Context: an optimization exercise on an open-source flow, tuned for small area. The choices shown serve that exercise and are no tape-out recipe.
Function was checked by simulation only, so behaviour that the tests miss may differ from the original.
Not every run is shown, and edits may drop behaviour that the tests do not exercise.
No activity file was given, so power comes from the tool's default toggle rates.

`flow/run.sh`:
```
#!/bin/bash
# synth_recipe.tcl (not shown) runs the flow's synth.tcl, then flattens the netlist and writes it again
# the make line also repeats each setting of config.mk as NAME=value (left out here)
make -C /OpenROAD-flow-scripts/flow DESIGN_CONFIG=/design/flow/config.mk WORK_HOME=/design/flow/orfs CLKGATE_MAP_FILE= SYNTH_SCRIPT=/design/flow/synth_recipe.tcl finish
```
`flow/config.mk`:
```
export PLATFORM = sky130hd
export DESIGN_NAME = j4
export DESIGN_NICKNAME = j4
export VERILOG_FILES = /design/flow/design.v
export SDC_FILE = /design/flow/constraint.sdc
export NUM_CORES = 4
export LEC_CHECK = 0
export CAP_MARGIN = 20
export CORE_MARGIN = 2
export CORE_UTILIZATION = 40
export SLEW_MARGIN = 20
```
`flow/constraint.sdc`:
```
create_clock -name core_clock -period 6.0 [get_ports {clk}]
set_input_delay 1.2000 -clock core_clock [delete_from_list [all_inputs] [get_ports {clk}]]
set_output_delay 1.2000 -clock core_clock [all_outputs]
set_load 0.01 [all_outputs]
```
`flow/design.v`:
```
`default_nettype none
 `default_nettype none
module j4( input  wire clk
         , input  wire rst                       
         , output reg  [12:0] pc
         , input  wire [15:0] instr
         , output wire io_we                     
         , output wire io_re                     
         , output wire [16-1:0] io_ptr
         , input  wire [16-1:0] io_in
         , output wire [16-1:0] io_out
    );
reg  ds_we;                          
reg  [16-1:0] dst0, _dst0;       
wire [16-1:0] dst1;              
reg  [4-1:0] dsp, _dsp;         
reg  [16-1:0] ds_data [(2**4)-1:0];
always @(posedge clk) begin
    if (ds_we) begin
        ds_data[_dsp] <= dst0;
    end
end
assign dst1 = ds_data[dsp];
always @(*) begin
    casez ({instr[15:13]})
        3'b1??:  
            {ds_we, _dsp} = {1'b1, dsp + 4'b0001};     
        3'b000:  
            {ds_we, _dsp} = {1'b0, dsp + 4'b0000};     
        3'b001:  
            {ds_we, _dsp} = {1'b0, dsp + 4'b0000};     
        3'b010:  
            {ds_we, _dsp} = {1'b0, dsp + 4'b0000};     
        3'b011:  
            {ds_we, _dsp} = {instr[7], dsp + {instr[1], instr[1], instr[1:0]}};
    endcase
end
reg  rs_we;                          
wire [16-1:0] rst0;              
reg  [16-1:0] _rst0;             
reg  [4-1:0] rsp, _rsp;         
reg  [16-1:0] rs_data [(2**4)-1:0];
always @(posedge clk) begin
    if (rs_we) begin
        rs_data[_rsp] <= _rst0;
    end
end
assign rst0 = rs_data[rsp];
always @(*) begin
    casez ({instr[15:13]})
        3'b1??:  
            {rs_we, _rsp} = {1'b0, rsp + 4'b0000};     
        3'b000:  
            {rs_we, _rsp} = {1'b0, rsp + 4'b0000};     
        3'b001:  
            {rs_we, _rsp} = {1'b0, rsp + 4'b0000};     
        3'b010:  
            {rs_we, _rsp} = {1'b1, rsp + 4'b0001};     
        3'b011:  
            {rs_we, _rsp} = {instr[6], rsp + {instr[3], instr[3], instr[3:2]}};
    endcase
end
always @* begin
    casez ({instr[15:8]})
        8'b1??_?_????:
            {_dst0, _rst0} =
                { {{(16 - 15){1'b0}}, instr[14:0]},    
                  rst0                                     
                };
        8'b000_?_????,  
        8'b001_?_????:  
            {_dst0, _rst0} = {dst0, rst0};                 
        8'b010_?_????:  
            {_dst0, _rst0} =
                { dst0,                                    
                  {{(16 - 13){1'b0}}, pc_inc}          
                };
        8'b011_?_0000:
            {_dst0, _rst0} = {dst0, rst0};                 
        8'b011_?_0001:
            {_dst0, _rst0} = {dst1, rst0};                 
        8'b011_?_0010:
            {_dst0, _rst0} = {dst0 + dst1, rst0};          
        8'b011_?_0011:
            {_dst0, _rst0} = {dst0 & dst1, rst0};          
        8'b011_?_0100:
            {_dst0, _rst0} = {dst0 | dst1, rst0};          
        8'b011_?_0101:
            {_dst0, _rst0} = {dst0 ^ dst1, rst0};          
        8'b011_?_0110:
            {_dst0, _rst0} = {~dst0, rst0};                
        8'b011_?_0111:
            {_dst0, _rst0} =
                { {16{(dst0 == dst1)}},                    
                  rst0                                     
                };
        8'b011_?_1000:
            {_dst0, _rst0} =
                { {16{($signed(dst1) < $signed(dst0))}},   
                  rst0                                     
                };
        8'b011_?_1001:
            {_dst0, _rst0} = { dst0 >> 1, rst0};           
        8'b011_?_1010:
            {_dst0, _rst0} = {dst0 - 16'h1, rst0};     
        8'b011_?_1011:
            {_dst0, _rst0} = {rst0, rst0};                 
        8'b011_?_1100:
            {_dst0, _rst0} = {io_in, rst0};                
        8'b011_?_1101:
            {_dst0, _rst0} = {dst0 << 1, rst0};            
        8'b011_?_1110:
            {_dst0, _rst0} =
                { {{(16 - 8){1'b0}}, rsp, dsp},        
                  rst0                                     
                };
        8'b011_?_1111:
            {_dst0, _rst0} =
                { {16{(dst1 < dst0)}},                     
                  rst0                                     
                };
    endcase
end
reg  [12:0] _pc;         
wire [12:0] pc_inc;
assign pc_inc = pc + 1;
always @(*) begin
    casez ({instr[15:13]})
        3'b1??:  
            _pc = pc_inc;
        3'b000:  
            _pc = instr[12:0];
        3'b001:  
            _pc = (|dst0 == 0) ? instr[12:0] : pc_inc;
        3'b010:  
            _pc = instr[12:0];
        3'b011:  
            _pc =  instr[12] ? rst0[12:0] : pc_inc;
    endcase
end
assign io_we = (instr[15:13] == 3'b011) & instr[5];
assign io_re = (instr[15:13] == 3'b011) & (instr[11:8] == 4'hc) & (|dst0[15:14]);
assign io_ptr = dst0;
assign io_out = dst1;
always @(posedge clk) begin
    if (rst)
        { pc , dst0 , dsp , rsp } <= 0;
    else
        { pc , dst0 , dsp , rsp } <= { _pc , _dst0 , _dsp , _rsp };
end
endmodule
```
run_1/congestion.png
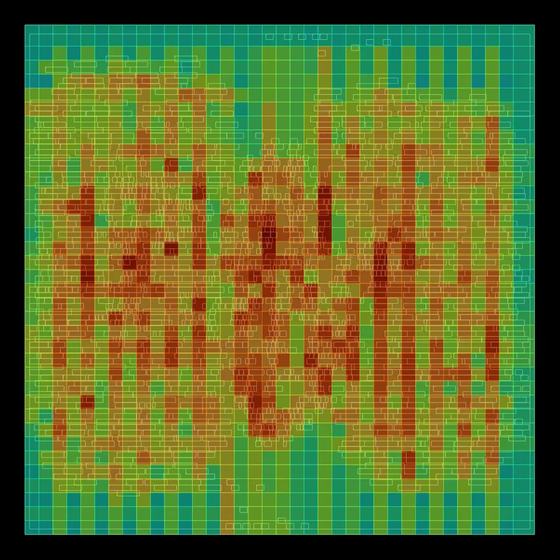
met2 usage: 35.5%
M3 GR Usage: 3.18%
fin util: 47.5%
met1 Track Usage GR: 30.1%
wire per inst: 27.1 um

run_1/flops_by_reg.png
Other sequential cells in the stronger grey, the rest of the logic in the fainter grey.
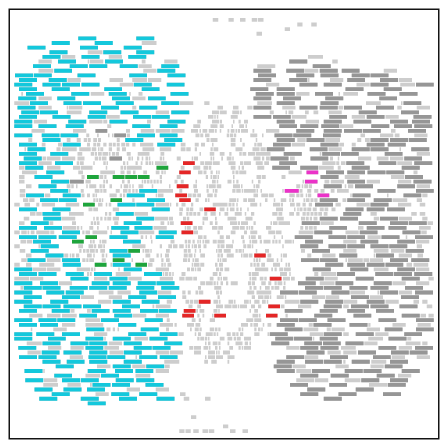
Key: red = `dst0` [sequential cells 16, where centre]; cyan = `rs_data` [sequential cells 256]; magenta = `dsp` [sequential cells 4]; green = `pc` [sequential cells 13, where middle left]
Seq area share: 56.0%
register area: 16100 um^2
power of the sequential group: 4.41 mW

run_1/ir_drop.png
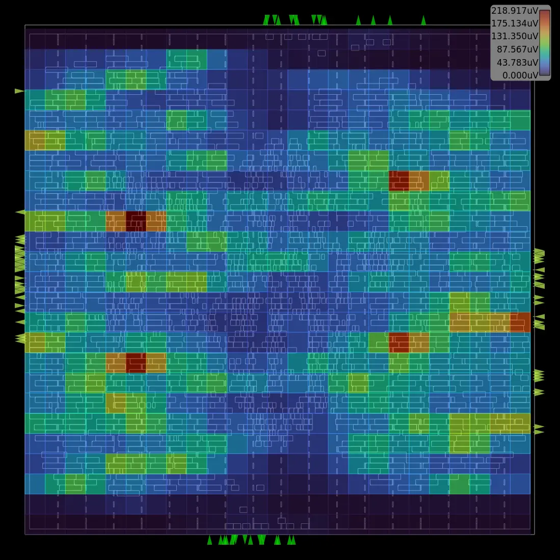
Overall Power: 9.18 mW
internal power: 6.82 mW

run_1/clk_routes.png
Bar = 100 um.
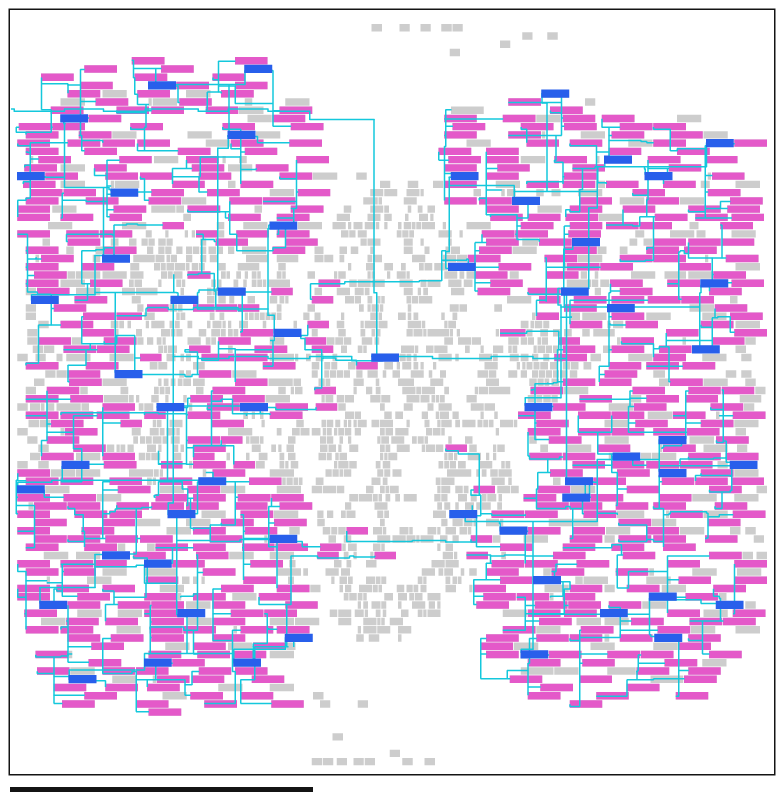
Key: blue = clock drivers [count 56]; magenta = flip-flops [count 549]; cyan = clock wires [length 6450 um]
Position of the flops: spread over the die. There are 57 routed clock nets.
latest clock arrival within the worst-skew pair: 610 ps
Power Clock: 3.35 mW

==> results.txt, run 1 <==
* CTS Buffer Depth at 3
* Comb pwr at 1.42 mW
* CTS resizes at 0
* Critical Path End: dst0[15]$_SDFFE_PP0P_
* Syn_area_per_cell at 16.4 um^2
* Clock buffers at approximately 70
* Routability congestion estimate from global placement at 0.888
* Netlist Area Pre-Place at 24600 um^2
* Highest metal used: met4
* Top cell class by occupied area: registers
* Crit path buf inv count at 2
* Leakage at ~9.5 nW
* Critical Path Stages at 19
* Iteration-0 DRC Markers at between 1000 and 1500
* Sequential area share after synthesis at 65.5%
* Setup Skew at 27.8 ps
* Final instance area at 28800 um^2
* First-pass GRT wire length at roughly 100000 um
* H-Tree Depth at 2
* Clk sink count at 549
* Crit path largest cell delay at 830 ps
* Comb pwr share at 15.5%
* Most Crowded Layer GR: met2
* WL met3 at 4730 um
* Sequential cells at 549
* Net Sw Frac at 25.7%
* Fin Hold WS at 557 ps
* Largest fanout on the critical path at 36
* Share of cells above drive strength 1 at a little under a quarter
* Worst Hold Class: register to register
* Initial antenna violation count at 0
* HPWL after DPL at 44000 um
* Delay-heaviest family, CP: compound AO/OA/AOI/OAI gates
* GRT overflow at 0
* # Taps at 782
* Dpl ws at between 400 and 500 ps
* Maximum vdd ir drop at 0.262 mV
* Fin cells at 2492
* Post-CTS Setup Repair Bufs at 0
* Io pins at between 80 and 90
* Worst Hold End: dst0[6]$_SDFFE_PP0P_
* Vias in the first global route at 14770
* Non-Clock Inverter Count at 47
* Sequential power share at 48.0%
* Flop2flop setup slack at 550 ps
* CTS tree: done
* CP endpoint kind: register
* P_sw at 2.36 mW
* Setup violations, final at 0
* Min Tclk post-route at 5450 ps
* Row cnt at 90
* Largest power group: sequential cells
* CTS Hold Buffers Added at 0
* Total GRT Usage at 21.5%
* Yosys cell types at 64
* Worst-margin pin slew at approximately 1100 ps
* Status: no timing/DRC/antenna violations
* Synthesis-to-finish area growth at 17.0%
* Final hold vios at 0
* Core box area at ~61000 um^2
* WHS Path Cells at 2
* Fin. max-slew vios at 0
* Worst reg2reg endpoint: dst0[15]$_SDFFE_PP0P_
* WS Path Type: register to register
* XOR/XNOR Fraction of Synth Area at 1.44%
* Placed Area at 27000 um^2
* Number of synthesized register bits at 549
* DRT met1 WL at 28600 um
* Unrepaired setup endpoints after global routing: false
* Setup crit start: dsp[0]$_SDFF_PP0_
* Fmax at approximately 0.18 GHz
* Headroom to the max-slew limit at 23.4%
* Post-synth EDFFs at 512
* Signal buf overhead at under 10%
* DRC viols at 0
* P per Cell Area at between 300 and 400 nW/um^2
* Setup_tns at 0 ps
* Fillcell total at 5187
* Via count at 14649
* Commonest cells after routing, fill and taps aside: edfxtp_1 (512), mux4_2 (152), buf_4 (92)
* Post-Synth Simple-Gate Area at 5.71%
* Ant. Diodes at 0
* R2r startpoint: dsp[0]$_SDFF_PP0_
* Period utilization at between 90% and 100%
* Hold wc startpoint: dst0[6]$_SDFFE_PP0P_
* Synth async-reset ratio at 0%
* Worst-path cell chain: mux4_2 > a22o_1 > a221oi_1 > buf_4 > inv_1 > nor2_1 > nand3_1 > xnor2_1 > nand2_1 > ha_1 > a21oi_1 > nand2_1 > o221ai_1 > o21ai_0 > a41oi_1 > o21ai_0 > xnor3_1 > a211oi_1 > nor2_1
* Clock Power Share at 36.5%
* Yosys warns at 1
* Most common cell after layout, fill and taps aside: edfxtp_1
* Path depth of the worst reg2reg path at 19
* Predominant post-synthesis flop cell: edfxtp_1
* Adder-Cell Fraction of Synth Area at 4.06%
* Final WS setup at 550 ps
* WL met2 at 32900 um
* Crit path required time at 6460 ps
* Slowest-stage cell, CP: dfxtp_4
* Max_cap viols at 0
* Synth Instances at 1496
* Initial Utilization at 40.6%
* DR pass1 iterations at 5
run 1: state kept, by name (all words and copies together) (netlist names):
| signal | cells |
|---|---|
| pc | 13 |
| ds_data | 256 |
| rsp | 4 |
| dsp | 4 |
| rs_data | 256 |
| dst0 | 16 |
run 1: synth_stat cells, drive strengths merged (6+ instances only):
library cell | instances | share of area [%]
edfxtp | 512 | 62
mux4 | 153 | 14
nor2 | 95 | 1.4
nand2 | 81 | 1.2
ha | 75 | 3.8
a21oi | 57 | 1.2
o21ai | 55 | 1.1
clkbuf | 49 | 0.75
inv | 45 | 0.69
dfxtp | 37 | 3.0
nand3 | 30 | 0.61
a221oi | 26 | 0.95
xnor2 | 26 | 0.93
buf | 24 | 0.56
a211oi | 22 | 0.67
a22oi | 22 | 0.67
nand2b | 14 | 0.36
nor3 | 14 | 0.28
nor4 | 14 | 0.41
o22ai | 13 | 0.33
xor2 | 12 | 0.43
nor2b | 9 | 0.23
a22o | 8 | 0.28
and3 | 8 | 0.20
mux2i | 8 | 0.33
nand4 | 8 | 0.23
and2 | 7 | 0.18
a221o | 6 | 0.24
==> run 2: changes to the inputs <==
==> flow/design.v (replaced) <==
`default_nettype none
 `default_nettype none
module j4( input  wire clk
         , input  wire rst                       
         , output reg  [12:0] pc
         , input  wire [15:0] instr
         , output wire io_we                     
         , output wire io_re                     
         , output wire [16-1:0] io_ptr
         , input  wire [16-1:0] io_in
         , output wire [16-1:0] io_out
    );
reg  [16-1:0] T;
reg  [4-1:0] dsp, rsp;
reg  [16-1:0] ds [0:15];
reg  [12:0]       rs [0:15];
wire is_lit  = instr[15];
wire is_jmp  = instr[15:13] == 3'b000;
wire is_cjmp = instr[15:13] == 3'b001;
wire is_call = instr[15:13] == 3'b010;
wire is_alu  = instr[15:13] == 3'b011;
wire [3:0] op = instr[11:8];
reg  [16-1:0] N;
reg  [12:0] R;
integer i;
always @* begin
    N = 0;
    R = 0;
    for (i = 0; i < 16; i = i + 1) begin
        N = N | (ds[i] & {16{dsp == i}});
        R = R | (rs[i] & {13{rsp == i}});
    end
end
wire [3:0] dsp_n = dsp + (is_lit ? 4'd1 : is_alu ? {{2{instr[1]}}, instr[1:0]} : 4'd0);
wire [3:0] rsp_n = rsp + (is_call ? 4'd1 : is_alu ? {{2{instr[3]}}, instr[3:2]} : 4'd0);
wire ds_we = is_lit | (is_alu & instr[7]);
wire rs_we = is_call | (is_alu & instr[6]);
wire [12:0] pc_inc = pc + 13'd1;
wire [12:0] rs_wd = is_call ? pc_inc : R;
always @(posedge clk) begin
    for (i = 0; i < 16; i = i + 1) begin
        if (ds_we && dsp_n == i) ds[i] <= T;
        if (rs_we && rsp_n == i) rs[i] <= rs_wd;
    end
end
wire sub = op[3];                                    
wire [16:0] sum = {1'b0, T ^ {16{sub}}} + {1'b0, N} + {16'd0, sub};
wire ult = ~sum[16];                                 
wire slt = (N[15] ^ T[15]) ? N[15] : ult;            
wire eq  = T == N;
reg [16-1:0] alu;
always @* begin
    case (op)
        4'b0000: alu = T;
        4'b0001: alu = N;
        4'b0010: alu = sum[15:0];
        4'b0011: alu = T & N;
        4'b0100: alu = T | N;
        4'b0101: alu = T ^ N;
        4'b0110: alu = ~T;
        4'b0111: alu = {16{eq}};
        4'b1000: alu = {16{slt}};
        4'b1001: alu = {1'b0, T[15:1]};
        4'b1010: alu = T - 16'd1;
        4'b1011: alu = {3'b000, R};
        4'b1100: alu = io_in;
        4'b1101: alu = {T[14:0], 1'b0};
        4'b1110: alu = {8'd0, rsp, dsp};
        default: alu = {16{ult}};
    endcase
end
wire [16-1:0] T_n = is_lit ? {1'b0, instr[14:0]} : is_alu ? alu : T;
reg [12:0] pc_n;
always @* begin
    if (is_lit)       pc_n = pc_inc;
    else if (is_alu)  pc_n = instr[12] ? R : pc_inc;
    else if (is_cjmp) pc_n = (T == 0) ? instr[12:0] : pc_inc;
    else              pc_n = instr[12:0];
end
assign io_we  = is_alu & instr[5];
assign io_re  = is_alu & (op == 4'hc) & (|T[15:14]);
assign io_ptr = T;
assign io_out = N;
always @(posedge clk) begin
    if (rst) begin
        pc <= 0; T <= 0; dsp <= 0; rsp <= 0;
    end else begin
        pc <= pc_n; T <= T_n; dsp <= dsp_n; rsp <= rsp_n;
    end
end
endmodule
run_2/ir_drop.png
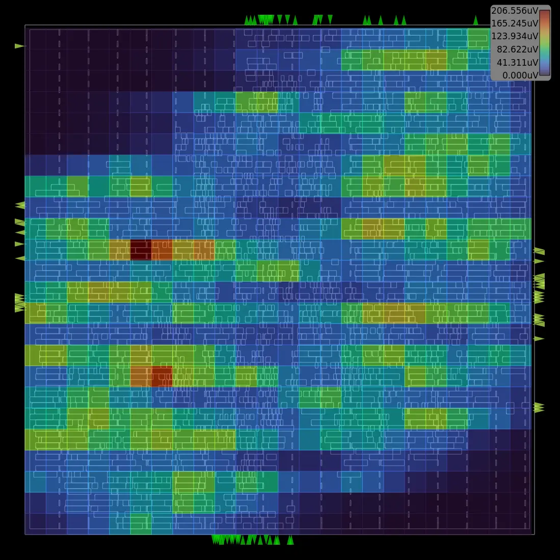
P per Cell Area: 339 nW/um^2
internal power: 6.44 mW
P_sw: 2.56 mW
Overall Power: 9.00 mW

run_2/congestion.png
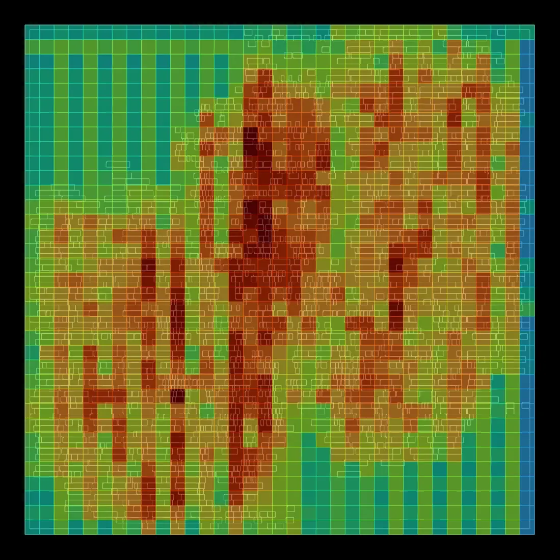
Total GRT Usage: 24.8%
M3 GR Usage: 4.55%
met2 usage: 40.5%
Most Crowded Layer GR: met2

run_2/flops_by_reg.png
Other sequential cells in the stronger grey, the rest of the logic in the fainter grey.
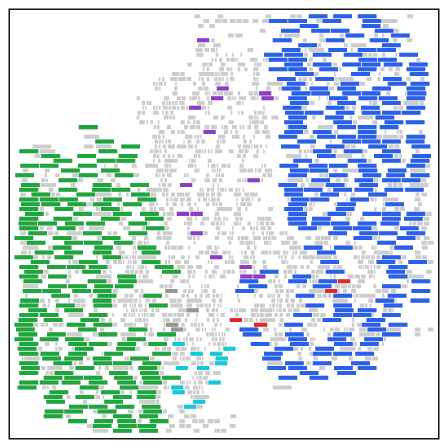
Key: green = `rs` [sequential cells 208]; red = `dsp` [sequential cells 4]; purple = `T` [sequential cells 16]; cyan = `pc` [sequential cells 13, where bottom centre]; blue = `ds` [sequential cells 256]

run_2/metal_density.png
24 x 24 tiles, from black (low) to pale yellow (high), scaled to the fullest tile. Values are wire area over tile area, all layers added.
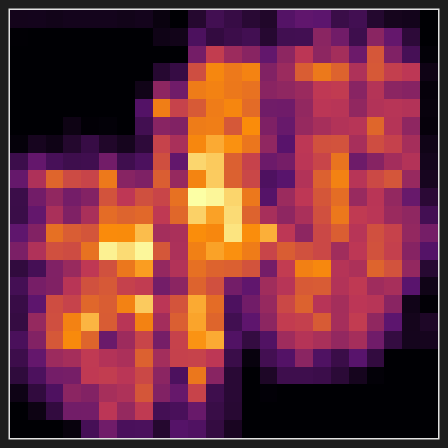
30% of the tiles are over half the peak. The densest ninth of the die: centre. The emptiest ninth of the die: upper left. 17% of the tiles are nearly empty.
DRT Wirelength: 74200 um
wire per inst: 27.9 um

==> run 2 against run 1 <==
Highest routed layer is now met5. Still clean on timing, DRC and antenna. Clock skew grew 9.1 ps. Cell area fell by 7.9%. Global-route usage rose by 3.2 points. Sequential cell count shrank 48. Largest cell class unchanged.
==> results.txt, run 2 <==
* Status: no timing/DRC/antenna violations
* Headroom to the max-slew limit at 24.6% (+1.2 points)
* DRC viols at 0 (unchanged)
* Via count at 16285 (+11%)
* Yosys cell types at 89 (+39%)
* Dpl ws at 948 ps (+508 ps)
* CTS resizes at 0 (unchanged)
* WS Path Type: register to register
* Critical Path End: T[5]$_SDFFE_PP0P_
* Final instance area at 26500 um^2 (-7.9%)
* Post-CTS Setup Repair Bufs at 0 (unchanged)
* Period utilization at 84.1% (-6.7 points)
* Worst-margin pin slew at 1130 ps (-15.0 ps)
* Commonest cells after routing, fill and taps aside: edfxtp_1 (464), nor2_1 (127), a22oi_1 (127)
* Slowest-stage cell, CP: dfxtp_1
* Top cell type's share of synthesized area at 61.7% (-0.76 points)
* CTS Buffer Depth at 3 (unchanged)
* First-pass GRT wire length at 108000 um (+7.6%)
* Hold wc startpoint: pc[0]$_SDFF_PP0_
* Io pins at 81 (unchanged)
* Synthesis-to-finish area growth at 17.5%
* DR pass1 iterations at 5 (unchanged)
* Largest area contributor in the netlist: edfxtp_1
* Leakage at 9.00 nW (-5.7%)
* Max_cap viols at 0 (unchanged)
* Setup crit start: dsp[1]$_SDFF_PP0_
* CP endpoint kind: register
* Synth async-reset ratio at 0% (unchanged)
* Fin cells at 2657 (+6.6%)
* GRT overflow at 0 (unchanged)
* Worst Hold End: pc[0]$_SDFF_PP0_
* Row cnt at 87 (-3.3%)
* Predominant post-synthesis flop cell: edfxtp_1
* Setup_tns at 0 ps (unchanged)
* Flop2flop setup slack at 950 ps (+400 ps)
* Worst Hold Class: register to register
* Post-synth EDFFs at 464 (-9.4%)
* Fin. max-slew vios at 0 (unchanged)
* Clk sink count at 501 (-8.7%)
* Fin util at 47.3% (-0.20 points)
* Delay-heaviest family, CP: compound AO/OA/AOI/OAI gates
* Crit path buf inv count at 3 (+1)
* Final hold vios at 0 (unchanged)
## run 2: cell families after synthesis
kind of cell / share of synthesized area [%]
AO/OA/AOI/OAI: 15.3
buffers and inverters: 2.86
flip-flops: 65.0
adder cells (fa/ha/maj): 3.15
AND/OR/NAND/NOR: 10.2
XOR/XNOR: 1.98
multiplexers: 1.54
## run 2: worst min-delay path, cell delays in order (launching register included)
cell     delay, ps
dfxtp_1        390
nor2_1         150
a21oi_1         50
nor2_1          70
## run 2: cell type report
type                            count  area (um^2)
Multi-Input combinational cell   1065         7380
Fill cell                        4912        29500
Inverter                           47          176
Clock inverter                     37          370
Tap cell                          756          946
Sequential cell                   501        14700
Clock buffer                       63         1360
Timing Repair Buffer              187         1620
Antenna cell                        1         2.50
## run 2: metal layers
layer	GRT usage [%]	vias up	wire length (um)
met5	0	-	23
met1	32.9	8179	29800
met2	40.5	855	35200
met3	4.55	164	6320
met4	9.43	4	2810
li1	-	7083	-
## run 2: where the power goes
part	total (mW)	internal (mW)	switching, mW
clock	3.25	1.86	1.40
sequential	4.06	4.00	0.0544
combinational	1.69	0.576	1.11
==> run 3: changes to the inputs <==
--- a/flow/config.mk
+++ b/flow/config.mk
@@ -7,5 +7,6 @@
 export LEC_CHECK = 0
 export CAP_MARGIN = 20
 export CORE_MARGIN = 2
-export CORE_UTILIZATION = 40
+export CORE_UTILIZATION = 65
+export CTS_BUF_LIST = sky130_fd_sc_hd__clkbuf_4 sky130_fd_sc_hd__clkbuf_8
 export SLEW_MARGIN = 20
run_3/ir_drop.png
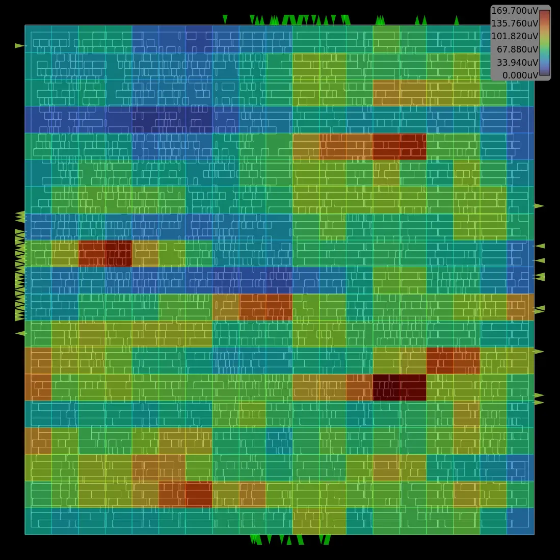
P_sw: 2.49 mW
Overall Power: 8.61 mW
P per Cell Area: 332 nW/um^2

run_3/flops_by_reg.png
Other sequential cells in the stronger grey, the rest of the logic in the fainter grey.
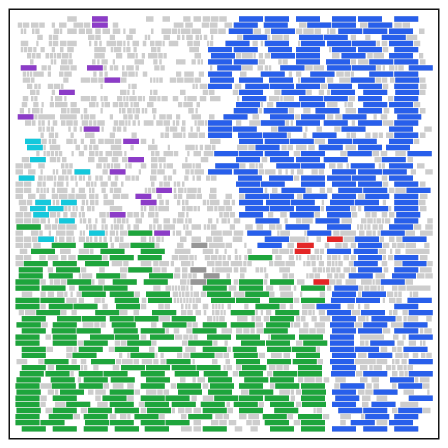
Seq area share: 56.7%
fin util: 75.3%
power of the sequential group: 4.06 mW

run_3/clk_routes.png
Bar = 50 um.
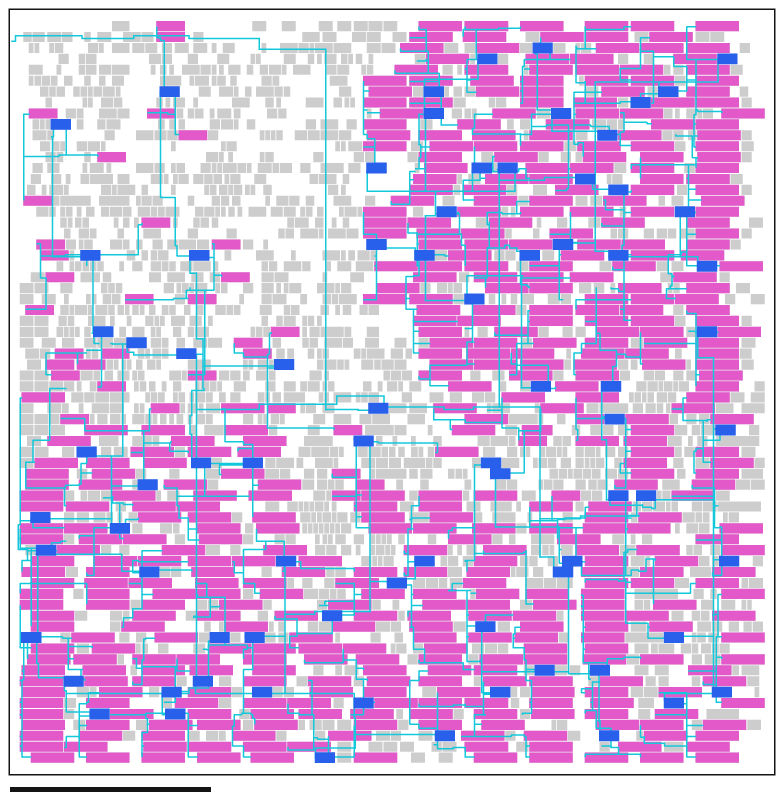
Key: magenta = flip-flops [count 501]; cyan = clock wires [length 5540 um]; blue = clock drivers [count 77]
Position of the flops: spread over the die. There are 78 routed clock nets.

run_3/metal_density.png
38 x 38 tiles, from black (low) to pale yellow (high), scaled to the fullest tile. Values are wire area over tile area, all layers added.
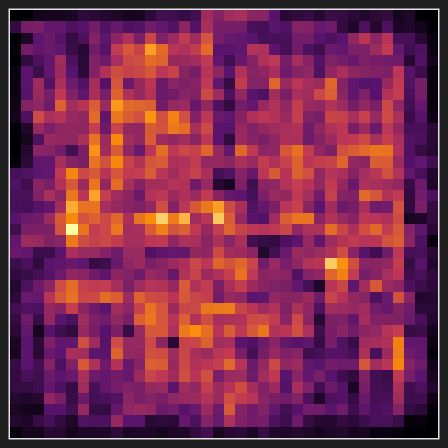
1.3% of the tiles are nearly empty. 20% of the tiles are over half the peak. The fullest tile reaches 0.96. The mean over all tiles is 0.34.

==> run 3 against run 2 <==
Via count increased by 2.5%. Still clean. Critical endpoint is now T[4]$_SDFFE_PP0P_. Die area down 38%. Count of clock-buffer cells in the layout rose by 43. Highest routed layer is now met4. Wire length decreased by 4.6%. Global-route usage is 15 points higher. Cell area fell by 2.4%. Largest power group unchanged.
==> results.txt, run 3 <==
* Comb pwr share at 19.7% (+0.9 points)
* Max_cap viols at 0 (unchanged)
* Final hold vios at 0 (unchanged)
* Synth async-reset ratio at 0% (unchanged)
* Wire per inst at 29.6 um (+6.0%)
* Adder-Cell Fraction of Synth Area at 3.15% (unchanged)
* Mux cell area share after synthesis at 1.54% (unchanged)
* Max reg flops at 256
* Post-Synth Simple-Gate Area at 10.2% (unchanged)
* Row cnt at 68 (-22%)
* Compound-Gate Fraction of Synth Area at 15.3% (unchanged)
* Worst Hold Class: register to register
* Delay-heaviest family, CP: compound AO/OA/AOI/OAI gates
* Worst-margin pin slew at 1190 ps (+59.4 ps)
* Crit path required time at 6500 ps
* Predominant post-synthesis flop cell: edfxtp_1
* Fin cells at 2390 (-10%)
* Largest family of logic cells by synthesized area: compound AO/OA/AOI/OAI gates
* Leakage at 8.92 nW (-0.89%)
* XOR/XNOR Fraction of Synth Area at 1.98% (unchanged)
* Io pins at 81 (unchanged)
* Top cell type's share of synthesized area at 61.7% (unchanged)
* CTS resizes at 0 (unchanged)
* DRT Wirelength at 70800 um (-4.6%)
* Headroom to the max-slew limit at 20.1% (-4.5 points)
* Core box area at 34400 um^2
* Net Sw Frac at 29.0% (+0.50 points)
* Status: no timing/DRC/antenna violations
* Routability congestion estimate from global placement at 0.945
* Period utilization at 86.4% (+2.3 points)
* CP endpoint kind: register
* WS Path Type: register to register
* Critical Path End: T[4]$_SDFFE_PP0P_
* Internal power at 6.11 mW (-5.0%)
* Sequential power share at 47.2% (+2.1 points)
* Yosys cell types at 89 (unchanged)
* Fin. max-slew vios at 0 (unchanged)
* Post-synth EDFFs at 464 (unchanged)
* Dpl ws at 979 ps (+30.9 ps)
* First-pass GRT wire length at 104000 um (-3.0%)
* Worst Hold End: pc[0]$_SDFF_PP0_
* Slowest-stage cell, CP: dfxtp_1
* GRT overflow at 0 (unchanged)
* Clock Power Share at 33.1% (-3.1 points)
* Critical Path Stages at 18
* Commonest cells after routing, fill and taps aside: edfxtp_1 (464), nor2_1 (129), a22oi_1 (127)
* Synthesis-to-finish area growth at 14.7%
* DR pass1 iterations at 6 (+1)
* Setup_tns at 0 ps (unchanged)
* Hold wc startpoint: pc[0]$_SDFF_PP0_
* Post-CTS Setup Repair Bufs at 0 (unchanged)
* Flop2flop setup slack at 820 ps (-140 ps)
* Clk sink count at 501 (unchanged)
* CTS Hold Buffers Added at 0
* CTS Buffer Depth at 3 (unchanged)
* DRC viols at 0 (unchanged)
* Final instance area at 25900 um^2 (-2.4%)
* Total GRT Usage at 39.8% (+15 points)
* Crit path buf inv count at 2 (-1)
[run 3: power groups by stage]
stage | clock, mW | sequential, mW | combinational, mW
2_1_floorplan | 0 | 4.13 | 0.952
3_3_place_gp | 0 | 4.13 | 1.61
3_5_place_dp | 0 | 4.13 | 1.63
4_1_cts | 2.86 | 4.06 | 1.64
5_1_grt | 3.00 | 4.07 | 1.79
6_report | 2.85 | 4.06 | 1.70
[run 3: layer usage]
metal  vias to the layer above  wire (um)  global-route usage (%)  share of wire [%]
li1                       7101          -                       -                  -
met1                      8071      27000                    56.9                 38
met2                      1302      31400                    59.5                 44
met3                       210       9150                    8.83                 13
met4                         0       3200                    17.4                4.5
met5                         -          0                       0                  0
[run 3: cell families after synthesis]
| group | Yosys count |
|---|---|
| flip-flops | 501 |
| AO/OA/AOI/OAI | 464 |
| AND/OR/NAND/NOR | 462 |
| buffers and inverters | 152 |
| adder cells (fa/ha/maj) | 55 |
| XOR/XNOR | 51 |
| multiplexers | 33 |
[run 3: area by class of cell]
class	count	area (um^2)
sequential	501	14700
fill	2194	8480
multi-input combinational	1065	7350
timing repair buffer	182	1580
clock buffer	106	1290
tap	455	569
clock inverter	33	254
inverter	47	176
antenna	1	2.50
--- run 4 (changed files replaced; the others as in run 3) ---
==> flow/design.v <==
`default_nettype none
 `default_nettype none
module j4( input  wire clk
         , input  wire rst                       
         , output reg  [12:0] pc
         , input  wire [15:0] instr
         , output wire io_we                     
         , output wire io_re                     
         , output wire [16-1:0] io_ptr
         , input  wire [16-1:0] io_in
         , output wire [16-1:0] io_out
    );
reg  [16-1:0] T;
reg  [4-1:0] dsp, rsp;
wire is_lit  = instr[15];
wire is_jmp  = instr[15:13] == 3'b000;
wire is_cjmp = instr[15:13] == 3'b001;
wire is_call = instr[15:13] == 3'b010;
wire is_alu  = instr[15:13] == 3'b011;
wire [3:0] op = instr[11:8];
wire [15:0] aop = {16{is_alu}} & (16'd1 << op);   
wire [1:0] dd = is_lit ? 2'b01 : is_alu ? instr[1:0] : 2'b00;
wire [1:0] ee = is_call ? 2'b01 : is_alu ? instr[3:2] : 2'b00;
wire [3:0] dsp_n = dsp + {{2{dd[1]}}, dd};
wire [3:0] rsp_n = rsp + {{2{ee[1]}}, ee};
wire ds_we = is_lit | (is_alu & instr[7]);
wire rs_we = is_call | (is_alu & instr[6]);
wire [15:0] ds_wr, rs_wr;        
wire [15:0] ds_sn, rs_sn;        
genvar g, b;
generate for (g = 0; g < 16; g = g + 1) begin: DEC
    assign ds_wr[g] = ds_we & (dsp_n == g);
    assign rs_wr[g] = rs_we & (rsp_n == g);
    assign ds_sn[g] = ~(dsp == g);
    assign rs_sn[g] = ~((rsp == g) & ~is_call);
end endgenerate
wire [12:0] pc_inc = pc + 13'd1;
wire [16-1:0] N;
wire [12:0] R;                   
wire [16-1:0] ds_q [0:15];
wire [12:0]       rs_q [0:15];
generate for (g = 0; g < 16; g = g + 1) begin: DS
    reg [16-1:0] q;
    always @(posedge clk) if (ds_wr[g]) q <= T;
    assign ds_q[g] = q;
end endgenerate
generate for (g = 0; g < 16; g = g + 1) begin: RS
    reg [12:0] q;
    always @(posedge clk) if (rs_wr[g]) q <= R;
    assign rs_q[g] = q;
end endgenerate
generate for (b = 0; b < 16; b = b + 1) begin: NRD
    wire [15:0] col;
    for (g = 0; g < 16; g = g + 1) begin: C
        assign col[g] = ds_q[g][b];
    end
    wire [7:0] t;
    wire lo, hi;
    for (g = 0; g < 8; g = g + 1) begin: P
        j4_o22ai u (.a1(ds_sn[2*g]), .a2(col[2*g]), .b1(ds_sn[2*g+1]), .b2(col[2*g+1]), .y(t[g]));
    end
    j4_nor4 u0 (.a(t[0]), .b(t[1]), .c(t[2]), .d(t[3]), .y(lo));
    j4_nor4 u1 (.a(t[4]), .b(t[5]), .c(t[6]), .d(t[7]), .y(hi));
    assign N[b] = lo & hi;
end endgenerate
generate for (b = 0; b < 13; b = b + 1) begin: RRD
    wire [15:0] col;
    for (g = 0; g < 16; g = g + 1) begin: C
        assign col[g] = rs_q[g][b];
    end
    wire [7:0] t;
    wire lo, hi;
    for (g = 0; g < 8; g = g + 1) begin: P
        j4_o22ai u (.a1(rs_sn[2*g]), .a2(col[2*g]), .b1(rs_sn[2*g+1]), .b2(col[2*g+1]), .y(t[g]));
    end
    j4_nor4 u0 (.a(t[0]), .b(t[1]), .c(t[2]), .d(t[3]), .y(lo));
    j4_nor4 u1 (.a(t[4]), .b(t[5]), .c(t[6]), .d(t[7]), .y(hi));
    assign R[b] = lo & hi & (~is_call | pc_inc[b]);
end endgenerate
wire sub = aop[7] | aop[8] | aop[15];
wire dec = aop[10];
wire bsel1 = ~sub | dec;         
wire bsel0 = sub | dec;          
wire [16-1:0] B;
wire [16:0] cy;
wire [16-1:0] sum;
assign cy[0] = sub;
generate for (b = 0; b < 16; b = b + 1) begin: ADD
    j4_mux2i ub (.a0(~bsel0), .a1(~bsel1), .s(N[b]), .y(B[b]));
    j4_fa    uf (.a(T[b]), .b(B[b]), .ci(cy[b]), .s(sum[b]), .co(cy[b+1]));
end endgenerate
wire eq  = ~|sum;                                
wire ult = cy[16] & ~eq;                     
wire slt = (N[15] ^ T[15]) ? N[15] : ult;        
wire cmp = (aop[7] & eq) | (aop[8] & slt) | (aop[15] & ult);
wire keep = ~rst & ~is_lit & ~is_alu;            
wire [3:0] tt = rst ? 4'b0000 :
                keep ? 4'b1010 :
                {4{cmp}} |
                ({4{aop[0]}} & 4'b1010) |
                ({4{aop[1]}} & 4'b1100) |
                ({4{aop[3]}} & 4'b1000) |
                ({4{aop[4]}} & 4'b1110) |
                ({4{aop[5]}} & 4'b0110) |
                ({4{aop[6]}} & 4'b0101);
wire e_add = ~rst & (aop[2] | aop[10]);
wire e_shr = ~rst & aop[9];
wire e_shl = ~rst & aop[13];
wire e_r   = ~rst & aop[11];
wire e_in  = ~rst & aop[12];
wire e_lit = ~rst & is_lit;
wire e_ptr = ~rst & aop[14];
wire [16-1:0] Tsh = {1'b0, T[15:1]};
wire [16-1:0] Tsl = {T[14:0], 1'b0};
wire [16-1:0] Rx  = {3'b000, R};
wire [16-1:0] Lx  = {1'b0, instr[14:0]};
wire [16-1:0] Px  = {8'd0, rsp, dsp};
wire [16-1:0] T_n;
generate for (b = 0; b < 16; b = b + 1) begin: TN
    wire lut_n;
    j4_mux4 ul (.d0(~tt[0]), .d1(~tt[1]), .d2(~tt[2]), .d3(~tt[3]), .s0(T[b]), .s1(N[b]), .y(lut_n));
    assign T_n[b] = ~lut_n
                  | (sum[b] & e_add) | (Tsh[b] & e_shr) | (Tsl[b] & e_shl)
                  | (Rx[b] & e_r) | (io_in[b] & e_in) | (Lx[b] & e_lit) | (Px[b] & e_ptr);
end endgenerate
wire tz = ~|T;
wire s_jmp = ~rst & (is_jmp | is_call | (is_cjmp & tz));
wire s_ret = ~rst & is_alu & instr[12];
wire s_inc = ~rst & ~s_jmp & ~s_ret;
wire [12:0] pc_n = ({13{s_inc}} & pc_inc) | ({13{s_jmp}} & instr[12:0]) | ({13{s_ret}} & R);
assign io_we  = is_alu & instr[5];
assign io_re  = aop[12] & (|T[15:14]);
assign io_ptr = T;
assign io_out = N;
always @(posedge clk) begin
    pc  <= pc_n;
    T   <= T_n;
    dsp <= rst ? 4'd0 : dsp_n;
    rsp <= rst ? 4'd0 : rsp_n;
end
endmodule
module j4_o22ai(input wire a1, input wire a2, input wire b1, input wire b2, output wire y);
    assign y = ~((a1 | a2) & (b1 | b2));
endmodule
module j4_nor4(input wire a, input wire b, input wire c, input wire d, output wire y);
    assign y = ~(a | b | c | d);
endmodule
module j4_mux2i(input wire a0, input wire a1, input wire s, output wire y);
    assign y = ~(s ? a1 : a0);
endmodule
module j4_mux4(input wire d0, input wire d1, input wire d2, input wire d3,
               input wire s0, input wire s1, output wire y);
    assign y = s1 ? (s0 ? d3 : d2) : (s0 ? d1 : d0);
endmodule
module j4_fa(input wire a, input wire b, input wire ci, output wire s, output wire co);
    assign {co, s} = a + b + ci;
endmodule
==> flow/config.mk <==
export PLATFORM = sky130hd
export DESIGN_NAME = j4
export DESIGN_NICKNAME = j4
export VERILOG_FILES = /design/flow/design.v
export SDC_FILE = /design/flow/constraint.sdc
export NUM_CORES = 4
export LEC_CHECK = 0
export CAP_MARGIN = 20
export CORE_MARGIN = 2
export CORE_UTILIZATION = 40
export SLEW_MARGIN = 20
export SYNTH_HIERARCHICAL = 1
run_4/metal_density.png
23 x 23 tiles, from black (low) to pale yellow (high), scaled to the fullest tile. Values are wire area over tile area, all layers added.
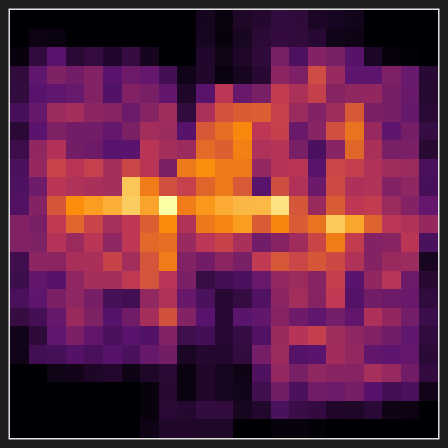
wire per inst: 27.1 um
Total GRT Usage: 23.2%

run_4/placement_by_type.png
Bar = 50 um.
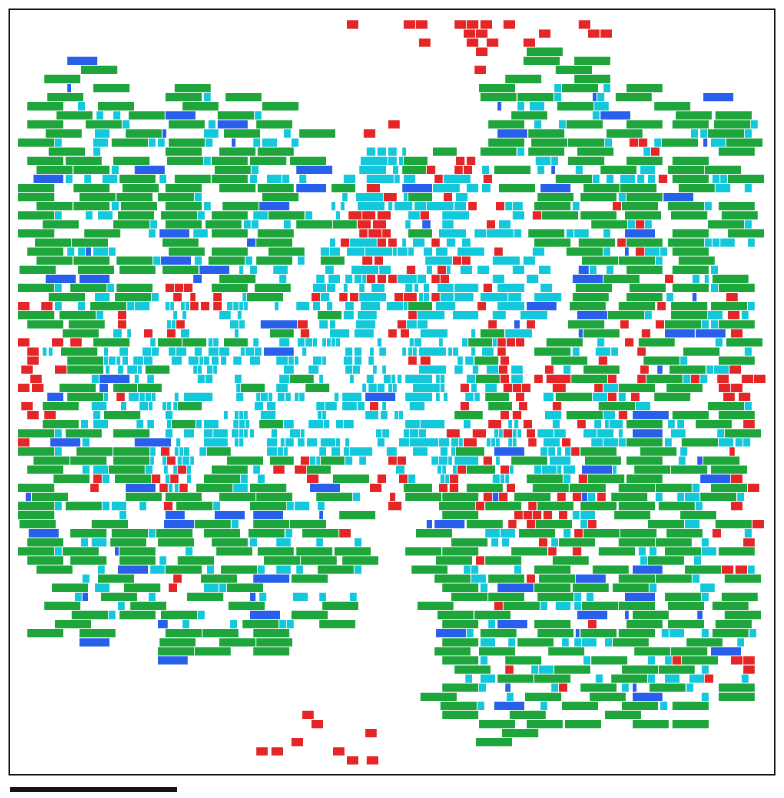
Key: blue = clock drivers and dummy loads [cells 93, share of their area 6.9%]; red = other buffers and delay cells [cells 258, share of their area 9.0%]; cyan = combinational and other logic [cells 742, share of their area 24%]; green = flops [cells 501, share of their area 60%]

==> run 4 against run 3 <==
The layout now fails its checks (setup timing). Non-clock buffer count increased by 76. Area after synthesis down 10%. Hold slack improved by 45 ps. Sequential share of layout area increased by 1.8 points. Cell count is 5.1% lower. Largest cell class unchanged. Die area up 44%. Total power increased by 0.99%. Sequential power about the same. Combinational power down 16%. Count of clock-buffer cells in the layout decreased by 45.
==> results.txt, run 4 <==
* Hold wc startpoint: dsp[0]$_SDFF_PP0_
* Area of the multi-input gates at 5670 um^2 (-23%)
* Predominant post-synthesis flop cell: edfxtp_1
* Non-clock buffer count at 258 (+42%)
* Fin cells at 2267 (-5.1%)
* Non-Clock Inverter Count at 18 (-62%)
* Status: finished with violations
* Comb pwr share at 16.4% (-3.3 points)
* Clock network area share at 6.67% (+0.71 points)
* Setup violations, final at 16
* CP endpoint kind: register
* Internal power at 6.48 mW (+5.9%)
* Sequential cells at 501 (unchanged)
* DR pass1 iterations at 6 (unchanged)
* CTS Buffer Depth at 3 (unchanged)
* Maximum vdd ir drop at 0.293 mV
* Io pins at 81 (unchanged)
* Crit path buf inv count at 2 (unchanged)
* Failed layout checks: setup timing
* Worst Hold End: T[0]$_DFF_P_
* Setup_tns at -53680 ps (-53680 ps)
* Sequential power share at 46.9% (-0.3 points)
* Delay-heaviest family, CP: adder cells
* Multi-input combinational area share at 22.5% (-5.8 points)
* GRT overflow at 0 (unchanged)
* Commonest cells after routing, fill and taps aside: edfxtp_1 (464), o22ai_1 (233), buf_4 (163)
* Clock buffers at 61 (-42%)
* Register area at 14700 um^2 (about the same)
* Slowest-stage cell, CP: fa_1
* Yosys cell types at 65 (-27%)
* Multi-input gates at 724 (-32%)
* Fin. max-slew vios at 0 (unchanged)
* WS Path Type: input pin to register
* WHS Path Cells at 3
* DRC viols at 0 (unchanged)
* Worst-margin pin slew at 1170 ps (-16.0 ps)
* DRT Wirelength at 61500 um (-13%)
* Overall Power at 8.69 mW (+0.99%)
* Top cell type's share of synthesized area at 69.0% (+7.2 points)
* Power of the sequential group at 4.08 mW (about the same)
* Post-synth EDFFs at 464 (unchanged)
* CTS Hold Buffers Added at 0 (unchanged)
* Die width at about 230 um
* Synthesis-to-finish area growth at 24.4%
* Largest power group: sequential cells
* Final WS setup at -3450 ps
* Worst Hold Class: register to register
* Row cnt at 82 (+21%)
* Crit path required time at 6490 ps (about the same)
* Max reg flops at 256 (unchanged)
* Critical Path End: T[7]$_DFF_P_
* Dpl ws at -4460 ps (-5430 ps)
* P_sw at 2.22 mW (-11%)
* Period utilization at 158% (+71 points)
* Flop2flop setup slack at -3440 ps (-4260 ps)
* Comb pwr at 1.43 mW (-16%)
* Number of synthesized register bits at 501
* Synth async-reset ratio at 0% (unchanged)
* Leakage at 8.34 nW (-6.5%)
* Final hold vios at 0 (unchanged)
* P per Cell Area at 346 nW/um^2 (+4.1%)
* Signal buf overhead at 8.69% (+2.6 points)
run_4/clk_routes.png
Bar = 50 um.
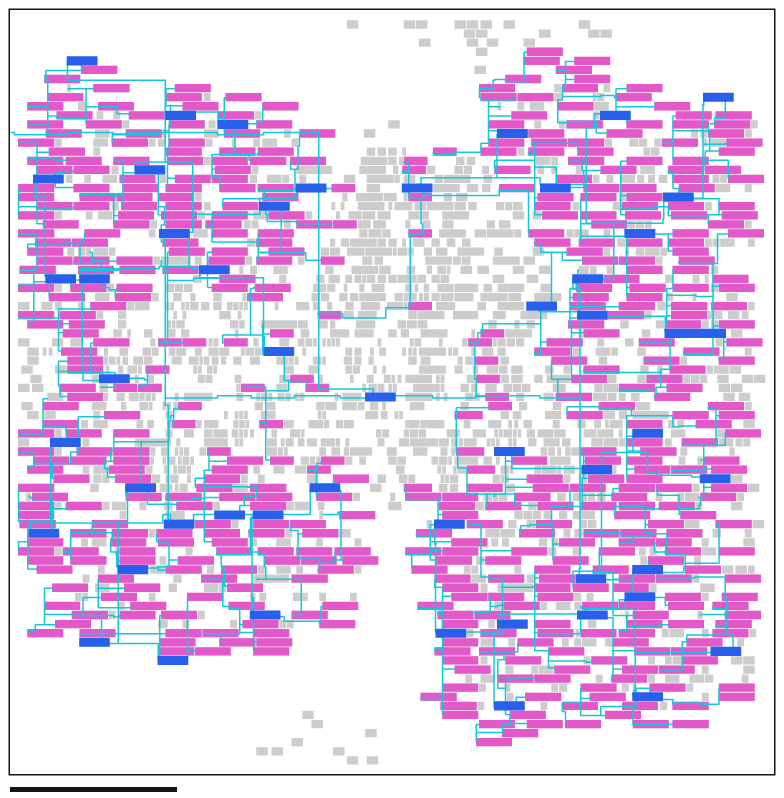
Key: magenta = flip-flops [count 501]; blue = clock drivers [count 51]; cyan = clock wires [length 5760 um]
There are 52 routed clock nets. Position of the flops: spread over the die.
Power Clock: 3.19 mW
Clock Power Share: 36.7%
latest clock arrival within the worst-skew pair: 600 ps
Setup Skew: 28.2 ps

run_4/congestion.png
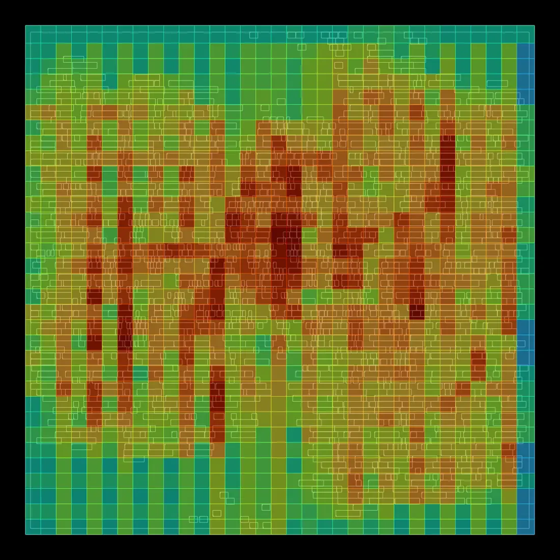
M3 GR Usage: 4.02%
fin util: 50.3%
met1 Track Usage GR: 30.3%
met2 usage: 39.3%

-- run 4: cell types whose count changed after synthesis, sizes merged, moves of 45 or more --
cell / previous run / this run
a21oi: 67 / 21
ha: 52 / 7
nand3: 68 / 21
clkbuf: 85 / 6
a221oi: 58 / 4
nor2: 144 / 59
a22oi: 127 / 12
o22ai: 21 / 238
nor4: 13 / 66
-- run 4: repair_timing --
item / CTS / global route
endpoints found under the hold margin: 0 / 0
endpoints found under the setup margin: 16 / 16
pin swaps: 6 / 3
gates resized for setup: 61 / 21
setup buffers: 4 / 3
-- run 4: routing by layer --
metal	GRT usage (%)	share of wire [%]	vias up
met5	0	0.047	-
met4	8.05	3.5	4
met3	4.02	6.7	106
met2	39.3	49	500
met1	30.3	40	6672
li1	-	-	5822
-- run 4: kinds of logic (layout without fill, tap and decap cells) --
logic type,count (synthesis),count (layout),synth area share (%)
DFF,501,501,72.6
AOI/OAI and AO/OA,340,340,11.1
and+or+nand+nor,307,307,9.60
buffers and inverters,39,369,0.861
muxes,36,36,2.79
adders and majority gates,26,26,2.27
xor gates and xnor gates,15,15,0.799
other,0,1,0
run_4/ir_drop.png
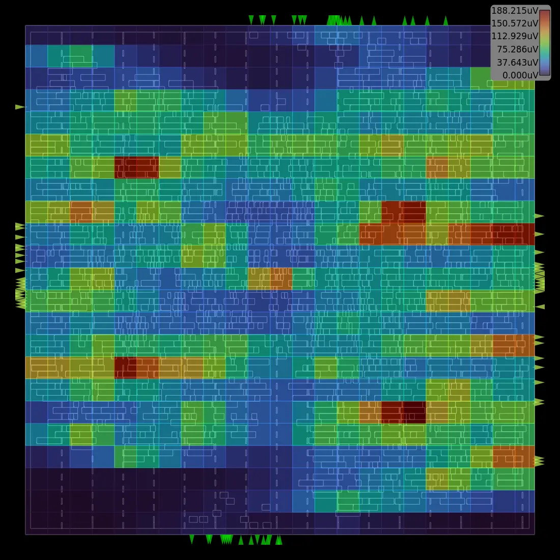

## Run 5: files that changed since run 4, shown whole
removed: flow/run.sh
==> flow/design.v <==
`default_nettype none
 `default_nettype none
module j4( input  wire clk
         , input  wire rst                       
         , output reg  [12:0] pc
         , input  wire [15:0] instr
         , output wire io_we                     
         , output wire io_re                     
         , output wire [16-1:0] io_ptr
         , input  wire [16-1:0] io_in
         , output wire [16-1:0] io_out
    );
reg  [16-1:0] T;
reg  [4-1:0] dsp, rsp;
wire is_lit  = instr[15];
wire is_jmp  = instr[15:13] == 3'b000;
wire is_cjmp = instr[15:13] == 3'b001;
wire is_call = instr[15:13] == 3'b010;
wire is_alu  = instr[15:13] == 3'b011;
wire [3:0] op = instr[11:8];
wire [15:0] aop = {16{is_alu}} & (16'd1 << op);   
wire [1:0] dd = is_lit ? 2'b01 : is_alu ? instr[1:0] : 2'b00;
wire [1:0] ee = is_call ? 2'b01 : is_alu ? instr[3:2] : 2'b00;
wire [3:0] dsp_n = dsp + {{2{dd[1]}}, dd};
wire [3:0] rsp_n = rsp + {{2{ee[1]}}, ee};
wire ds_we = is_lit | (is_alu & instr[7]);
wire rs_we = is_call | (is_alu & instr[6]);
wire [15:0] ds_wr, rs_wr;        
wire [15:0] ds_sn, rs_sn;        
genvar g, b;
generate for (g = 0; g < 16; g = g + 1) begin: DEC
    assign ds_wr[g] = ds_we & (dsp_n == g);
    assign rs_wr[g] = rs_we & (rsp_n == g);
    assign ds_sn[g] = ~(dsp == g);
    assign rs_sn[g] = ~((rsp == g) & ~is_call);
end endgenerate
wire [12:0] pc_inc = pc + 13'd1;
wire [16-1:0] N;
wire [12:0] R;                   
wire [16-1:0] ds_q [0:15];
wire [12:0]       rs_q [0:15];
generate for (g = 0; g < 16; g = g + 1) begin: DS
    reg [16-1:0] q;
    always @(posedge clk) if (ds_wr[g]) q <= T;
    assign ds_q[g] = q;
end endgenerate
generate for (g = 0; g < 16; g = g + 1) begin: RS
    reg [12:0] q;
    always @(posedge clk) if (rs_wr[g]) q <= R;
    assign rs_q[g] = q;
end endgenerate
generate for (b = 0; b < 16; b = b + 1) begin: NRD
    wire [15:0] col;
    for (g = 0; g < 16; g = g + 1) begin: C
        assign col[g] = ds_q[g][b];
    end
    wire [7:0] t;
    for (g = 0; g < 8; g = g + 1) begin: P
        j4_o22ai u (.a1(ds_sn[2*g]), .a2(col[2*g]), .b1(ds_sn[2*g+1]), .b2(col[2*g+1]), .y(t[g]));
    end
    j4_nor8 u0 (.a(t), .y(N[b]));
end endgenerate
generate for (b = 0; b < 13; b = b + 1) begin: RRD
    wire [15:0] col;
    for (g = 0; g < 16; g = g + 1) begin: C
        assign col[g] = rs_q[g][b];
    end
    wire [7:0] t;
    for (g = 0; g < 8; g = g + 1) begin: P
        j4_o22ai u (.a1(rs_sn[2*g]), .a2(col[2*g]), .b1(rs_sn[2*g+1]), .b2(col[2*g+1]), .y(t[g]));
    end
    wire rd;
    j4_nor8 u0 (.a(t), .y(rd));
    assign R[b] = rd & (~is_call | pc_inc[b]);
end endgenerate
wire sub = aop[7] | aop[8] | aop[15];
wire dec = aop[10];
wire bsel1 = ~sub | dec;         
wire bsel0 = sub | dec;          
wire [16-1:0] B;
wire [16-1:0] sum;
wire cout;
generate for (b = 0; b < 16; b = b + 1) begin: ADD
    j4_mux2i ub (.a0(~bsel0), .a1(~bsel1), .s(N[b]), .y(B[b]));
end endgenerate
assign {cout, sum} = {1'b0, T} + {1'b0, B} + {16'd0, sub};
wire eq  = &(T ^ B);                             
wire ult = cout & ~eq;                           
wire slt = (N[15] ^ T[15]) ? N[15] : ult;        
wire cmp = (aop[7] & eq) | (aop[8] & slt) | (aop[15] & ult);
wire keep = ~rst & ~is_lit & ~is_alu;            
wire [3:0] tt = rst ? 4'b0000 :
                keep ? 4'b1010 :
                {4{cmp}} |
                ({4{aop[0]}} & 4'b1010) |
                ({4{aop[1]}} & 4'b1100) |
                ({4{aop[3]}} & 4'b1000) |
                ({4{aop[4]}} & 4'b1110) |
                ({4{aop[5]}} & 4'b0110) |
                ({4{aop[6]}} & 4'b0101);
wire e_add = ~rst & (aop[2] | aop[10]);
wire e_shr = ~rst & aop[9];
wire e_shl = ~rst & aop[13];
wire e_r   = ~rst & aop[11];
wire e_in  = ~rst & aop[12];
wire e_lit = ~rst & is_lit;
wire e_ptr = ~rst & aop[14];
wire [16-1:0] Tsh = {1'b0, T[15:1]};
wire [16-1:0] Tsl = {T[14:0], 1'b0};
wire [16-1:0] Rx  = {3'b000, R};
wire [16-1:0] Lx  = {1'b0, instr[14:0]};
wire [16-1:0] Px  = {8'd0, rsp, dsp};
wire [16-1:0] T_n;
generate for (b = 0; b < 16; b = b + 1) begin: TN
    wire lut_n;
    j4_mux4 ul (.d0(~tt[0]), .d1(~tt[1]), .d2(~tt[2]), .d3(~tt[3]), .s0(T[b]), .s1(N[b]), .y(lut_n));
    wire x1, x2, x3;
    j4_a222oi ua (.a1(sum[b]), .a2(e_add), .b1(Tsh[b]), .b2(e_shr), .c1(Tsl[b]), .c2(e_shl), .y(x1));
    j4_a222oi ub (.a1(Rx[b]), .a2(e_r), .b1(io_in[b]), .b2(e_in), .c1(Lx[b]), .c2(e_lit), .y(x2));
    assign x3 = ~(Px[b] & e_ptr);
    j4_nand4 un (.a(x1), .b(x2), .c(x3), .d(lut_n), .y(T_n[b]));
end endgenerate
wire tz = ~|T;
wire s_jmp = ~rst & (is_jmp | is_call | (is_cjmp & tz));
wire s_ret = ~rst & is_alu & instr[12];
wire s_inc = ~rst & ~s_jmp & ~s_ret;
wire [12:0] pc_n;
generate for (b = 0; b < 13; b = b + 1) begin: PCN
    wire x;
    j4_a222oi u (.a1(pc_inc[b]), .a2(s_inc), .b1(instr[b]), .b2(s_jmp), .c1(R[b]), .c2(s_ret), .y(x));
    assign pc_n[b] = ~x;
end endgenerate
assign io_we  = is_alu & instr[5];
assign io_re  = aop[12] & (|T[15:14]);
assign io_ptr = T;
assign io_out = N;
always @(posedge clk) begin
    pc  <= pc_n;
    T   <= T_n;
    dsp <= rst ? 4'd0 : dsp_n;
    rsp <= rst ? 4'd0 : rsp_n;
end
endmodule
module j4_o22ai(input wire a1, input wire a2, input wire b1, input wire b2, output wire y);
    assign y = ~((a1 | a2) & (b1 | b2));
endmodule
module j4_nor8(input wire [7:0] a, output wire y);
    assign y = ~|a;
endmodule
module j4_mux2i(input wire a0, input wire a1, input wire s, output wire y);
    assign y = ~(s ? a1 : a0);
endmodule
module j4_mux4(input wire d0, input wire d1, input wire d2, input wire d3,
               input wire s0, input wire s1, output wire y);
    assign y = s1 ? (s0 ? d3 : d2) : (s0 ? d1 : d0);
endmodule
module j4_fa(input wire a, input wire b, input wire ci, output wire s, output wire co);
    assign {co, s} = a + b + ci;
endmodule
module j4_a222oi(input wire a1, input wire a2, input wire b1, input wire b2,
                 input wire c1, input wire c2, output wire y);
    assign y = ~((a1 & a2) | (b1 & b2) | (c1 & c2));
endmodule
module j4_nand4(input wire a, input wire b, input wire c, input wire d, output wire y);
    assign y = ~(a & b & c & d);
endmodule
==> flow/flow/run.sh <==
#!/bin/bash
# Layout flow: the standard ORFS flow (standard synthesis unchanged), with
#  - single-drive buf_1 cells as the port buffers,
#  - a clock tree of clkbuf_4/clkbuf_8 with larger sink clusters and no dummy loads.
# make's full output goes to orfs_make.log in the work folder.
set -euo pipefail
bash standard.sh \
  "BUFFER_PORTS_ARGS=-buffer_cell sky130_fd_sc_hd__buf_1" \
  "CTS_ARGS=-sink_clustering_enable -repair_clock_nets -dont_use_dummy_load -sink_clustering_size 20 -sink_clustering_max_diameter 60 -buf_list {sky130_fd_sc_hd__clkbuf_4 sky130_fd_sc_hd__clkbuf_8}" \
  finish > orfs_make.log 2>&1
==> flow/standard.sh <==
#!/bin/bash
# synth_recipe.tcl (not shown) runs the flow's synth.tcl, then flattens the netlist and writes it again
# the make line also repeats each setting of config.mk as NAME=value (left out here)
make -C /OpenROAD-flow-scripts/flow DESIGN_CONFIG=/design/flow/config.mk WORK_HOME=/design/flow/orfs CLKGATE_MAP_FILE= SYNTH_SCRIPT=/design/flow/synth_recipe.tcl "${@:-finish}"
==> flow/config.mk <==
export PLATFORM = sky130hd
export DESIGN_NAME = j4
export DESIGN_NICKNAME = j4
export VERILOG_FILES = /design/flow/design.v
export SDC_FILE = /design/flow/constraint.sdc
export NUM_CORES = 4
export LEC_CHECK = 0
export CAP_MARGIN = 20
export CORE_MARGIN = 2
export CORE_UTILIZATION = 65
export SLEW_MARGIN = 20
export SYNTH_HIERARCHICAL = 1
run_5/ir_drop.png
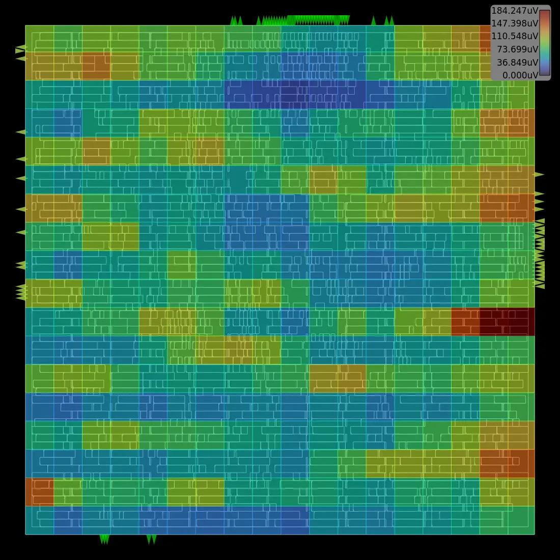
internal power: 4.91 mW
P_sw: 1.78 mW

run_5/congestion.png
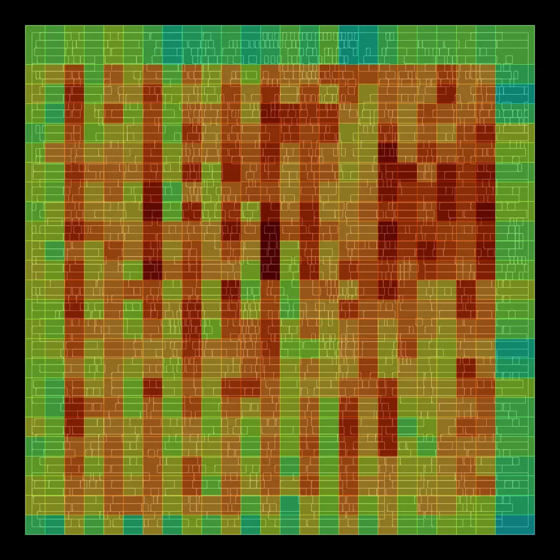
wire per inst: 27.7 um
M3 GR Usage: 5.43%

run_5/placement_by_type.png
Bar = 50 um.
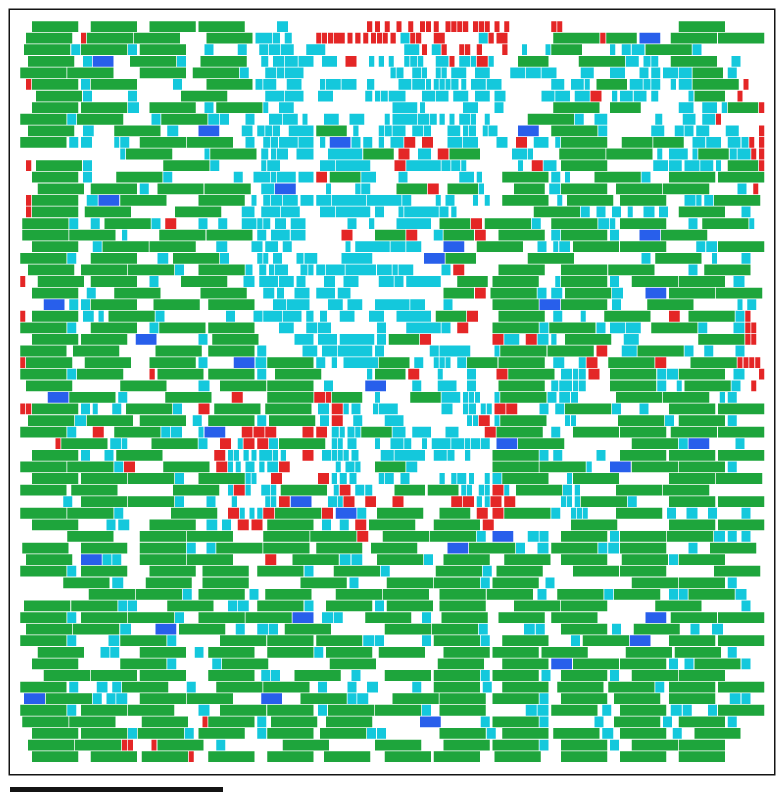
Key: red = other buffers and delay cells [cells 161, share of their area 4.3%]; green = flops [cells 501, share of their area 69%]; cyan = combinational and other logic [cells 768, share of their area 25%]; blue = clock drivers [cells 34, share of their area 2.2%]

run_5/flops_by_reg.png
Other sequential cells in the stronger grey, the rest of the logic in the fainter grey.
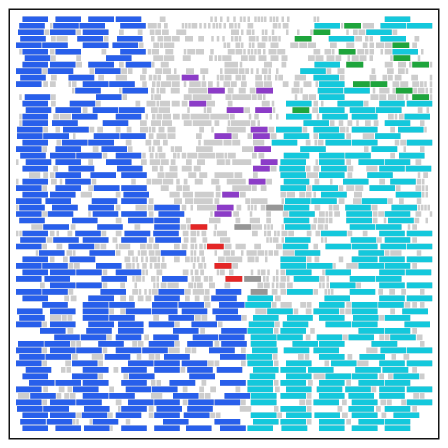
Key: green = `pc` [sequential cells 13, where upper right]; blue = `DS.q` [sequential cells 256]; red = `dsp` [sequential cells 4, where centre]; cyan = `RS.q` [sequential cells 208]; purple = `T` [sequential cells 16]

==> run 5 against run 4 <==
The run now finishes clean. Total power fell by 23%. Sequential power barely moved. Via count fell by 2.4%. Worst setup slack improved by 4200 ps. Global-route usage rose by 9.3 points. Count of clock-buffer cells in the layout fell by 27. Synthesized cell count rose by 0.16%. Clock skew rose by 41 ps. Area after synthesis fell by 1.1%. Largest power group unchanged.
==> results.txt, run 5 <==
* Status: no timing/DRC/antenna violations
* Number of synthesized register bits at 501 (unchanged)
* Post-synth EDFFs at 464 (unchanged)
* Clock Power Share at 22.0% (-15 points)
* Fin. max-slew vios at 0 (unchanged)
* Io pins at 81 (unchanged)
* Flop2flop setup slack at 780 ps (+4220 ps)
* Most Crowded Layer GR: met2
* Latest clock arrival within the worst-skew pair at 590 ps (about the same)
* Post-Synth Simple-Gate Area at 8.05% (-1.5 points)
* Compound-Gate Fraction of Synth Area at 12.0% (+0.95 points)
* Predominant post-synthesis flop cell: edfxtp_1
* Comb pwr share at 17.1% (+0.7 points)
* Power Clock at 1.47 mW (-54%)
* Largest power group: sequential cells
* Worst-margin pin slew at 1180 ps (+5.72 ps)
* Top cell type's share of synthesized area at 69.7% (+0.77 points)
* Synth async-reset ratio at 0% (unchanged)
* Power of the sequential group at 4.08 mW (about the same)
* Mux cell area share after synthesis at 2.61% (-0.18 points)
* Critical Path End: T[10]$_DFF_P_
* WL met2 at 25700 um (-15%)
* Maximum vdd ir drop at 0.296 mV (+0.85%)
* WHS Path Cells at 2 (-1)
* DRC viols at 0 (unchanged)
* P per Cell Area at 306 nW/um^2 (-12%)
* Overall Power at 6.69 mW (-23%)
* Setup_tns at 0 ps (+53680 ps)
* Highest metal used: met4
* Row cnt at 64 (-22%)
* Post-CTS Setup Repair Bufs at 0 (-4)
* DRT Wirelength at 51600 um (-16%)
* WS Path Type: register to register
* Final hold vios at 0 (unchanged)
* CTS Hold Buffers Added at 0 (unchanged)
* Period utilization at 87.1% (-70 points)
* Fin cells at 1861 (-18%)
* CTS resizes at 0 (-100%)
* Worst Hold Class: register to register
* Max reg flops at 256 (unchanged)
* Leakage at 7.34 nW (-12%)
* Fin util at 71.8% (+22 points)
* Final WS setup at 776 ps (+4230 ps)
* Comb pwr at 1.14 mW (-20%)
-- run 5: logic make-up (layout without fill, tap and decap cells) --
family	after synthesis	in the layout
adders and majority gates	27	27
buffers and inverters	31	217
DFF	501	501
and+or+nand+nor	298	298
AOI/OAI and AO/OA	345	345
muxes	32	32
xor gates and xnor gates	30	30
other	2	15
-- run 5: worst max-delay path: stages, from the launching register on --
cell and delay (ps):
dfxtp_1 540, nor2b_1 140, nand2_1 100, buf_4 240, o22ai_1 110, or4_1 460, nor2_1 290, mux2i_1 180
fa_1 480, fa_1 450, nand3_1 110, a21oi_1 70, or3_1 480, a21oi_4 200, o32ai_1 160, o41ai_2 390
buf_4 250, mux4_2 250, nand4_1 100
-- run 5: final cells by class --
type | count | area, um^2 | share of cell area, %
Tap cell | 396 | 495 | 2.27
Timing Repair Buffer | 161 | 908 | 4.15
Inverter | 22 | 82.6 | 0.378
Antenna cell | 1 | 2.50 | 0.0114
Multi-Input combinational cell | 746 | 5230 | 23.9
Sequential cell | 501 | 14700 | 67.1
Clock buffer | 34 | 468 | 2.14
==> run 6: changes to the inputs <==
--- a/flow/config.mk
+++ b/flow/config.mk
@@ -8,5 +8,6 @@
 export CAP_MARGIN = 20
 export CORE_MARGIN = 2
 export CORE_UTILIZATION = 65
+export GPL_TIMING_DRIVEN = 0
 export SLEW_MARGIN = 20
 export SYNTH_HIERARCHICAL = 1
==> run 6 against run 5 <==
Clock skew decreased by 12 ps. First-iteration DRC count down 4.6%. Clock power is 4% higher. Critical path type unchanged. Worst setup slack got worse by 460 ps. Area after synthesis is the same. Total power up 0.19%. Critical path depth is the same. Sequential cell count did not move. Largest cell class unchanged. Cell count is 2.3% lower.
==> results.txt, run 6 <==
* Top post-synthesis cells by count: edfxtp_1 (464), o22ai_1 (232), nor2_1 (85)
* Slowest-stage cell, CP: dfxtp_1
* Mux cell area share after synthesis at 2.61% (unchanged)
* Worst-path cell chain: nor2b_1 > nand2_2 > o22ai_1 > or4_1 > nor2_2 > mux2i_1 > fa_1 > fa_1 > nand3_1 > a21oi_1 > or3_1 > buf_4 > a21oi_4 > o21ai_2 > o31ai_4 > buf_6 > mux4_2 > nand4_1
* Comb pwr share at 15.2% (-1.9 points)
* Worst path most repeated cell: fa_1
* Fin. max-slew vios at 0 (unchanged)
* Setup_tns at 0 ps (unchanged)
* Top cell class by occupied area: registers
* Overall Power at 6.70 mW (+0.19%)
* Most Crowded Layer GR: met2
* Multi-input combinational area share at 24.9% (+1.0 points)
* Max reg flops at 256 (unchanged)
* WL met2 at 25600 um (-0.32%)
* Post-Synth Simple-Gate Area at 8.05% (unchanged)
* Synth Instances at 1266
* Synth async-reset ratio at 0% (unchanged)
* Non-clock buffer count at 117 (-27%)
* Number of synthesized register bits at 501 (unchanged)
* Fin cells at 1818 (-2.3%)
* Area of the multi-input gates at 5470 um^2 (+4.5%)
* DRT Wirelength at 51200 um (-0.68%)
* CTS Hold Buffers Added at 0 (unchanged)
* Period utilization at 94.8% (+7.7 points)
* Crit path buf inv count at 2 (unchanged)
* Leakage at 7.18 nW (-2.2%)
* Register area at 14700 um^2 (unchanged)
* Internal power at 4.92 mW (+0.21%)
* Final hold vios at 0 (unchanged)
* Predominant post-synthesis flop cell: edfxtp_1
* Antenna viol nets, final at 0
* Maximum vdd ir drop at 0.278 mV (-5.9%)
* Top cell type's share of synthesized area at 69.7% (unchanged)
* GRT overflow at 0
* Largest fanout on the critical path at 16
* Post-CTS Setup Repair Bufs at 4 (+4)
* CTS resizes at 13 (+13)
* Ant. Diodes at 0 (-1)
* P_sw at 1.78 mW (+0.15%)
* Signal buf overhead at 3.18% (-0.98 points)
* Clk Tree Root Cell: clkbuf_8
* Clock buffers at 36 (+5.9%)
* XOR/XNOR Fraction of Synth Area at 1.32%
* CP endpoint kind: register
* Dpl cells at 1776
* Crit path largest cell delay at 630 ps (+90 ps)
* Multi-input gates at 746 (unchanged)
* P per Cell Area at 306 nW/um^2 (about the same)
* Status: no timing/DRC/antenna violations
* Syn_area_per_cell at 15.8 um^2
* First-pass GRT wire length at roughly 75000 um
* Final WS setup at 312 ps (-463 ps)
* Clock network area share at 2.26% (+0.12 points)
* Yosys warns at 7
* # Taps at 396 (unchanged)
* Worst Hold Class: register to register
* Non-Clock Inverter Count at 22 (unchanged)
* DRC viols at 0 (unchanged)
* Delay-heaviest family, CP: simple AND/OR/NAND/NOR gates
* I/O Buffers at 80
* WS Path Type: register to register
* Most area-consuming cells after synthesis: edfxtp_1 (70%), o22ai_1 (7.3%), dfxtp_1 (3.7%)
* WL met3 at 4380 um
* Wire per inst at 28.2 um (+1.7%)
* Post-synth EDFFs at 464 (unchanged)
* Compound-Gate Fraction of Synth Area at 12.0% (unchanged)
* Sequential cells at 501 (unchanged)
* Io pins at 81 (unchanged)
* Clock Power Share at 22.8% (+0.8 points)
* Worst-margin pin slew at 1030 ps (-154 ps)
* DRT met1 WL at 18700 um
* Highest metal used: met4
[run 6: cell count changes in the layout (fill, tap and decap cells not counted), moves of 9 or more]
| cell | before | now |
|---|---|---|
| nor2_2 | 2 | 38 |
| buf_4 | 81 | 8 |
| buf_6 | 0 | 13 |
| nor2_1 | 83 | 47 |
| nand2_1 | 53 | 44 |
| buf_8 | 0 | 10 |
[run 6: final timing paths]
path              slack, ps           end  depth (start not counted)         startpoint
setup / recovery        310  T[8]$_DFF_P_                         18  dsp[1]$_SDFF_PP0_
hold / removal          620  T[4]$_DFF_P_                          2  rsp[0]$_SDFF_PP0_
setup reg to reg        310  T[8]$_DFF_P_                         18  dsp[1]$_SDFF_PP0_
hold reg to reg         620  T[4]$_DFF_P_                          2  rsp[0]$_SDFF_PP0_
[run 6: tightest hold or removal path: cells and delay by family, from the launching register on]
kind / cells / cell delay (ps)
simple gates: 2 / 180
flops: 1 / 380
[run 6: power by group through the flow]
stage	clock network (mW)	registers (mW)	logic, mW
2_1_floorplan	0	4.18	0.647
3_3_place_gp	0	4.22	0.939
3_5_place_dp	0	4.23	0.981
4_1_cts	1.53	4.15	0.994
5_1_grt	1.65	4.17	1.09
6_report	1.53	4.15	1.02
run_6/placement_by_type.png
Bar = 50 um.
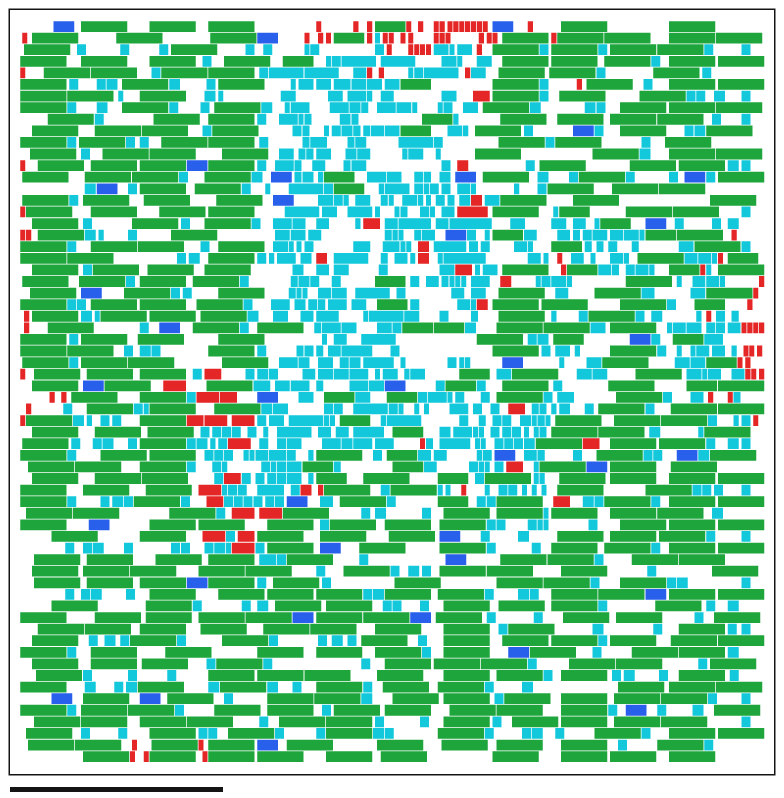
row cnt: 64
Seq area share: 67.0%
final instance area: 21900 um^2

run_6/flops_by_reg.png
Other sequential cells in the stronger grey, the rest of the logic in the fainter grey.
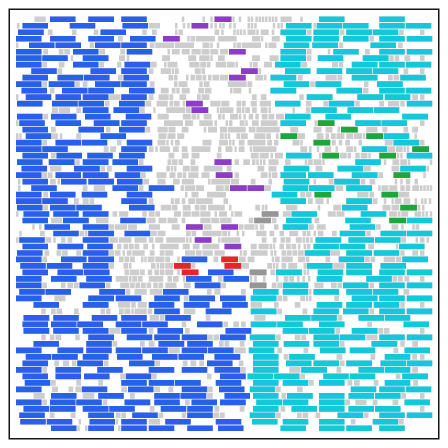
Key: purple = `T` [sequential cells 16]; red = `dsp` [sequential cells 4, where centre]; green = `pc` [sequential cells 13]; blue = `DS.q` [sequential cells 256]; cyan = `RS.q` [sequential cells 208]

run_6/congestion.png
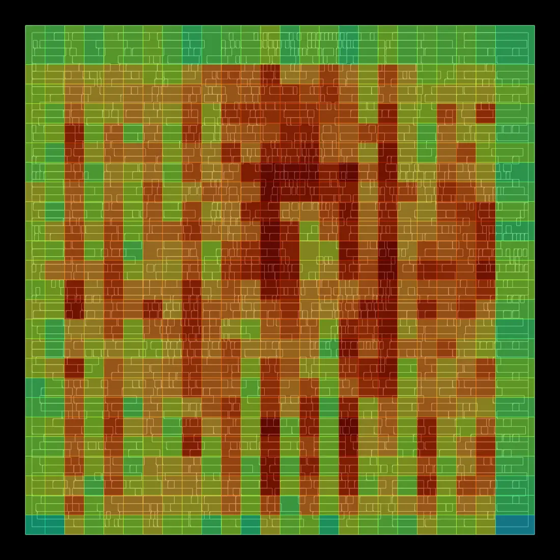
M3 GR Usage: 4.16%
fin util: 72.0%
met2 usage: 54.2%
Total GRT Usage: 32.2%

run_6/clk_routes.png
Bar = 50 um.
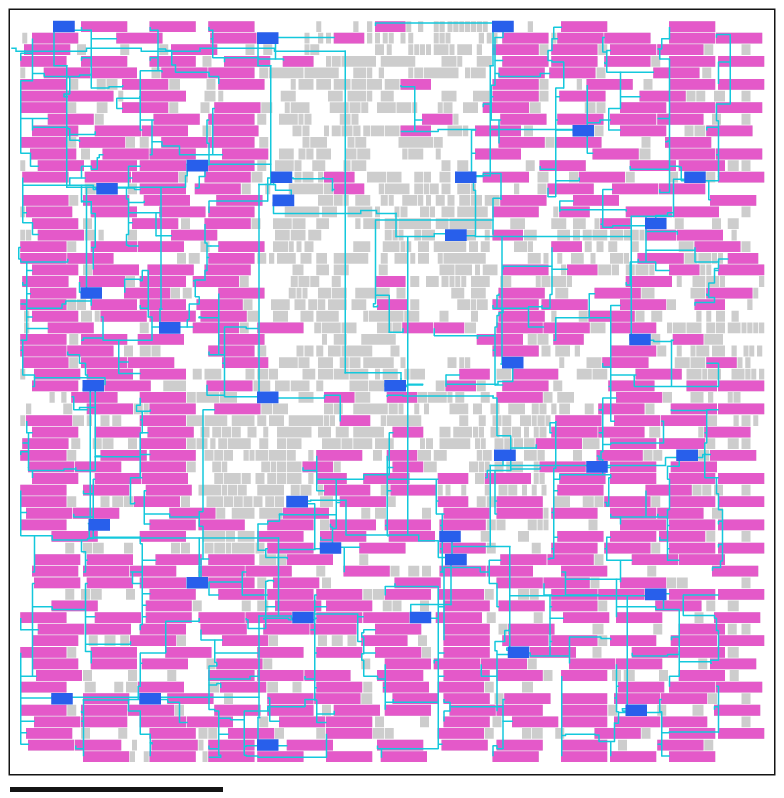
Setup Skew: 57.1 ps
Power Clock: 1.53 mW
latest clock arrival within the worst-skew pair: 590 ps

==> run 7: changes to the inputs <==
--- a/flow/flow/run.sh
+++ b/flow/flow/run.sh
@@ -7,4 +7,5 @@
 bash standard.sh \
   "BUFFER_PORTS_ARGS=-buffer_cell sky130_fd_sc_hd__buf_1" \
   "CTS_ARGS=-sink_clustering_enable -repair_clock_nets -dont_use_dummy_load -sink_clustering_size 20 -sink_clustering_max_diameter 60 -buf_list {sky130_fd_sc_hd__clkbuf_4 sky130_fd_sc_hd__clkbuf_8}" \
+  RECOVER_POWER=100 \
   finish > orfs_make.log 2>&1
--- a/flow/config.mk
+++ b/flow/config.mk
@@ -8,6 +8,5 @@
 export CAP_MARGIN = 20
 export CORE_MARGIN = 2
 export CORE_UTILIZATION = 65
-export GPL_TIMING_DRIVEN = 0
 export SLEW_MARGIN = 20
 export SYNTH_HIERARCHICAL = 1
run_7/metal_density.png
36 x 36 tiles, from black (low) to pale yellow (high), scaled to the fullest tile. Values are wire area over tile area, all layers added.
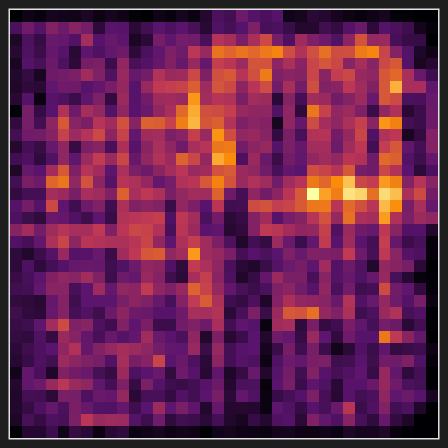
wire per inst: 27.7 um
via count: 12864
Total GRT Usage: 32.5%
DRT Wirelength: 51500 um

run_7/clk_routes.png
Bar = 50 um.
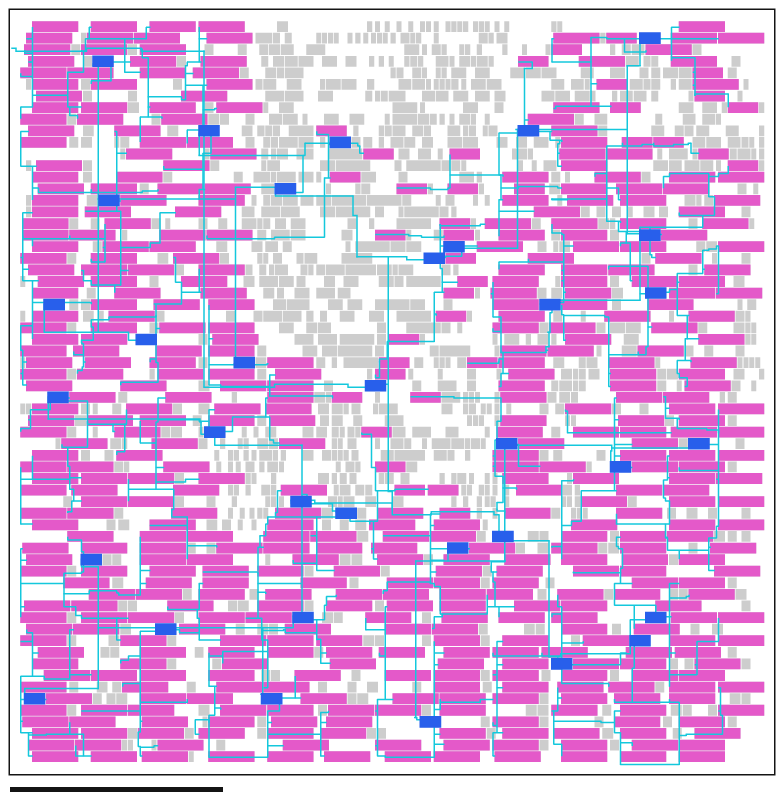
Setup Skew: 65.9 ps
Power Clock: 1.47 mW
Clock Power Share: 22.1%

run_7/congestion.png
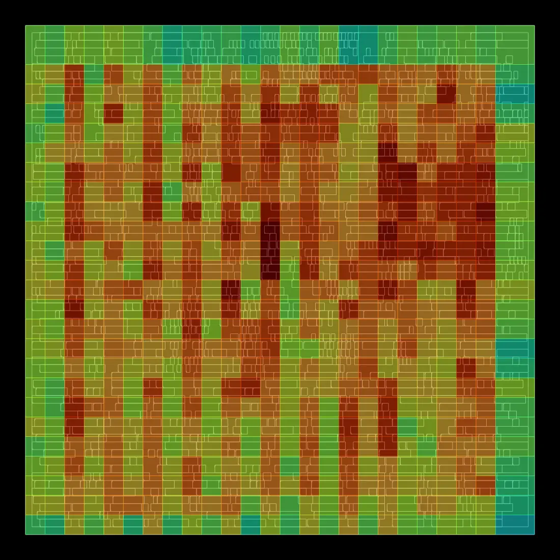
fin util: 71.2%
M3 GR Usage: 5.43%
met2 usage: 54.0%
met1 Track Usage GR: 43.4%

run_7/placement_by_type.png
Bar = 50 um.
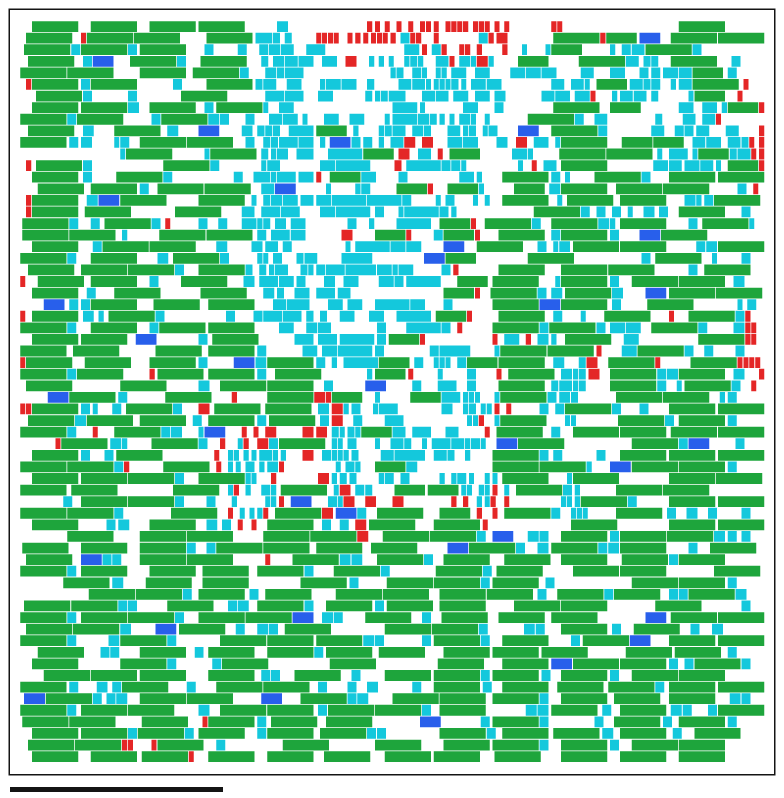
Key: blue = clock drivers [cells 34, share of their area 2.2%]; cyan = combinational and other logic [cells 768, share of their area 25%]; green = flops [cells 501, share of their area 69%]; red = other buffers and delay cells [cells 161, share of their area 3.3%]

==> run 7 against run 6 <==
Still clean. Clock skew grew 8.9 ps. Cell area shrank 1.2%. Cell count grew 2.4%. First-iteration DRC count grew 1.2%. Largest cell class unchanged. Largest power group unchanged.
==> results.txt, run 7 <==
* Dpl ws at 579 ps
* Delay-heaviest family, CP: simple AND/OR/NAND/NOR gates
* Flop2flop setup slack at 650 ps (+330 ps)
* Final hold vios at 0 (unchanged)
* Crit path required time at 6370 ps
* Number of synthesized register bits at 501 (unchanged)
* Critical Path End: T[10]$_DFF_P_
* Period utilization at 89.2% (-5.5 points)
* Hold wc startpoint: rsp[0]$_SDFF_PP0_
* Setup crit start: dsp[1]$_SDFF_PP0_
* Sequential cells at 501 (unchanged)
* Multi-input gates at 746 (unchanged)
* Top cell class by occupied area: registers
* Crit path buf inv count at 2 (unchanged)
* Status: no timing/DRC/antenna violations
* Dpl cells at 1826 (+2.8%)
* Synth async-reset ratio at 0% (unchanged)
* # Taps at 396 (unchanged)
* DRC viols at 0 (unchanged)
* Synth Instances at 1266 (unchanged)
* Initial antenna violation count at 1
* Area of the multi-input gates at 5230 um^2 (-4.4%)
* Clk Tree Root Cell: clkbuf_8
* Post-synth EDFFs at 464 (unchanged)
* Multi-input combinational area share at 24.1% (-0.82 points)
* First-pass GRT wire length at 75100 um (+0.78%)
* Unrepaired setup endpoints after global routing: false
* Final WS setup at 645 ps (+333 ps)
* Worst-path cell chain: nor2b_1 > nand2_1 > buf_4 > o22ai_1 > or4_1 > nor2_1 > mux2i_1 > fa_1 > fa_1 > nand3_1 > a21oi_1 > or3_1 > a21oi_4 > o32ai_1 > o41ai_2 > clkbuf_2 > mux4_2 > nand4_1
* Largest fanout on the critical path at 16 (unchanged)
* R2r startpoint: dsp[1]$_SDFF_PP0_
* Clock buffers at 34 (-5.6%)
* WL met3 at 4790 um (+9.2%)
* Non-Clock Inverter Count at 22 (unchanged)
* Worst reg2reg endpoint: T[10]$_DFF_P_
* Overall Power at 6.67 mW (-0.50%)
* Fin cells at 1861 (+2.4%)
* Ant. Diodes at 1 (+1)
* Antenna viol nets, final at 0 (unchanged)
* Setup_tns at 0 ps (unchanged)
* Fillcell total at 2057
* CTS resizes at 0 (-13)
* GRT overflow at 0 (unchanged)
* Maximum vdd ir drop at 0.295 mV (+6.1%)
* Yosys warns at 7 (unchanged)
* Worst Hold Class: register to register
* Max reg flops at 256 (unchanged)
* Leakage at 7.12 nW (-0.72%)
* Worst Hold End: T[4]$_DFF_P_
* Io pins at 81 (unchanged)
* Predominant post-synthesis flop cell: edfxtp_1
* Path depth of the worst reg2reg path at 18 (unchanged)
* I/O Buffers at 80 (unchanged)
* Row cnt at 64 (unchanged)
* P per Cell Area at 308 nW/um^2 (+0.67%)
* Yosys cell types at 62
* Final instance area at 21700 um^2 (-1.2%)
* WL met2 at 25700 um (+0.52%)
* Worst-margin pin slew at 1240 ps (+219 ps)
* Sequential area share after synthesis at between 70% and 80%
* CP endpoint kind: register
* Worst path most repeated cell: fa_1
* Latest clock arrival within the worst-skew pair at 590 ps (about the same)
* WS Path Type: register to register
* CTS Hold Buffers Added at 0 (unchanged)
* Top post-synthesis cells by count: edfxtp_1 (464), o22ai_1 (232), nor2_1 (85)
* Syn_area_per_cell at 15.8 um^2 (unchanged)
* Seq area share at 67.8% (+0.79 points)
* Most area-consuming cells after synthesis: edfxtp_1 (70%), o22ai_1 (7.3%), dfxtp_1 (3.7%)
* WHS Path Cells at 2 (unchanged)
* Highest metal used: met4
* Setup crit start kind: register
* Non-clock buffer count at 161 (+38%)
* Slowest-stage cell, CP: dfxtp_1
* DRT met1 WL at 18700 um (-0.27%)
* Headroom to the max-slew limit at between 15 and 20%
## run 7: cell types whose count changed in the layout (fill, tap and decap cells not counted), sizes merged
cell | before | now
buf | 112 | 106
clkbuf | 41 | 89
diode | 0 | 1
## run 7: cells by family (layout without fill, tap and decap cells)
| family | count (synthesis) | count (layout) | synth area share [%] |
|---|---|---|---|
| muxes | 32 | 32 | 2.61 |
| xor gates and xnor gates | 30 | 30 | 1.32 |
| DFF | 501 | 501 | 73.4 |
| AOI/OAI and AO/OA | 345 | 345 | 12.0 |
| and+or+nand+nor | 298 | 298 | 8.05 |
| other | 2 | 15 | 0.0376 |
| adders and majority gates | 27 | 27 | 1.84 |
| buffers and inverters | 31 | 217 | 0.695 |
## run 7: report_power, final
part / total, mW / leakage (nW) / internal, mW / switching [mW]
Clock: 1.47 / 0.244 / 0.514 / 0.958
Combinational: 1.11 / 2.38 / 0.350 / 0.762
Sequential: 4.08 / 4.51 / 4.02 / 0.0584
Total: 6.67 / 7.12 / 4.89 / 1.78
## run 7: per-layer routing
layer	GRT usage, %	vias to the layer above
met4	13.0	0
met3	5.43	122
met2	54.0	712
met1	43.4	6324
li1	-	5706
met5	0	-
==> run 8: changes to the inputs <==
--- a/flow/flow/run.sh
+++ b/flow/flow/run.sh
@@ -7,5 +7,4 @@
 bash standard.sh \
   "BUFFER_PORTS_ARGS=-buffer_cell sky130_fd_sc_hd__buf_1" \
   "CTS_ARGS=-sink_clustering_enable -repair_clock_nets -dont_use_dummy_load -sink_clustering_size 20 -sink_clustering_max_diameter 60 -buf_list {sky130_fd_sc_hd__clkbuf_4 sky130_fd_sc_hd__clkbuf_8}" \
-  RECOVER_POWER=100 \
   finish > orfs_make.log 2>&1
--- a/flow/config.mk
+++ b/flow/config.mk
@@ -5,8 +5,8 @@
 export SDC_FILE = /design/flow/constraint.sdc
 export NUM_CORES = 4
 export LEC_CHECK = 0
-export CAP_MARGIN = 20
+export CAP_MARGIN = 5
 export CORE_MARGIN = 2
 export CORE_UTILIZATION = 65
-export SLEW_MARGIN = 20
+export SLEW_MARGIN = 5
 export SYNTH_HIERARCHICAL = 1
run_8/ir_drop.png
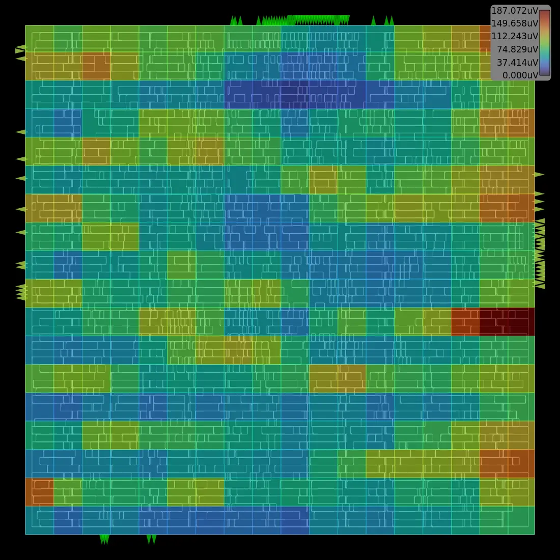
P per Cell Area: 306 nW/um^2
Overall Power: 6.68 mW
P_sw: 1.78 mW

run_8/congestion.png
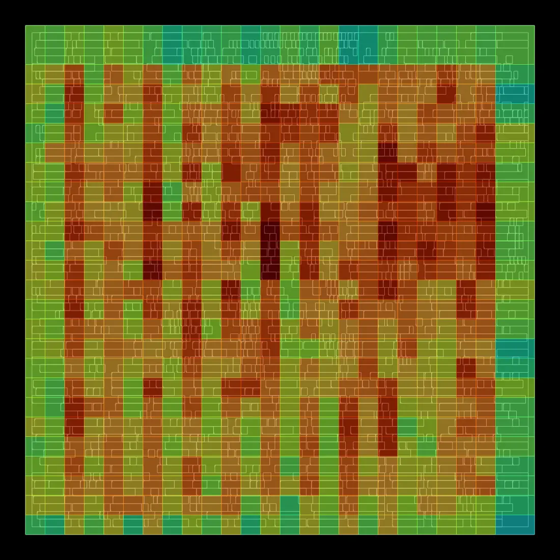
wire per inst: 27.7 um
fin util: 71.8%

run_8/flops_by_reg.png
Other sequential cells in the stronger grey, the rest of the logic in the fainter grey.
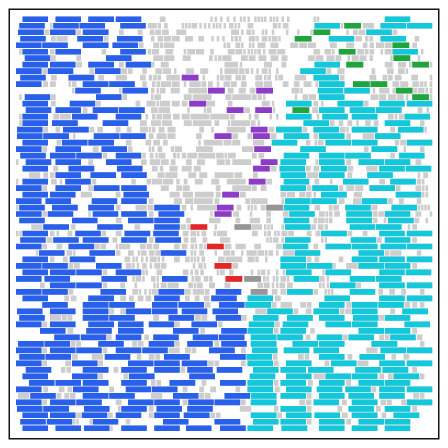
Key: blue = `DS.q` [sequential cells 256]; purple = `T` [sequential cells 16]; green = `pc` [sequential cells 13, where upper right]; cyan = `RS.q` [sequential cells 208]; red = `dsp` [sequential cells 4, where centre]
Another 4 sequential cells are not coloured.

run_8/clk_routes.png
Bar = 50 um.
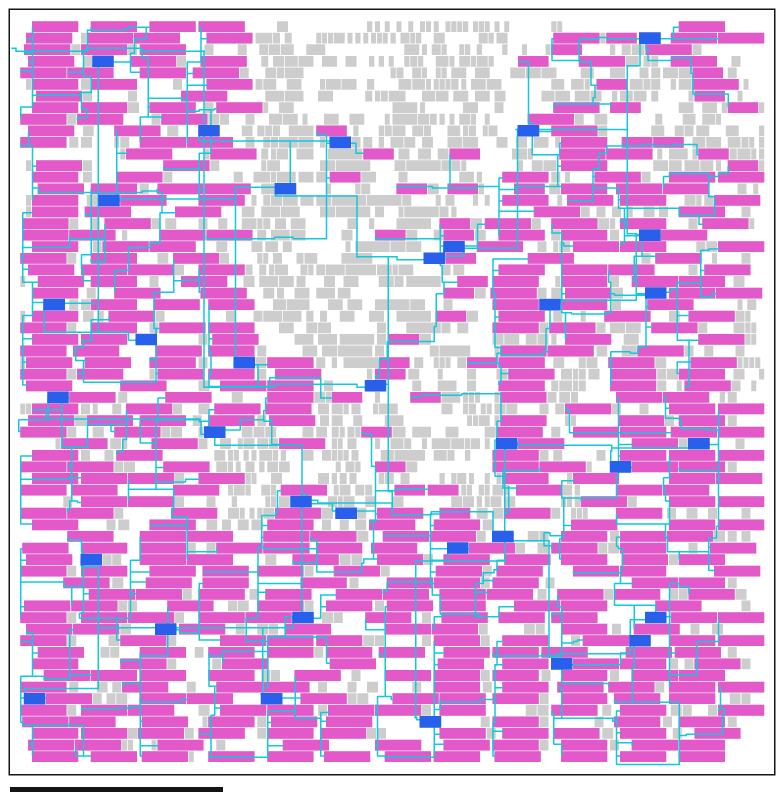
Clock Power Share: 22.0%
Setup Skew: 66.3 ps
latest clock arrival within the worst-skew pair: 580 ps

==> run 8 against run 7 <==
Still clean on timing, DRC and antenna. Cell count unchanged. Area after synthesis did not move. Via count fell by 0.15%. Total power grew 0.24%. Sequential power hardly changed. Combinational power hardly changed. Worst setup slack improved by 140 ps. Utilization rose by 0.66 points. Largest cell class unchanged. Highest routed layer unchanged.
==> results.txt, run 8 <==
* Status: no timing/DRC/antenna violations
* WL met3 at 4680 um (-2.2%)
* DRT Wirelength at 51500 um (about the same)
* Slowest-stage cell, CP: dfxtp_1
* Max reg flops at 256 (unchanged)
* Area of the multi-input gates at 5230 um^2 (unchanged)
* DRC viols at 0 (unchanged)
* WS Path Type: register to register
* Setup crit start kind: register
* Comb pwr share at 17.0% (+0.3 points)
* Headroom to the max-slew limit at 19.4% (+2.4 points)
* Top cell type's share of synthesized area at 69.7%
* Largest power group: sequential cells
* Sequential power share at 61.0% (-0.2 points)
* Fin cells at 1861 (unchanged)
* Multi-input gates at 746 (unchanged)
* Seq area share at 67.1% (-0.62 points)
* CP endpoint kind: register
* Clock buffers at 34 (unchanged)
* Top cell class by occupied area: registers
* Ant. Diodes at 1 (unchanged)
* Net Sw Frac at 26.6% (-0.11 points)
* CTS resizes at 0 (unchanged)
* Most Crowded Layer GR: met2
* Top post-synthesis cells by count: edfxtp_1 (464), o22ai_1 (232), nor2_1 (85)
* Clk Tree Root Cell: clkbuf_8
* Fillcell total at 1997 (-2.9%)
* Row cnt at 64 (unchanged)
* Final hold vios at 0 (unchanged)
* Comb pwr at 1.14 mW (about the same)
* Sequential cells at 501 (unchanged)
* Power of the sequential group at 4.08 mW (about the same)
* Most area-consuming cells after synthesis: edfxtp_1 (70%), o22ai_1 (7.3%), dfxtp_1 (3.7%)
* First-pass GRT wire length at 75100 um (unchanged)
* Worst Hold Class: register to register
* # Taps at 396 (unchanged)
* Sequential area share after synthesis at 73.4% (unchanged)
* CP arrival at 5580 ps
* Highest metal used: met4
* Hold wc startpoint: rsp[0]$_SDFF_PP0_
* Power Clock at 1.47 mW (about the same)
* Total GRT Usage at 32.5% (unchanged)
* Internal power at 4.91 mW (+0.39%)
* Largest fanout on the critical path at 16 (unchanged)
* Initial antenna violation count at 1 (unchanged)
* Met2 usage at 54.0% (unchanged)
* M3 GR Usage at 5.43% (unchanged)
* WL met2 at 25700 um (-0.22%)
* R2r startpoint: dsp[1]$_SDFF_PP0_
* Non-clock buffer count at 161 (unchanged)
* CTS Hold Buffers Added at 0 (unchanged)
* Synth Instances at 1266 (unchanged)
* Yosys warns at 7 (unchanged)
* Delay-heaviest family, CP: simple AND/OR/NAND/NOR gates
* Synth async-reset ratio at 0% (unchanged)
* Worst-path cell chain: nor2b_1 > nand2_1 > buf_4 > o22ai_1 > or4_1 > nor2_1 > mux2i_1 > fa_1 > fa_1 > nand3_1 > a21oi_1 > or3_1 > a21oi_4 > o32ai_1 > o41ai_2 > buf_4 > mux4_2 > nand4_1
* Dpl ws at 579 ps (unchanged)
* Setup crit start: dsp[1]$_SDFF_PP0_
* Maximum vdd ir drop at 0.296 mV (about the same)
* Syn_area_per_cell at 15.8 um^2 (unchanged)
* Setup_tns at 0 ps (unchanged)
* Final WS setup at 786 ps (+141 ps)
* Post-synth EDFFs at 464 (unchanged)
* Antenna viol nets, final at 0 (unchanged)
* Final instance area at 21900 um^2 (+0.93%)
* Number of synthesized register bits at 501 (unchanged)
* Non-Clock Inverter Count at 22 (unchanged)
* Fmax at 0.192 GHz
* I/O Buffers at 80 (unchanged)
* GRT overflow at 0 (unchanged)
* Multi-input combinational area share at 23.9% (-0.22 points)
* Io pins at 81 (unchanged)
* Via count at 12845 (-0.15%)
* Predominant post-synthesis flop cell: edfxtp_1
* Worst-margin pin slew at 1200 ps (-39.7 ps)
* Leakage at 7.34 nW (+3.0%)
* Crit path buf inv count at 2 (unchanged)
* Crit path required time at 6370 ps (about the same)
==> run 8: cell families (layout without fill, tap and decap cells) <==
group / count (synthesis) / after routing / share of synthesized area (%)
other cells: 2 / 15 / 0.0376
buf+inv: 31 / 217 / 0.695
fa+ha+maj: 27 / 27 / 1.84
mux: 32 / 32 / 2.61
compound gates: 345 / 345 / 12.0
xor+xnor: 30 / 30 / 1.32
simple gates: 298 / 298 / 8.05
flops: 501 / 501 / 73.4
==> run 8: path summary, 6_finish.rpt <==
| path | to | slack [ps] | cells past startpoint |
|---|---|---|---|
| setup / recovery | T[10]$_DFF_P_ | 790 | 18 |
| hold / removal | T[4]$_DFF_P_ | 620 | 2 |
| setup reg to reg | T[10]$_DFF_P_ | 790 | 18 |
| hold reg to reg | T[4]$_DFF_P_ | 620 | 2 |
==> run 8: per-stage QoR <==
step / power, mW / utilization (%) / hold slack [ps]
after CTS: 6.68 / 71.8 / 624
final: 6.68 / 71.8 / 622
after floorplan: 4.83 / - / 518
after global placement: 5.25 / 70.3 / 570
after global routing: 6.91 / 71.8 / 651
after detailed placement: 5.27 / 70.3 / 592
==> run 9: changes to the inputs <==
--- a/flow/design.v
+++ b/flow/design.v
@@ -105,20 +105,31 @@
 wire e_in  = ~rst & aop[12];
 wire e_lit = ~rst & is_lit;
 wire e_ptr = ~rst & aop[14];
-wire [16-1:0] Tsh = {1'b0, T[15:1]};
-wire [16-1:0] Tsl = {T[14:0], 1'b0};
-wire [16-1:0] Rx  = {3'b000, R};
-wire [16-1:0] Lx  = {1'b0, instr[14:0]};
 wire [16-1:0] Px  = {8'd0, rsp, dsp};
 wire [16-1:0] T_n;
 generate for (b = 0; b < 16; b = b + 1) begin: TN
     wire lut_n;
     j4_mux4 ul (.d0(~tt[0]), .d1(~tt[1]), .d2(~tt[2]), .d3(~tt[3]), .s0(T[b]), .s1(N[b]), .y(lut_n));
-    wire x1, x2, x3;
-    j4_a222oi ua (.a1(sum[b]), .a2(e_add), .b1(Tsh[b]), .b2(e_shr), .c1(Tsl[b]), .c2(e_shl), .y(x1));
-    j4_a222oi ub (.a1(Rx[b]), .a2(e_r), .b1(io_in[b]), .b2(e_in), .c1(Lx[b]), .c2(e_lit), .y(x2));
-    assign x3 = ~(Px[b] & e_ptr);
-    j4_nand4 un (.a(x1), .b(x2), .c(x3), .d(lut_n), .y(T_n[b]));
+    wire x1, x2;
+    if (b == 0)
+        j4_a22oi  ua (.a1(sum[b]), .a2(e_add), .b1(T[b+1]), .b2(e_shr), .y(x1));
+    else if (b == 16-1)
+        j4_a22oi  ua (.a1(sum[b]), .a2(e_add), .b1(T[b-1]), .b2(e_shl), .y(x1));
+    else
+        j4_a222oi ua (.a1(sum[b]), .a2(e_add), .b1(T[b+1]), .b2(e_shr), .c1(T[b-1]), .c2(e_shl), .y(x1));
+    if (b < 13)
+        j4_a222oi ub (.a1(R[b]), .a2(e_r), .b1(io_in[b]), .b2(e_in), .c1(instr[b]), .c2(e_lit), .y(x2));
+    else if (b < 15)
+        j4_a22oi  ub (.a1(io_in[b]), .a2(e_in), .b1(instr[b]), .b2(e_lit), .y(x2));
+    else
+        j4_nand2  ub (.a(io_in[b]), .b(e_in), .y(x2));
+    if (b < 8) begin: P
+        wire x3;
+        j4_nand2 up (.a(Px[b]), .b(e_ptr), .y(x3));
+        j4_nand4 un (.a(x1), .b(x2), .c(x3), .d(lut_n), .y(T_n[b]));
+    end else begin: Q
+        j4_nand3 un (.a(x1), .b(x2), .c(lut_n), .y(T_n[b]));
+    end
 end endgenerate
 wire tz = ~|T;
 wire s_jmp = ~rst & (is_jmp | is_call | (is_cjmp & tz));
@@ -164,3 +175,12 @@
 module j4_nand4(input wire a, input wire b, input wire c, input wire d, output wire y);
     assign y = ~(a & b & c & d);
 endmodule
+module j4_a22oi(input wire a1, input wire a2, input wire b1, input wire b2, output wire y);
+    assign y = ~((a1 & a2) | (b1 & b2));
+endmodule
+module j4_nand3(input wire a, input wire b, input wire c, output wire y);
+    assign y = ~(a & b & c);
+endmodule
+module j4_nand2(input wire a, input wire b, output wire y);
+    assign y = ~(a & b);
+endmodule
==> flow/flow/run.sh (replaced) <==
#!/bin/bash
# Layout flow: the standard ORFS flow (standard synthesis unchanged), with
#  - single-drive buf_1 cells as the port buffers,
#  - a clock tree of clkbuf_4/clkbuf_8 with sink clusters of at most 16 flops
#    and 50 um, and no dummy loads,
#  - downsizing of gates off the critical paths after global routing.
# make's full output goes to orfs_make.log in the work folder.
set -euo pipefail
bash standard.sh \
  "BUFFER_PORTS_ARGS=-buffer_cell sky130_fd_sc_hd__buf_1" \
  "CTS_ARGS=-sink_clustering_enable -repair_clock_nets -dont_use_dummy_load -sink_clustering_size 16 -sink_clustering_max_diameter 50 -buf_list {sky130_fd_sc_hd__clkbuf_4 sky130_fd_sc_hd__clkbuf_8}" \
  RECOVER_POWER=100 \
  GPL_KEEP_OVERFLOW=0 \
  finish > orfs_make.log 2>&1
--- a/flow/config.mk
+++ b/flow/config.mk
@@ -5,8 +5,8 @@
 export SDC_FILE = /design/flow/constraint.sdc
 export NUM_CORES = 4
 export LEC_CHECK = 0
-export CAP_MARGIN = 5
+export CAP_MARGIN = 20
 export CORE_MARGIN = 2
 export CORE_UTILIZATION = 65
-export SLEW_MARGIN = 5
+export SLEW_MARGIN = 20
 export SYNTH_HIERARCHICAL = 1
==> run 9 against run 8 <==
The layout now fails its checks (capacitance limit, slew limit). Non-clock buffer count fell by 58. Worst setup slack got worse by 550 ps. Hold slack got worse by 19 ps. Register-to-register slack got worse by 550 ps. Clock power rose by 12%. Critical path depth fell by 3. Wire length fell by 0.70%. Count of clock-buffer cells in the layout rose by 8. Combinational power fell by 11%. Die area barely moved. Critical endpoint is now T[6]$_DFF_P_.
==> results.txt, run 9 <==
* WS Path Type: register to register
* Non-clock buffer count at 103 (-36%)
* Worst Hold Class: register to register
* Critical Path End: T[6]$_DFF_P_
* Slowest-stage cell, CP: nand4_1
* Final instance area at 21500 um^2 (-1.6%)
* Final WS setup at 236 ps (-550 ps)
* Initial antenna violation count at 0 (-1)
* Synth Instances at 1284 (+1.4%)
* Final hold vios at 0 (unchanged)
* XOR/XNOR Fraction of Synth Area at 1.27% (-0.045 points)
* Area of the multi-input gates at 5260 um^2 (+0.62%)
* Total GRT Usage at 32.2% (-0.32 points)
* Top cell class by occupied area: registers
* Path depth of the worst reg2reg path at 15 (-3)
* Fin. max-slew vios at 14
* # Taps at 396 (unchanged)
* Sequential area share after synthesis at 73.4% (about the same)
* First-pass GRT wire length at 74800 um (-0.48%)
* Dpl ws at -0.346 ps (-579 ps)
* Row cnt at 64 (unchanged)
* CP endpoint kind: register
* Status: finished with violations
* Synth async-reset ratio at 0% (unchanged)
* Comb pwr share at 14.8% (-2.2 points)
* Crit path buf inv count at 0 (-2)
* Compound-Gate Fraction of Synth Area at 11.8% (-0.17 points)
* Net Sw Frac at 26.7% (+0.12 points)
* Max_cap viols at 1
* WHS Path Cells at 2 (unchanged)
* Non-Clock Inverter Count at 25 (+14%)
* I/O Buffers at 80 (unchanged)
* Sequential power share at 61.0% (about the same)
* Clock buffers at 42 (+24%)
* Crit path required time at 6400 ps (+30 ps)
* Worst Hold End: T[4]$_DFF_P_
* Maximum vdd ir drop at 0.229 mV (-23%)
* Wire per inst at 28.2 um (+1.8%)
* DRT Wirelength at 51200 um (-0.70%)
* Top cell type's share of synthesized area at 69.7% (about the same)
* Worst-path cell chain: nand4_1 > o22ai_1 > or4_1 > nor2_1 > mux2i_1 > fa_1 > fa_1 > nand3_1 > a21oi_1 > o311ai_0 > o221ai_1 > o21ai_1 > and3_1 > mux4_2 > nand4_1
* Multi-input combinational area share at 24.5% (+0.55 points)
* CTS Hold Buffers Added at 0 (unchanged)
* Worst reg2reg endpoint: T[6]$_DFF_P_
* Failed layout checks: capacitance limit, slew limit
* Critical Path Stages at 15 (-3)
* Ant. Diodes at 0 (-1)
* Hold wc startpoint: rsp[0]$_SDFF_PP0_
* Max reg flops at 256 (unchanged)
* Largest family of logic cells by synthesized area: compound AO/OA/AOI/OAI gates
run 9: cell count changes in the layout (fill, tap and decap cells not counted), sizes merged, moves of 4 or more:
cell,before,now
a222oi,45,40
a22oi,0,4
and2,3,7
buf,161,81
clkbuf,34,64
conb,14,0
nand2,53,59
nand3,26,30
nand4,20,14
nor2,85,89
nor3,2,7
o21a,1,15
o31a,12,0
run 9: routing by layer:
metal	GRT usage [%]	vias up	share of wire, %
met5	0	-	0
met4	12.0	0	3.8
met3	4.45	113	8.2
met2	53.2	717	49
met1	44.3	6344	39
li1	-	5632	-
run 9: worst register-to-register path: stages, from the launching register on:
cell	delay (ps)
dfxtp_1	430
nand4_1	680
o22ai_1	200
or4_1	640
nor2_1	440
mux2i_1	220
fa_1	510
fa_1	410
nand3_1	130
a21oi_1	130
o311ai_0	390
o221ai_1	200
o21ai_1	220
and3_1	530
mux4_2	340
nand4_1	90
run 9: power by group through the flow:
stage | Combinational [mW] | Sequential (mW) | Clock, mW
final | 1.01 | 4.14 | 1.64
after CTS | 1.00 | 4.14 | 1.64
after floorplan | 0.647 | 4.18 | 0
after global placement | 0.956 | 4.22 | 0
after global routing | 1.08 | 4.16 | 1.77
after detailed placement | 0.998 | 4.22 | 0
run_9/ir_drop.png
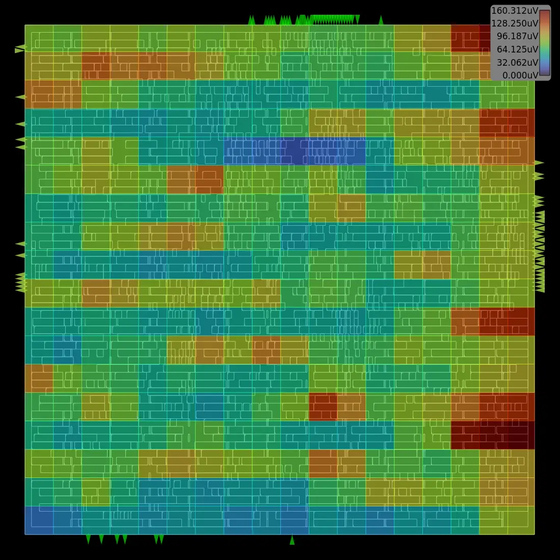
Overall Power: 6.79 mW
internal power: 4.98 mW
P per Cell Area: 316 nW/um^2
P_sw: 1.81 mW

run_9/metal_density.png
36 x 36 tiles, from black (low) to pale yellow (high), scaled to the fullest tile. Values are wire area over tile area, all layers added.
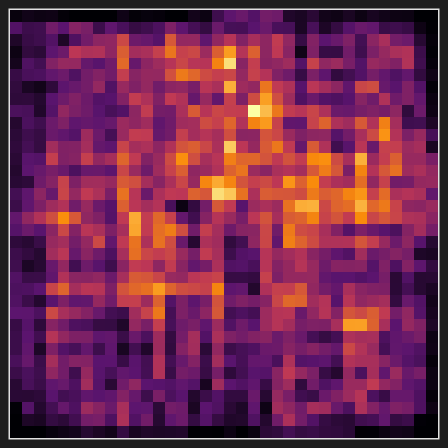
The mean over all tiles is 0.26. The fullest tile reaches 0.78. 19% of the tiles are over half the peak. 2.5% of the tiles are nearly empty.

run_9/flops_by_reg.png
Other sequential cells in the stronger grey, the rest of the logic in the fainter grey.
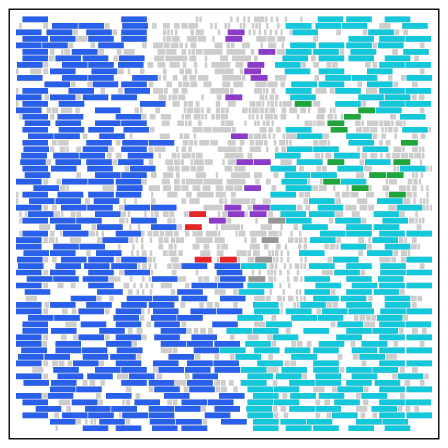
fin util: 70.7%
register area: 14700 um^2

run_9/clk_routes.png
Bar = 50 um.
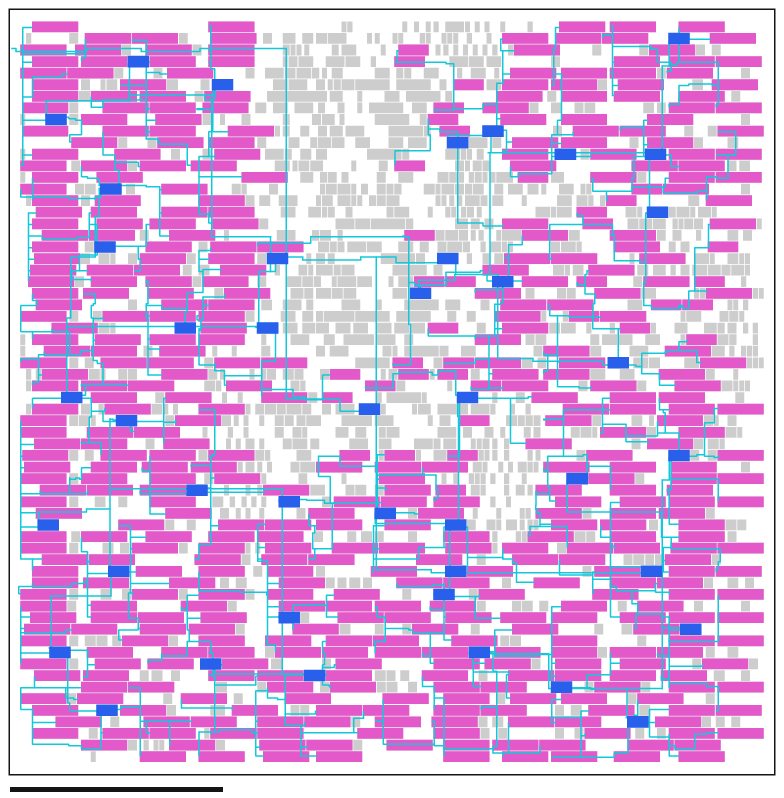
Key: blue = clock drivers [count 42]; cyan = clock wires [length 4890 um]; magenta = flip-flops [count 501]
There are 43 routed clock nets.
latest clock arrival within the worst-skew pair: 600 ps
Setup Skew: 68.9 ps

==> run 10: changes to the inputs <==
--- a/flow/flow/run.sh
+++ b/flow/flow/run.sh
@@ -10,5 +10,4 @@
   "BUFFER_PORTS_ARGS=-buffer_cell sky130_fd_sc_hd__buf_1" \
   "CTS_ARGS=-sink_clustering_enable -repair_clock_nets -dont_use_dummy_load -sink_clustering_size 16 -sink_clustering_max_diameter 50 -buf_list {sky130_fd_sc_hd__clkbuf_4 sky130_fd_sc_hd__clkbuf_8}" \
   RECOVER_POWER=100 \
-  GPL_KEEP_OVERFLOW=0 \
   finish > orfs_make.log 2>&1
run_10/congestion.png
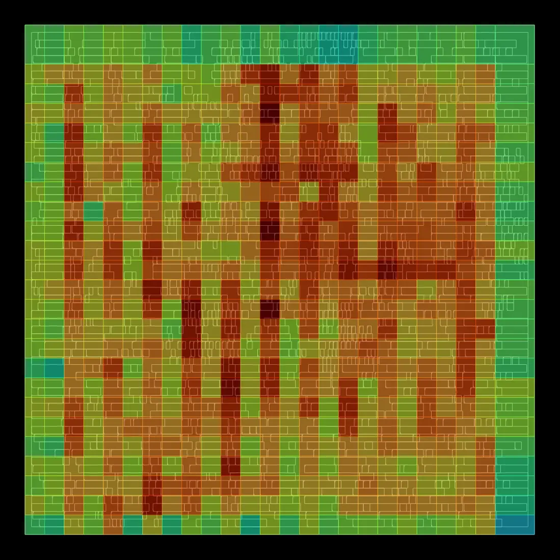
Total GRT Usage: 32.1%
fin util: 71.1%

run_10/metal_density.png
36 x 36 tiles, from black (low) to pale yellow (high), scaled to the fullest tile. Values are wire area over tile area, all layers added.
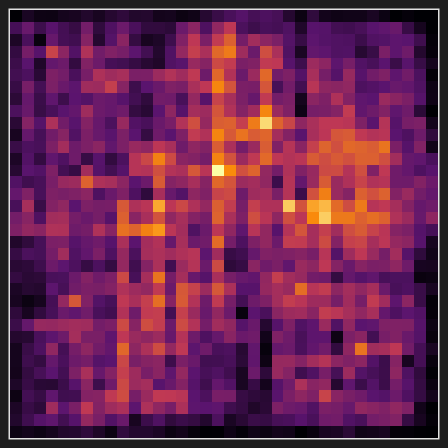
13% of the tiles are over half the peak. The mean over all tiles is 0.27. The fullest tile reaches 0.86. 1.9% of the tiles are nearly empty.
wire per inst: 27.7 um
via count: 12849
DRT Wirelength: 51500 um

run_10/clk_routes.png
Bar = 50 um.
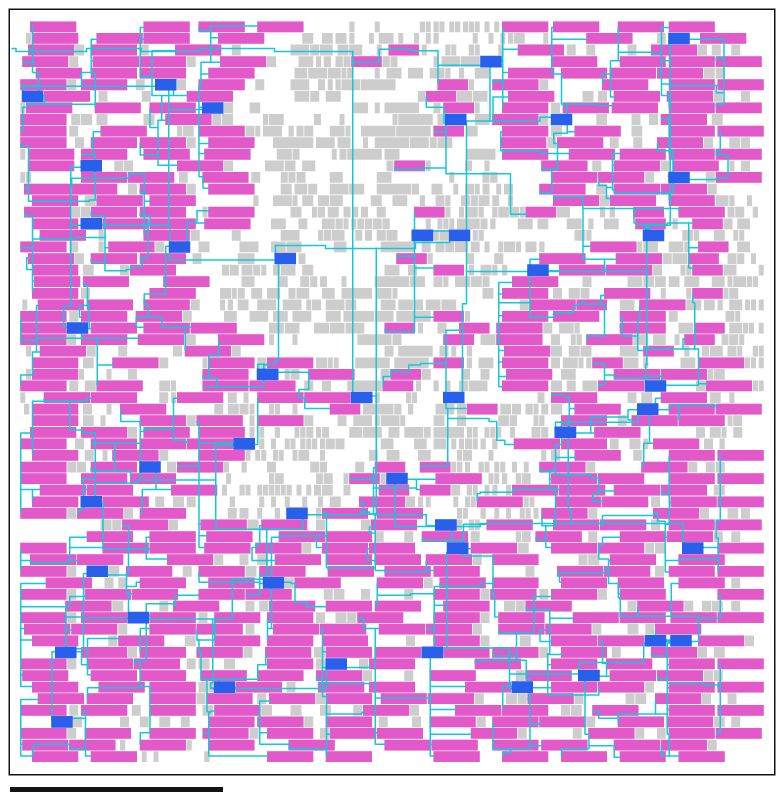
Key: magenta = flip-flops [count 501]; blue = clock drivers [count 43]; cyan = clock wires [length 4740 um]
There are 44 routed clock nets.

run_10/placement_by_type.png
Bar = 50 um.
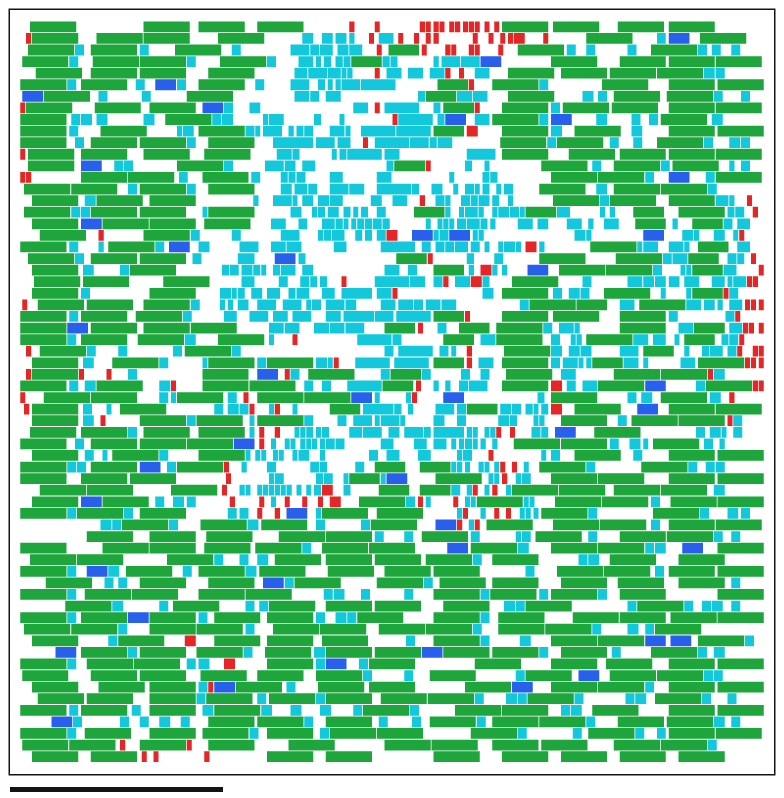
Key: blue = clock drivers [cells 43, share of their area 2.8%]; red = other buffers and delay cells [cells 144, share of their area 2.8%]; cyan = combinational and other logic [cells 774, share of their area 25%]; green = flops [cells 501, share of their area 69%]
final instance area: 21600 um^2
Seq area share: 67.8%

==> run 10 against run 9 <==
Still fails the layout checks on capacitance limit, slew limit. Via count increased by 0.34%. Global-route usage decreased by 0.065 points. First-iteration DRC count decreased by 7.7%. Critical path depth increased by 2. Cell area increased by 0.63%. Sequential cell count unchanged. Largest cell class unchanged. Synthesized cell count unchanged. Hold slack got worse by 18 ps. Wire length increased by 0.75%. Count of clock-buffer cells in the layout increased by 1. Total power increased by 0.41%. Area after synthesis unchanged.
==> results.txt, run 10 <==
* Area of the multi-input gates at 5200 um^2 (-1.2%)
* Post-synth EDFFs at approximately 460
* # Taps at 396 (unchanged)
* Overall Power at 6.82 mW (+0.41%)
* I/O Buffers at 80 (unchanged)
* Register area at 14700 um^2 (unchanged)
* Initial antenna violation count at 0 (unchanged)
* Multi-input combinational area share at 24.0% (-0.44 points)
* Final hold vios at 0 (unchanged)
* Path depth of the worst reg2reg path at 17 (+2)
* WL met2 at 24700 um (-1.9%)
* Synth async-reset ratio at 0% (unchanged)
* Non-Clock Inverter Count at 25 (unchanged)
* Maximum vdd ir drop at 0.274 mV (+20%)
* P per Cell Area at 315 nW/um^2 (-0.22%)
* Top cell class by occupied area: registers
* Met1 Track Usage GR at 45.2% (+0.81 points)
* XOR/XNOR Fraction of Synth Area at 1.27% (unchanged)
* Worst Hold End: T[4]$_DFF_P_
* Status: finished with violations
* Slowest-stage cell, CP: or4_1
* Latest clock arrival within the worst-skew pair at 580 ps (-20 ps)
* WL met3 at 4740 um (+13%)
* Highest metal used: met4
* Setup Skew at 51.5 ps (-17.4 ps)
* Clock buffers at 43 (+2.4%)
* Clk sink count at 501
* Failed layout checks: capacitance limit, slew limit
* Ant. Diodes at 0 (unchanged)
* Sequential area share after synthesis at 73.4% (unchanged)
* Final WS setup at 393 ps (+157 ps)
* Non-clock buffer count at 144 (+40%)
* Met2 usage at 51.2% (-2.0 points)
* Largest family of logic cells by synthesized area: compound AO/OA/AOI/OAI gates
* M3 GR Usage at 4.62% (+0.17 points)
* DRT met1 WL at 19900 um (+0.24%)
* WS Path Type: register to register
* Max_cap viols at 2 (+1)
* Worst-path cell chain: nor2_1 > nand3_1 > buf_4 > o22ai_1 > or4_1 > nor2_1 > mux2i_1 > fa_1 > fa_1 > nand3_1 > a21oi_1 > o311ai_0 > o221ai_1 > o21ai_1 > and3_1 > mux4_2 > nand4_1
* CP endpoint kind: register
* Fin. max-slew vios at 28 (+14)
* Crit path buf inv count at 1 (+1)
* First-pass GRT wire length at 74600 um (-0.24%)
* Fin cells at ~1900
* Hold wc startpoint: rsp[0]$_SDFF_PP0_
* Max reg flops at 256 (unchanged)
* Worst Hold Class: register to register
* Compound-Gate Fraction of Synth Area at 11.8% (unchanged)
* Top cell type's share of synthesized area at 69.7% (unchanged)
* Worst reg2reg endpoint: T[6]$_DFF_P_
* Dpl ws at 508 ps (+508 ps)
* Row cnt at 64 (unchanged)
## run 10: cell count changes in the layout (fill, tap and decap cells not counted), sizes merged
| cell | before | now |
|---|---|---|
| buf | 81 | 91 |
| clkbuf | 64 | 96 |
## run 10: power by group
group | switching (mW) | total (mW) | leakage, nW | internal [mW]
clock | 1.00 | 1.64 | 0.309 | 0.642
combinational | 0.775 | 1.11 | 2.30 | 0.337
sequential | 0.0387 | 4.06 | 4.54 | 4.02
total | 1.81 | 6.82 | 7.15 | 5.00
## run 10: worst max path at each step
stage / start / to / slack [ps] / cells past startpoint
after global placement: instr[8] / T[2]$_DFF_P_ / 640 / 16
after global routing: dsp[1]$_SDFF_PP0_ / T[0]$_DFF_P_ / 10 / 17
after CTS: dsp[1]$_SDFF_PP0_ / T[6]$_DFF_P_ / 500 / 17
after floorplan: instr[11] / T[1]$_DFF_P_ / 860 / 15
after detailed placement: instr[8] / T[1]$_DFF_P_ / 510 / 16
final: dsp[1]$_SDFF_PP0_ / T[6]$_DFF_P_ / 390 / 17
## run 10: what timing repair did
item	in CTS	in global routing
hold buffers	0	0
setup endpoints to repair	0	1
resized for setup	0	1

## what the ideal ports hide
How much do the figures lean on ideal ports? The routed layouts below were timed once more, with nothing changed but the port constraints.
Step 1, drivers: a clkbuf_16 drives clk and a buf_2 each remaining input, both assumed.
Step 2 times the ports against the registers' clock, not the clock port: input delays grow and output delays shrink by t, the midpoint of the rising clock arrivals with the driver on.
Slacks: ideal / step 1 / step 2; pairs: ideal / step 1.
run | shift t [ns] | slack for setup (ns) | hold WS [ns]
run 1 | 0.654 | 0.550 / 0.550 / 0.280 | 0.557 / 0.557 / 0.557
run 2 | 0.653 | 0.953 / 0.953 / 0.816 | 0.683 / 0.683 / 0.683
run 3 | 0.689 | 0.816 / 0.801 / 0.816 | 0.625 / 0.625 / 0.625
run 4 | 0.641 | -3.452 / -3.501 / -4.141 | 0.670 / 0.670 / 0.670
run 5 | 0.601 | 0.776 / 0.776 / 0.493 | 0.614 / 0.614 / 0.614
run 6 | 0.611 | 0.312 / 0.312 / -0.217 | 0.619 / 0.619 / 0.619
run 7 | 0.604 | 0.645 / 0.645 / 0.373 | 0.611 / 0.611 / 0.611
run 8 | 0.600 | 0.786 / 0.786 / 0.490 | 0.622 / 0.622 / 0.622
run 9 | 0.611 | 0.236 / 0.236 / -0.143 | 0.603 / 0.603 / 0.603
run 10 | 0.601 | 0.393 / 0.393 / 0.300 | 0.586 / 0.586 / 0.586
The setup slack of run 4, which loses most, moves by -0.049 ns with the drivers and by -0.689 ns with both steps.
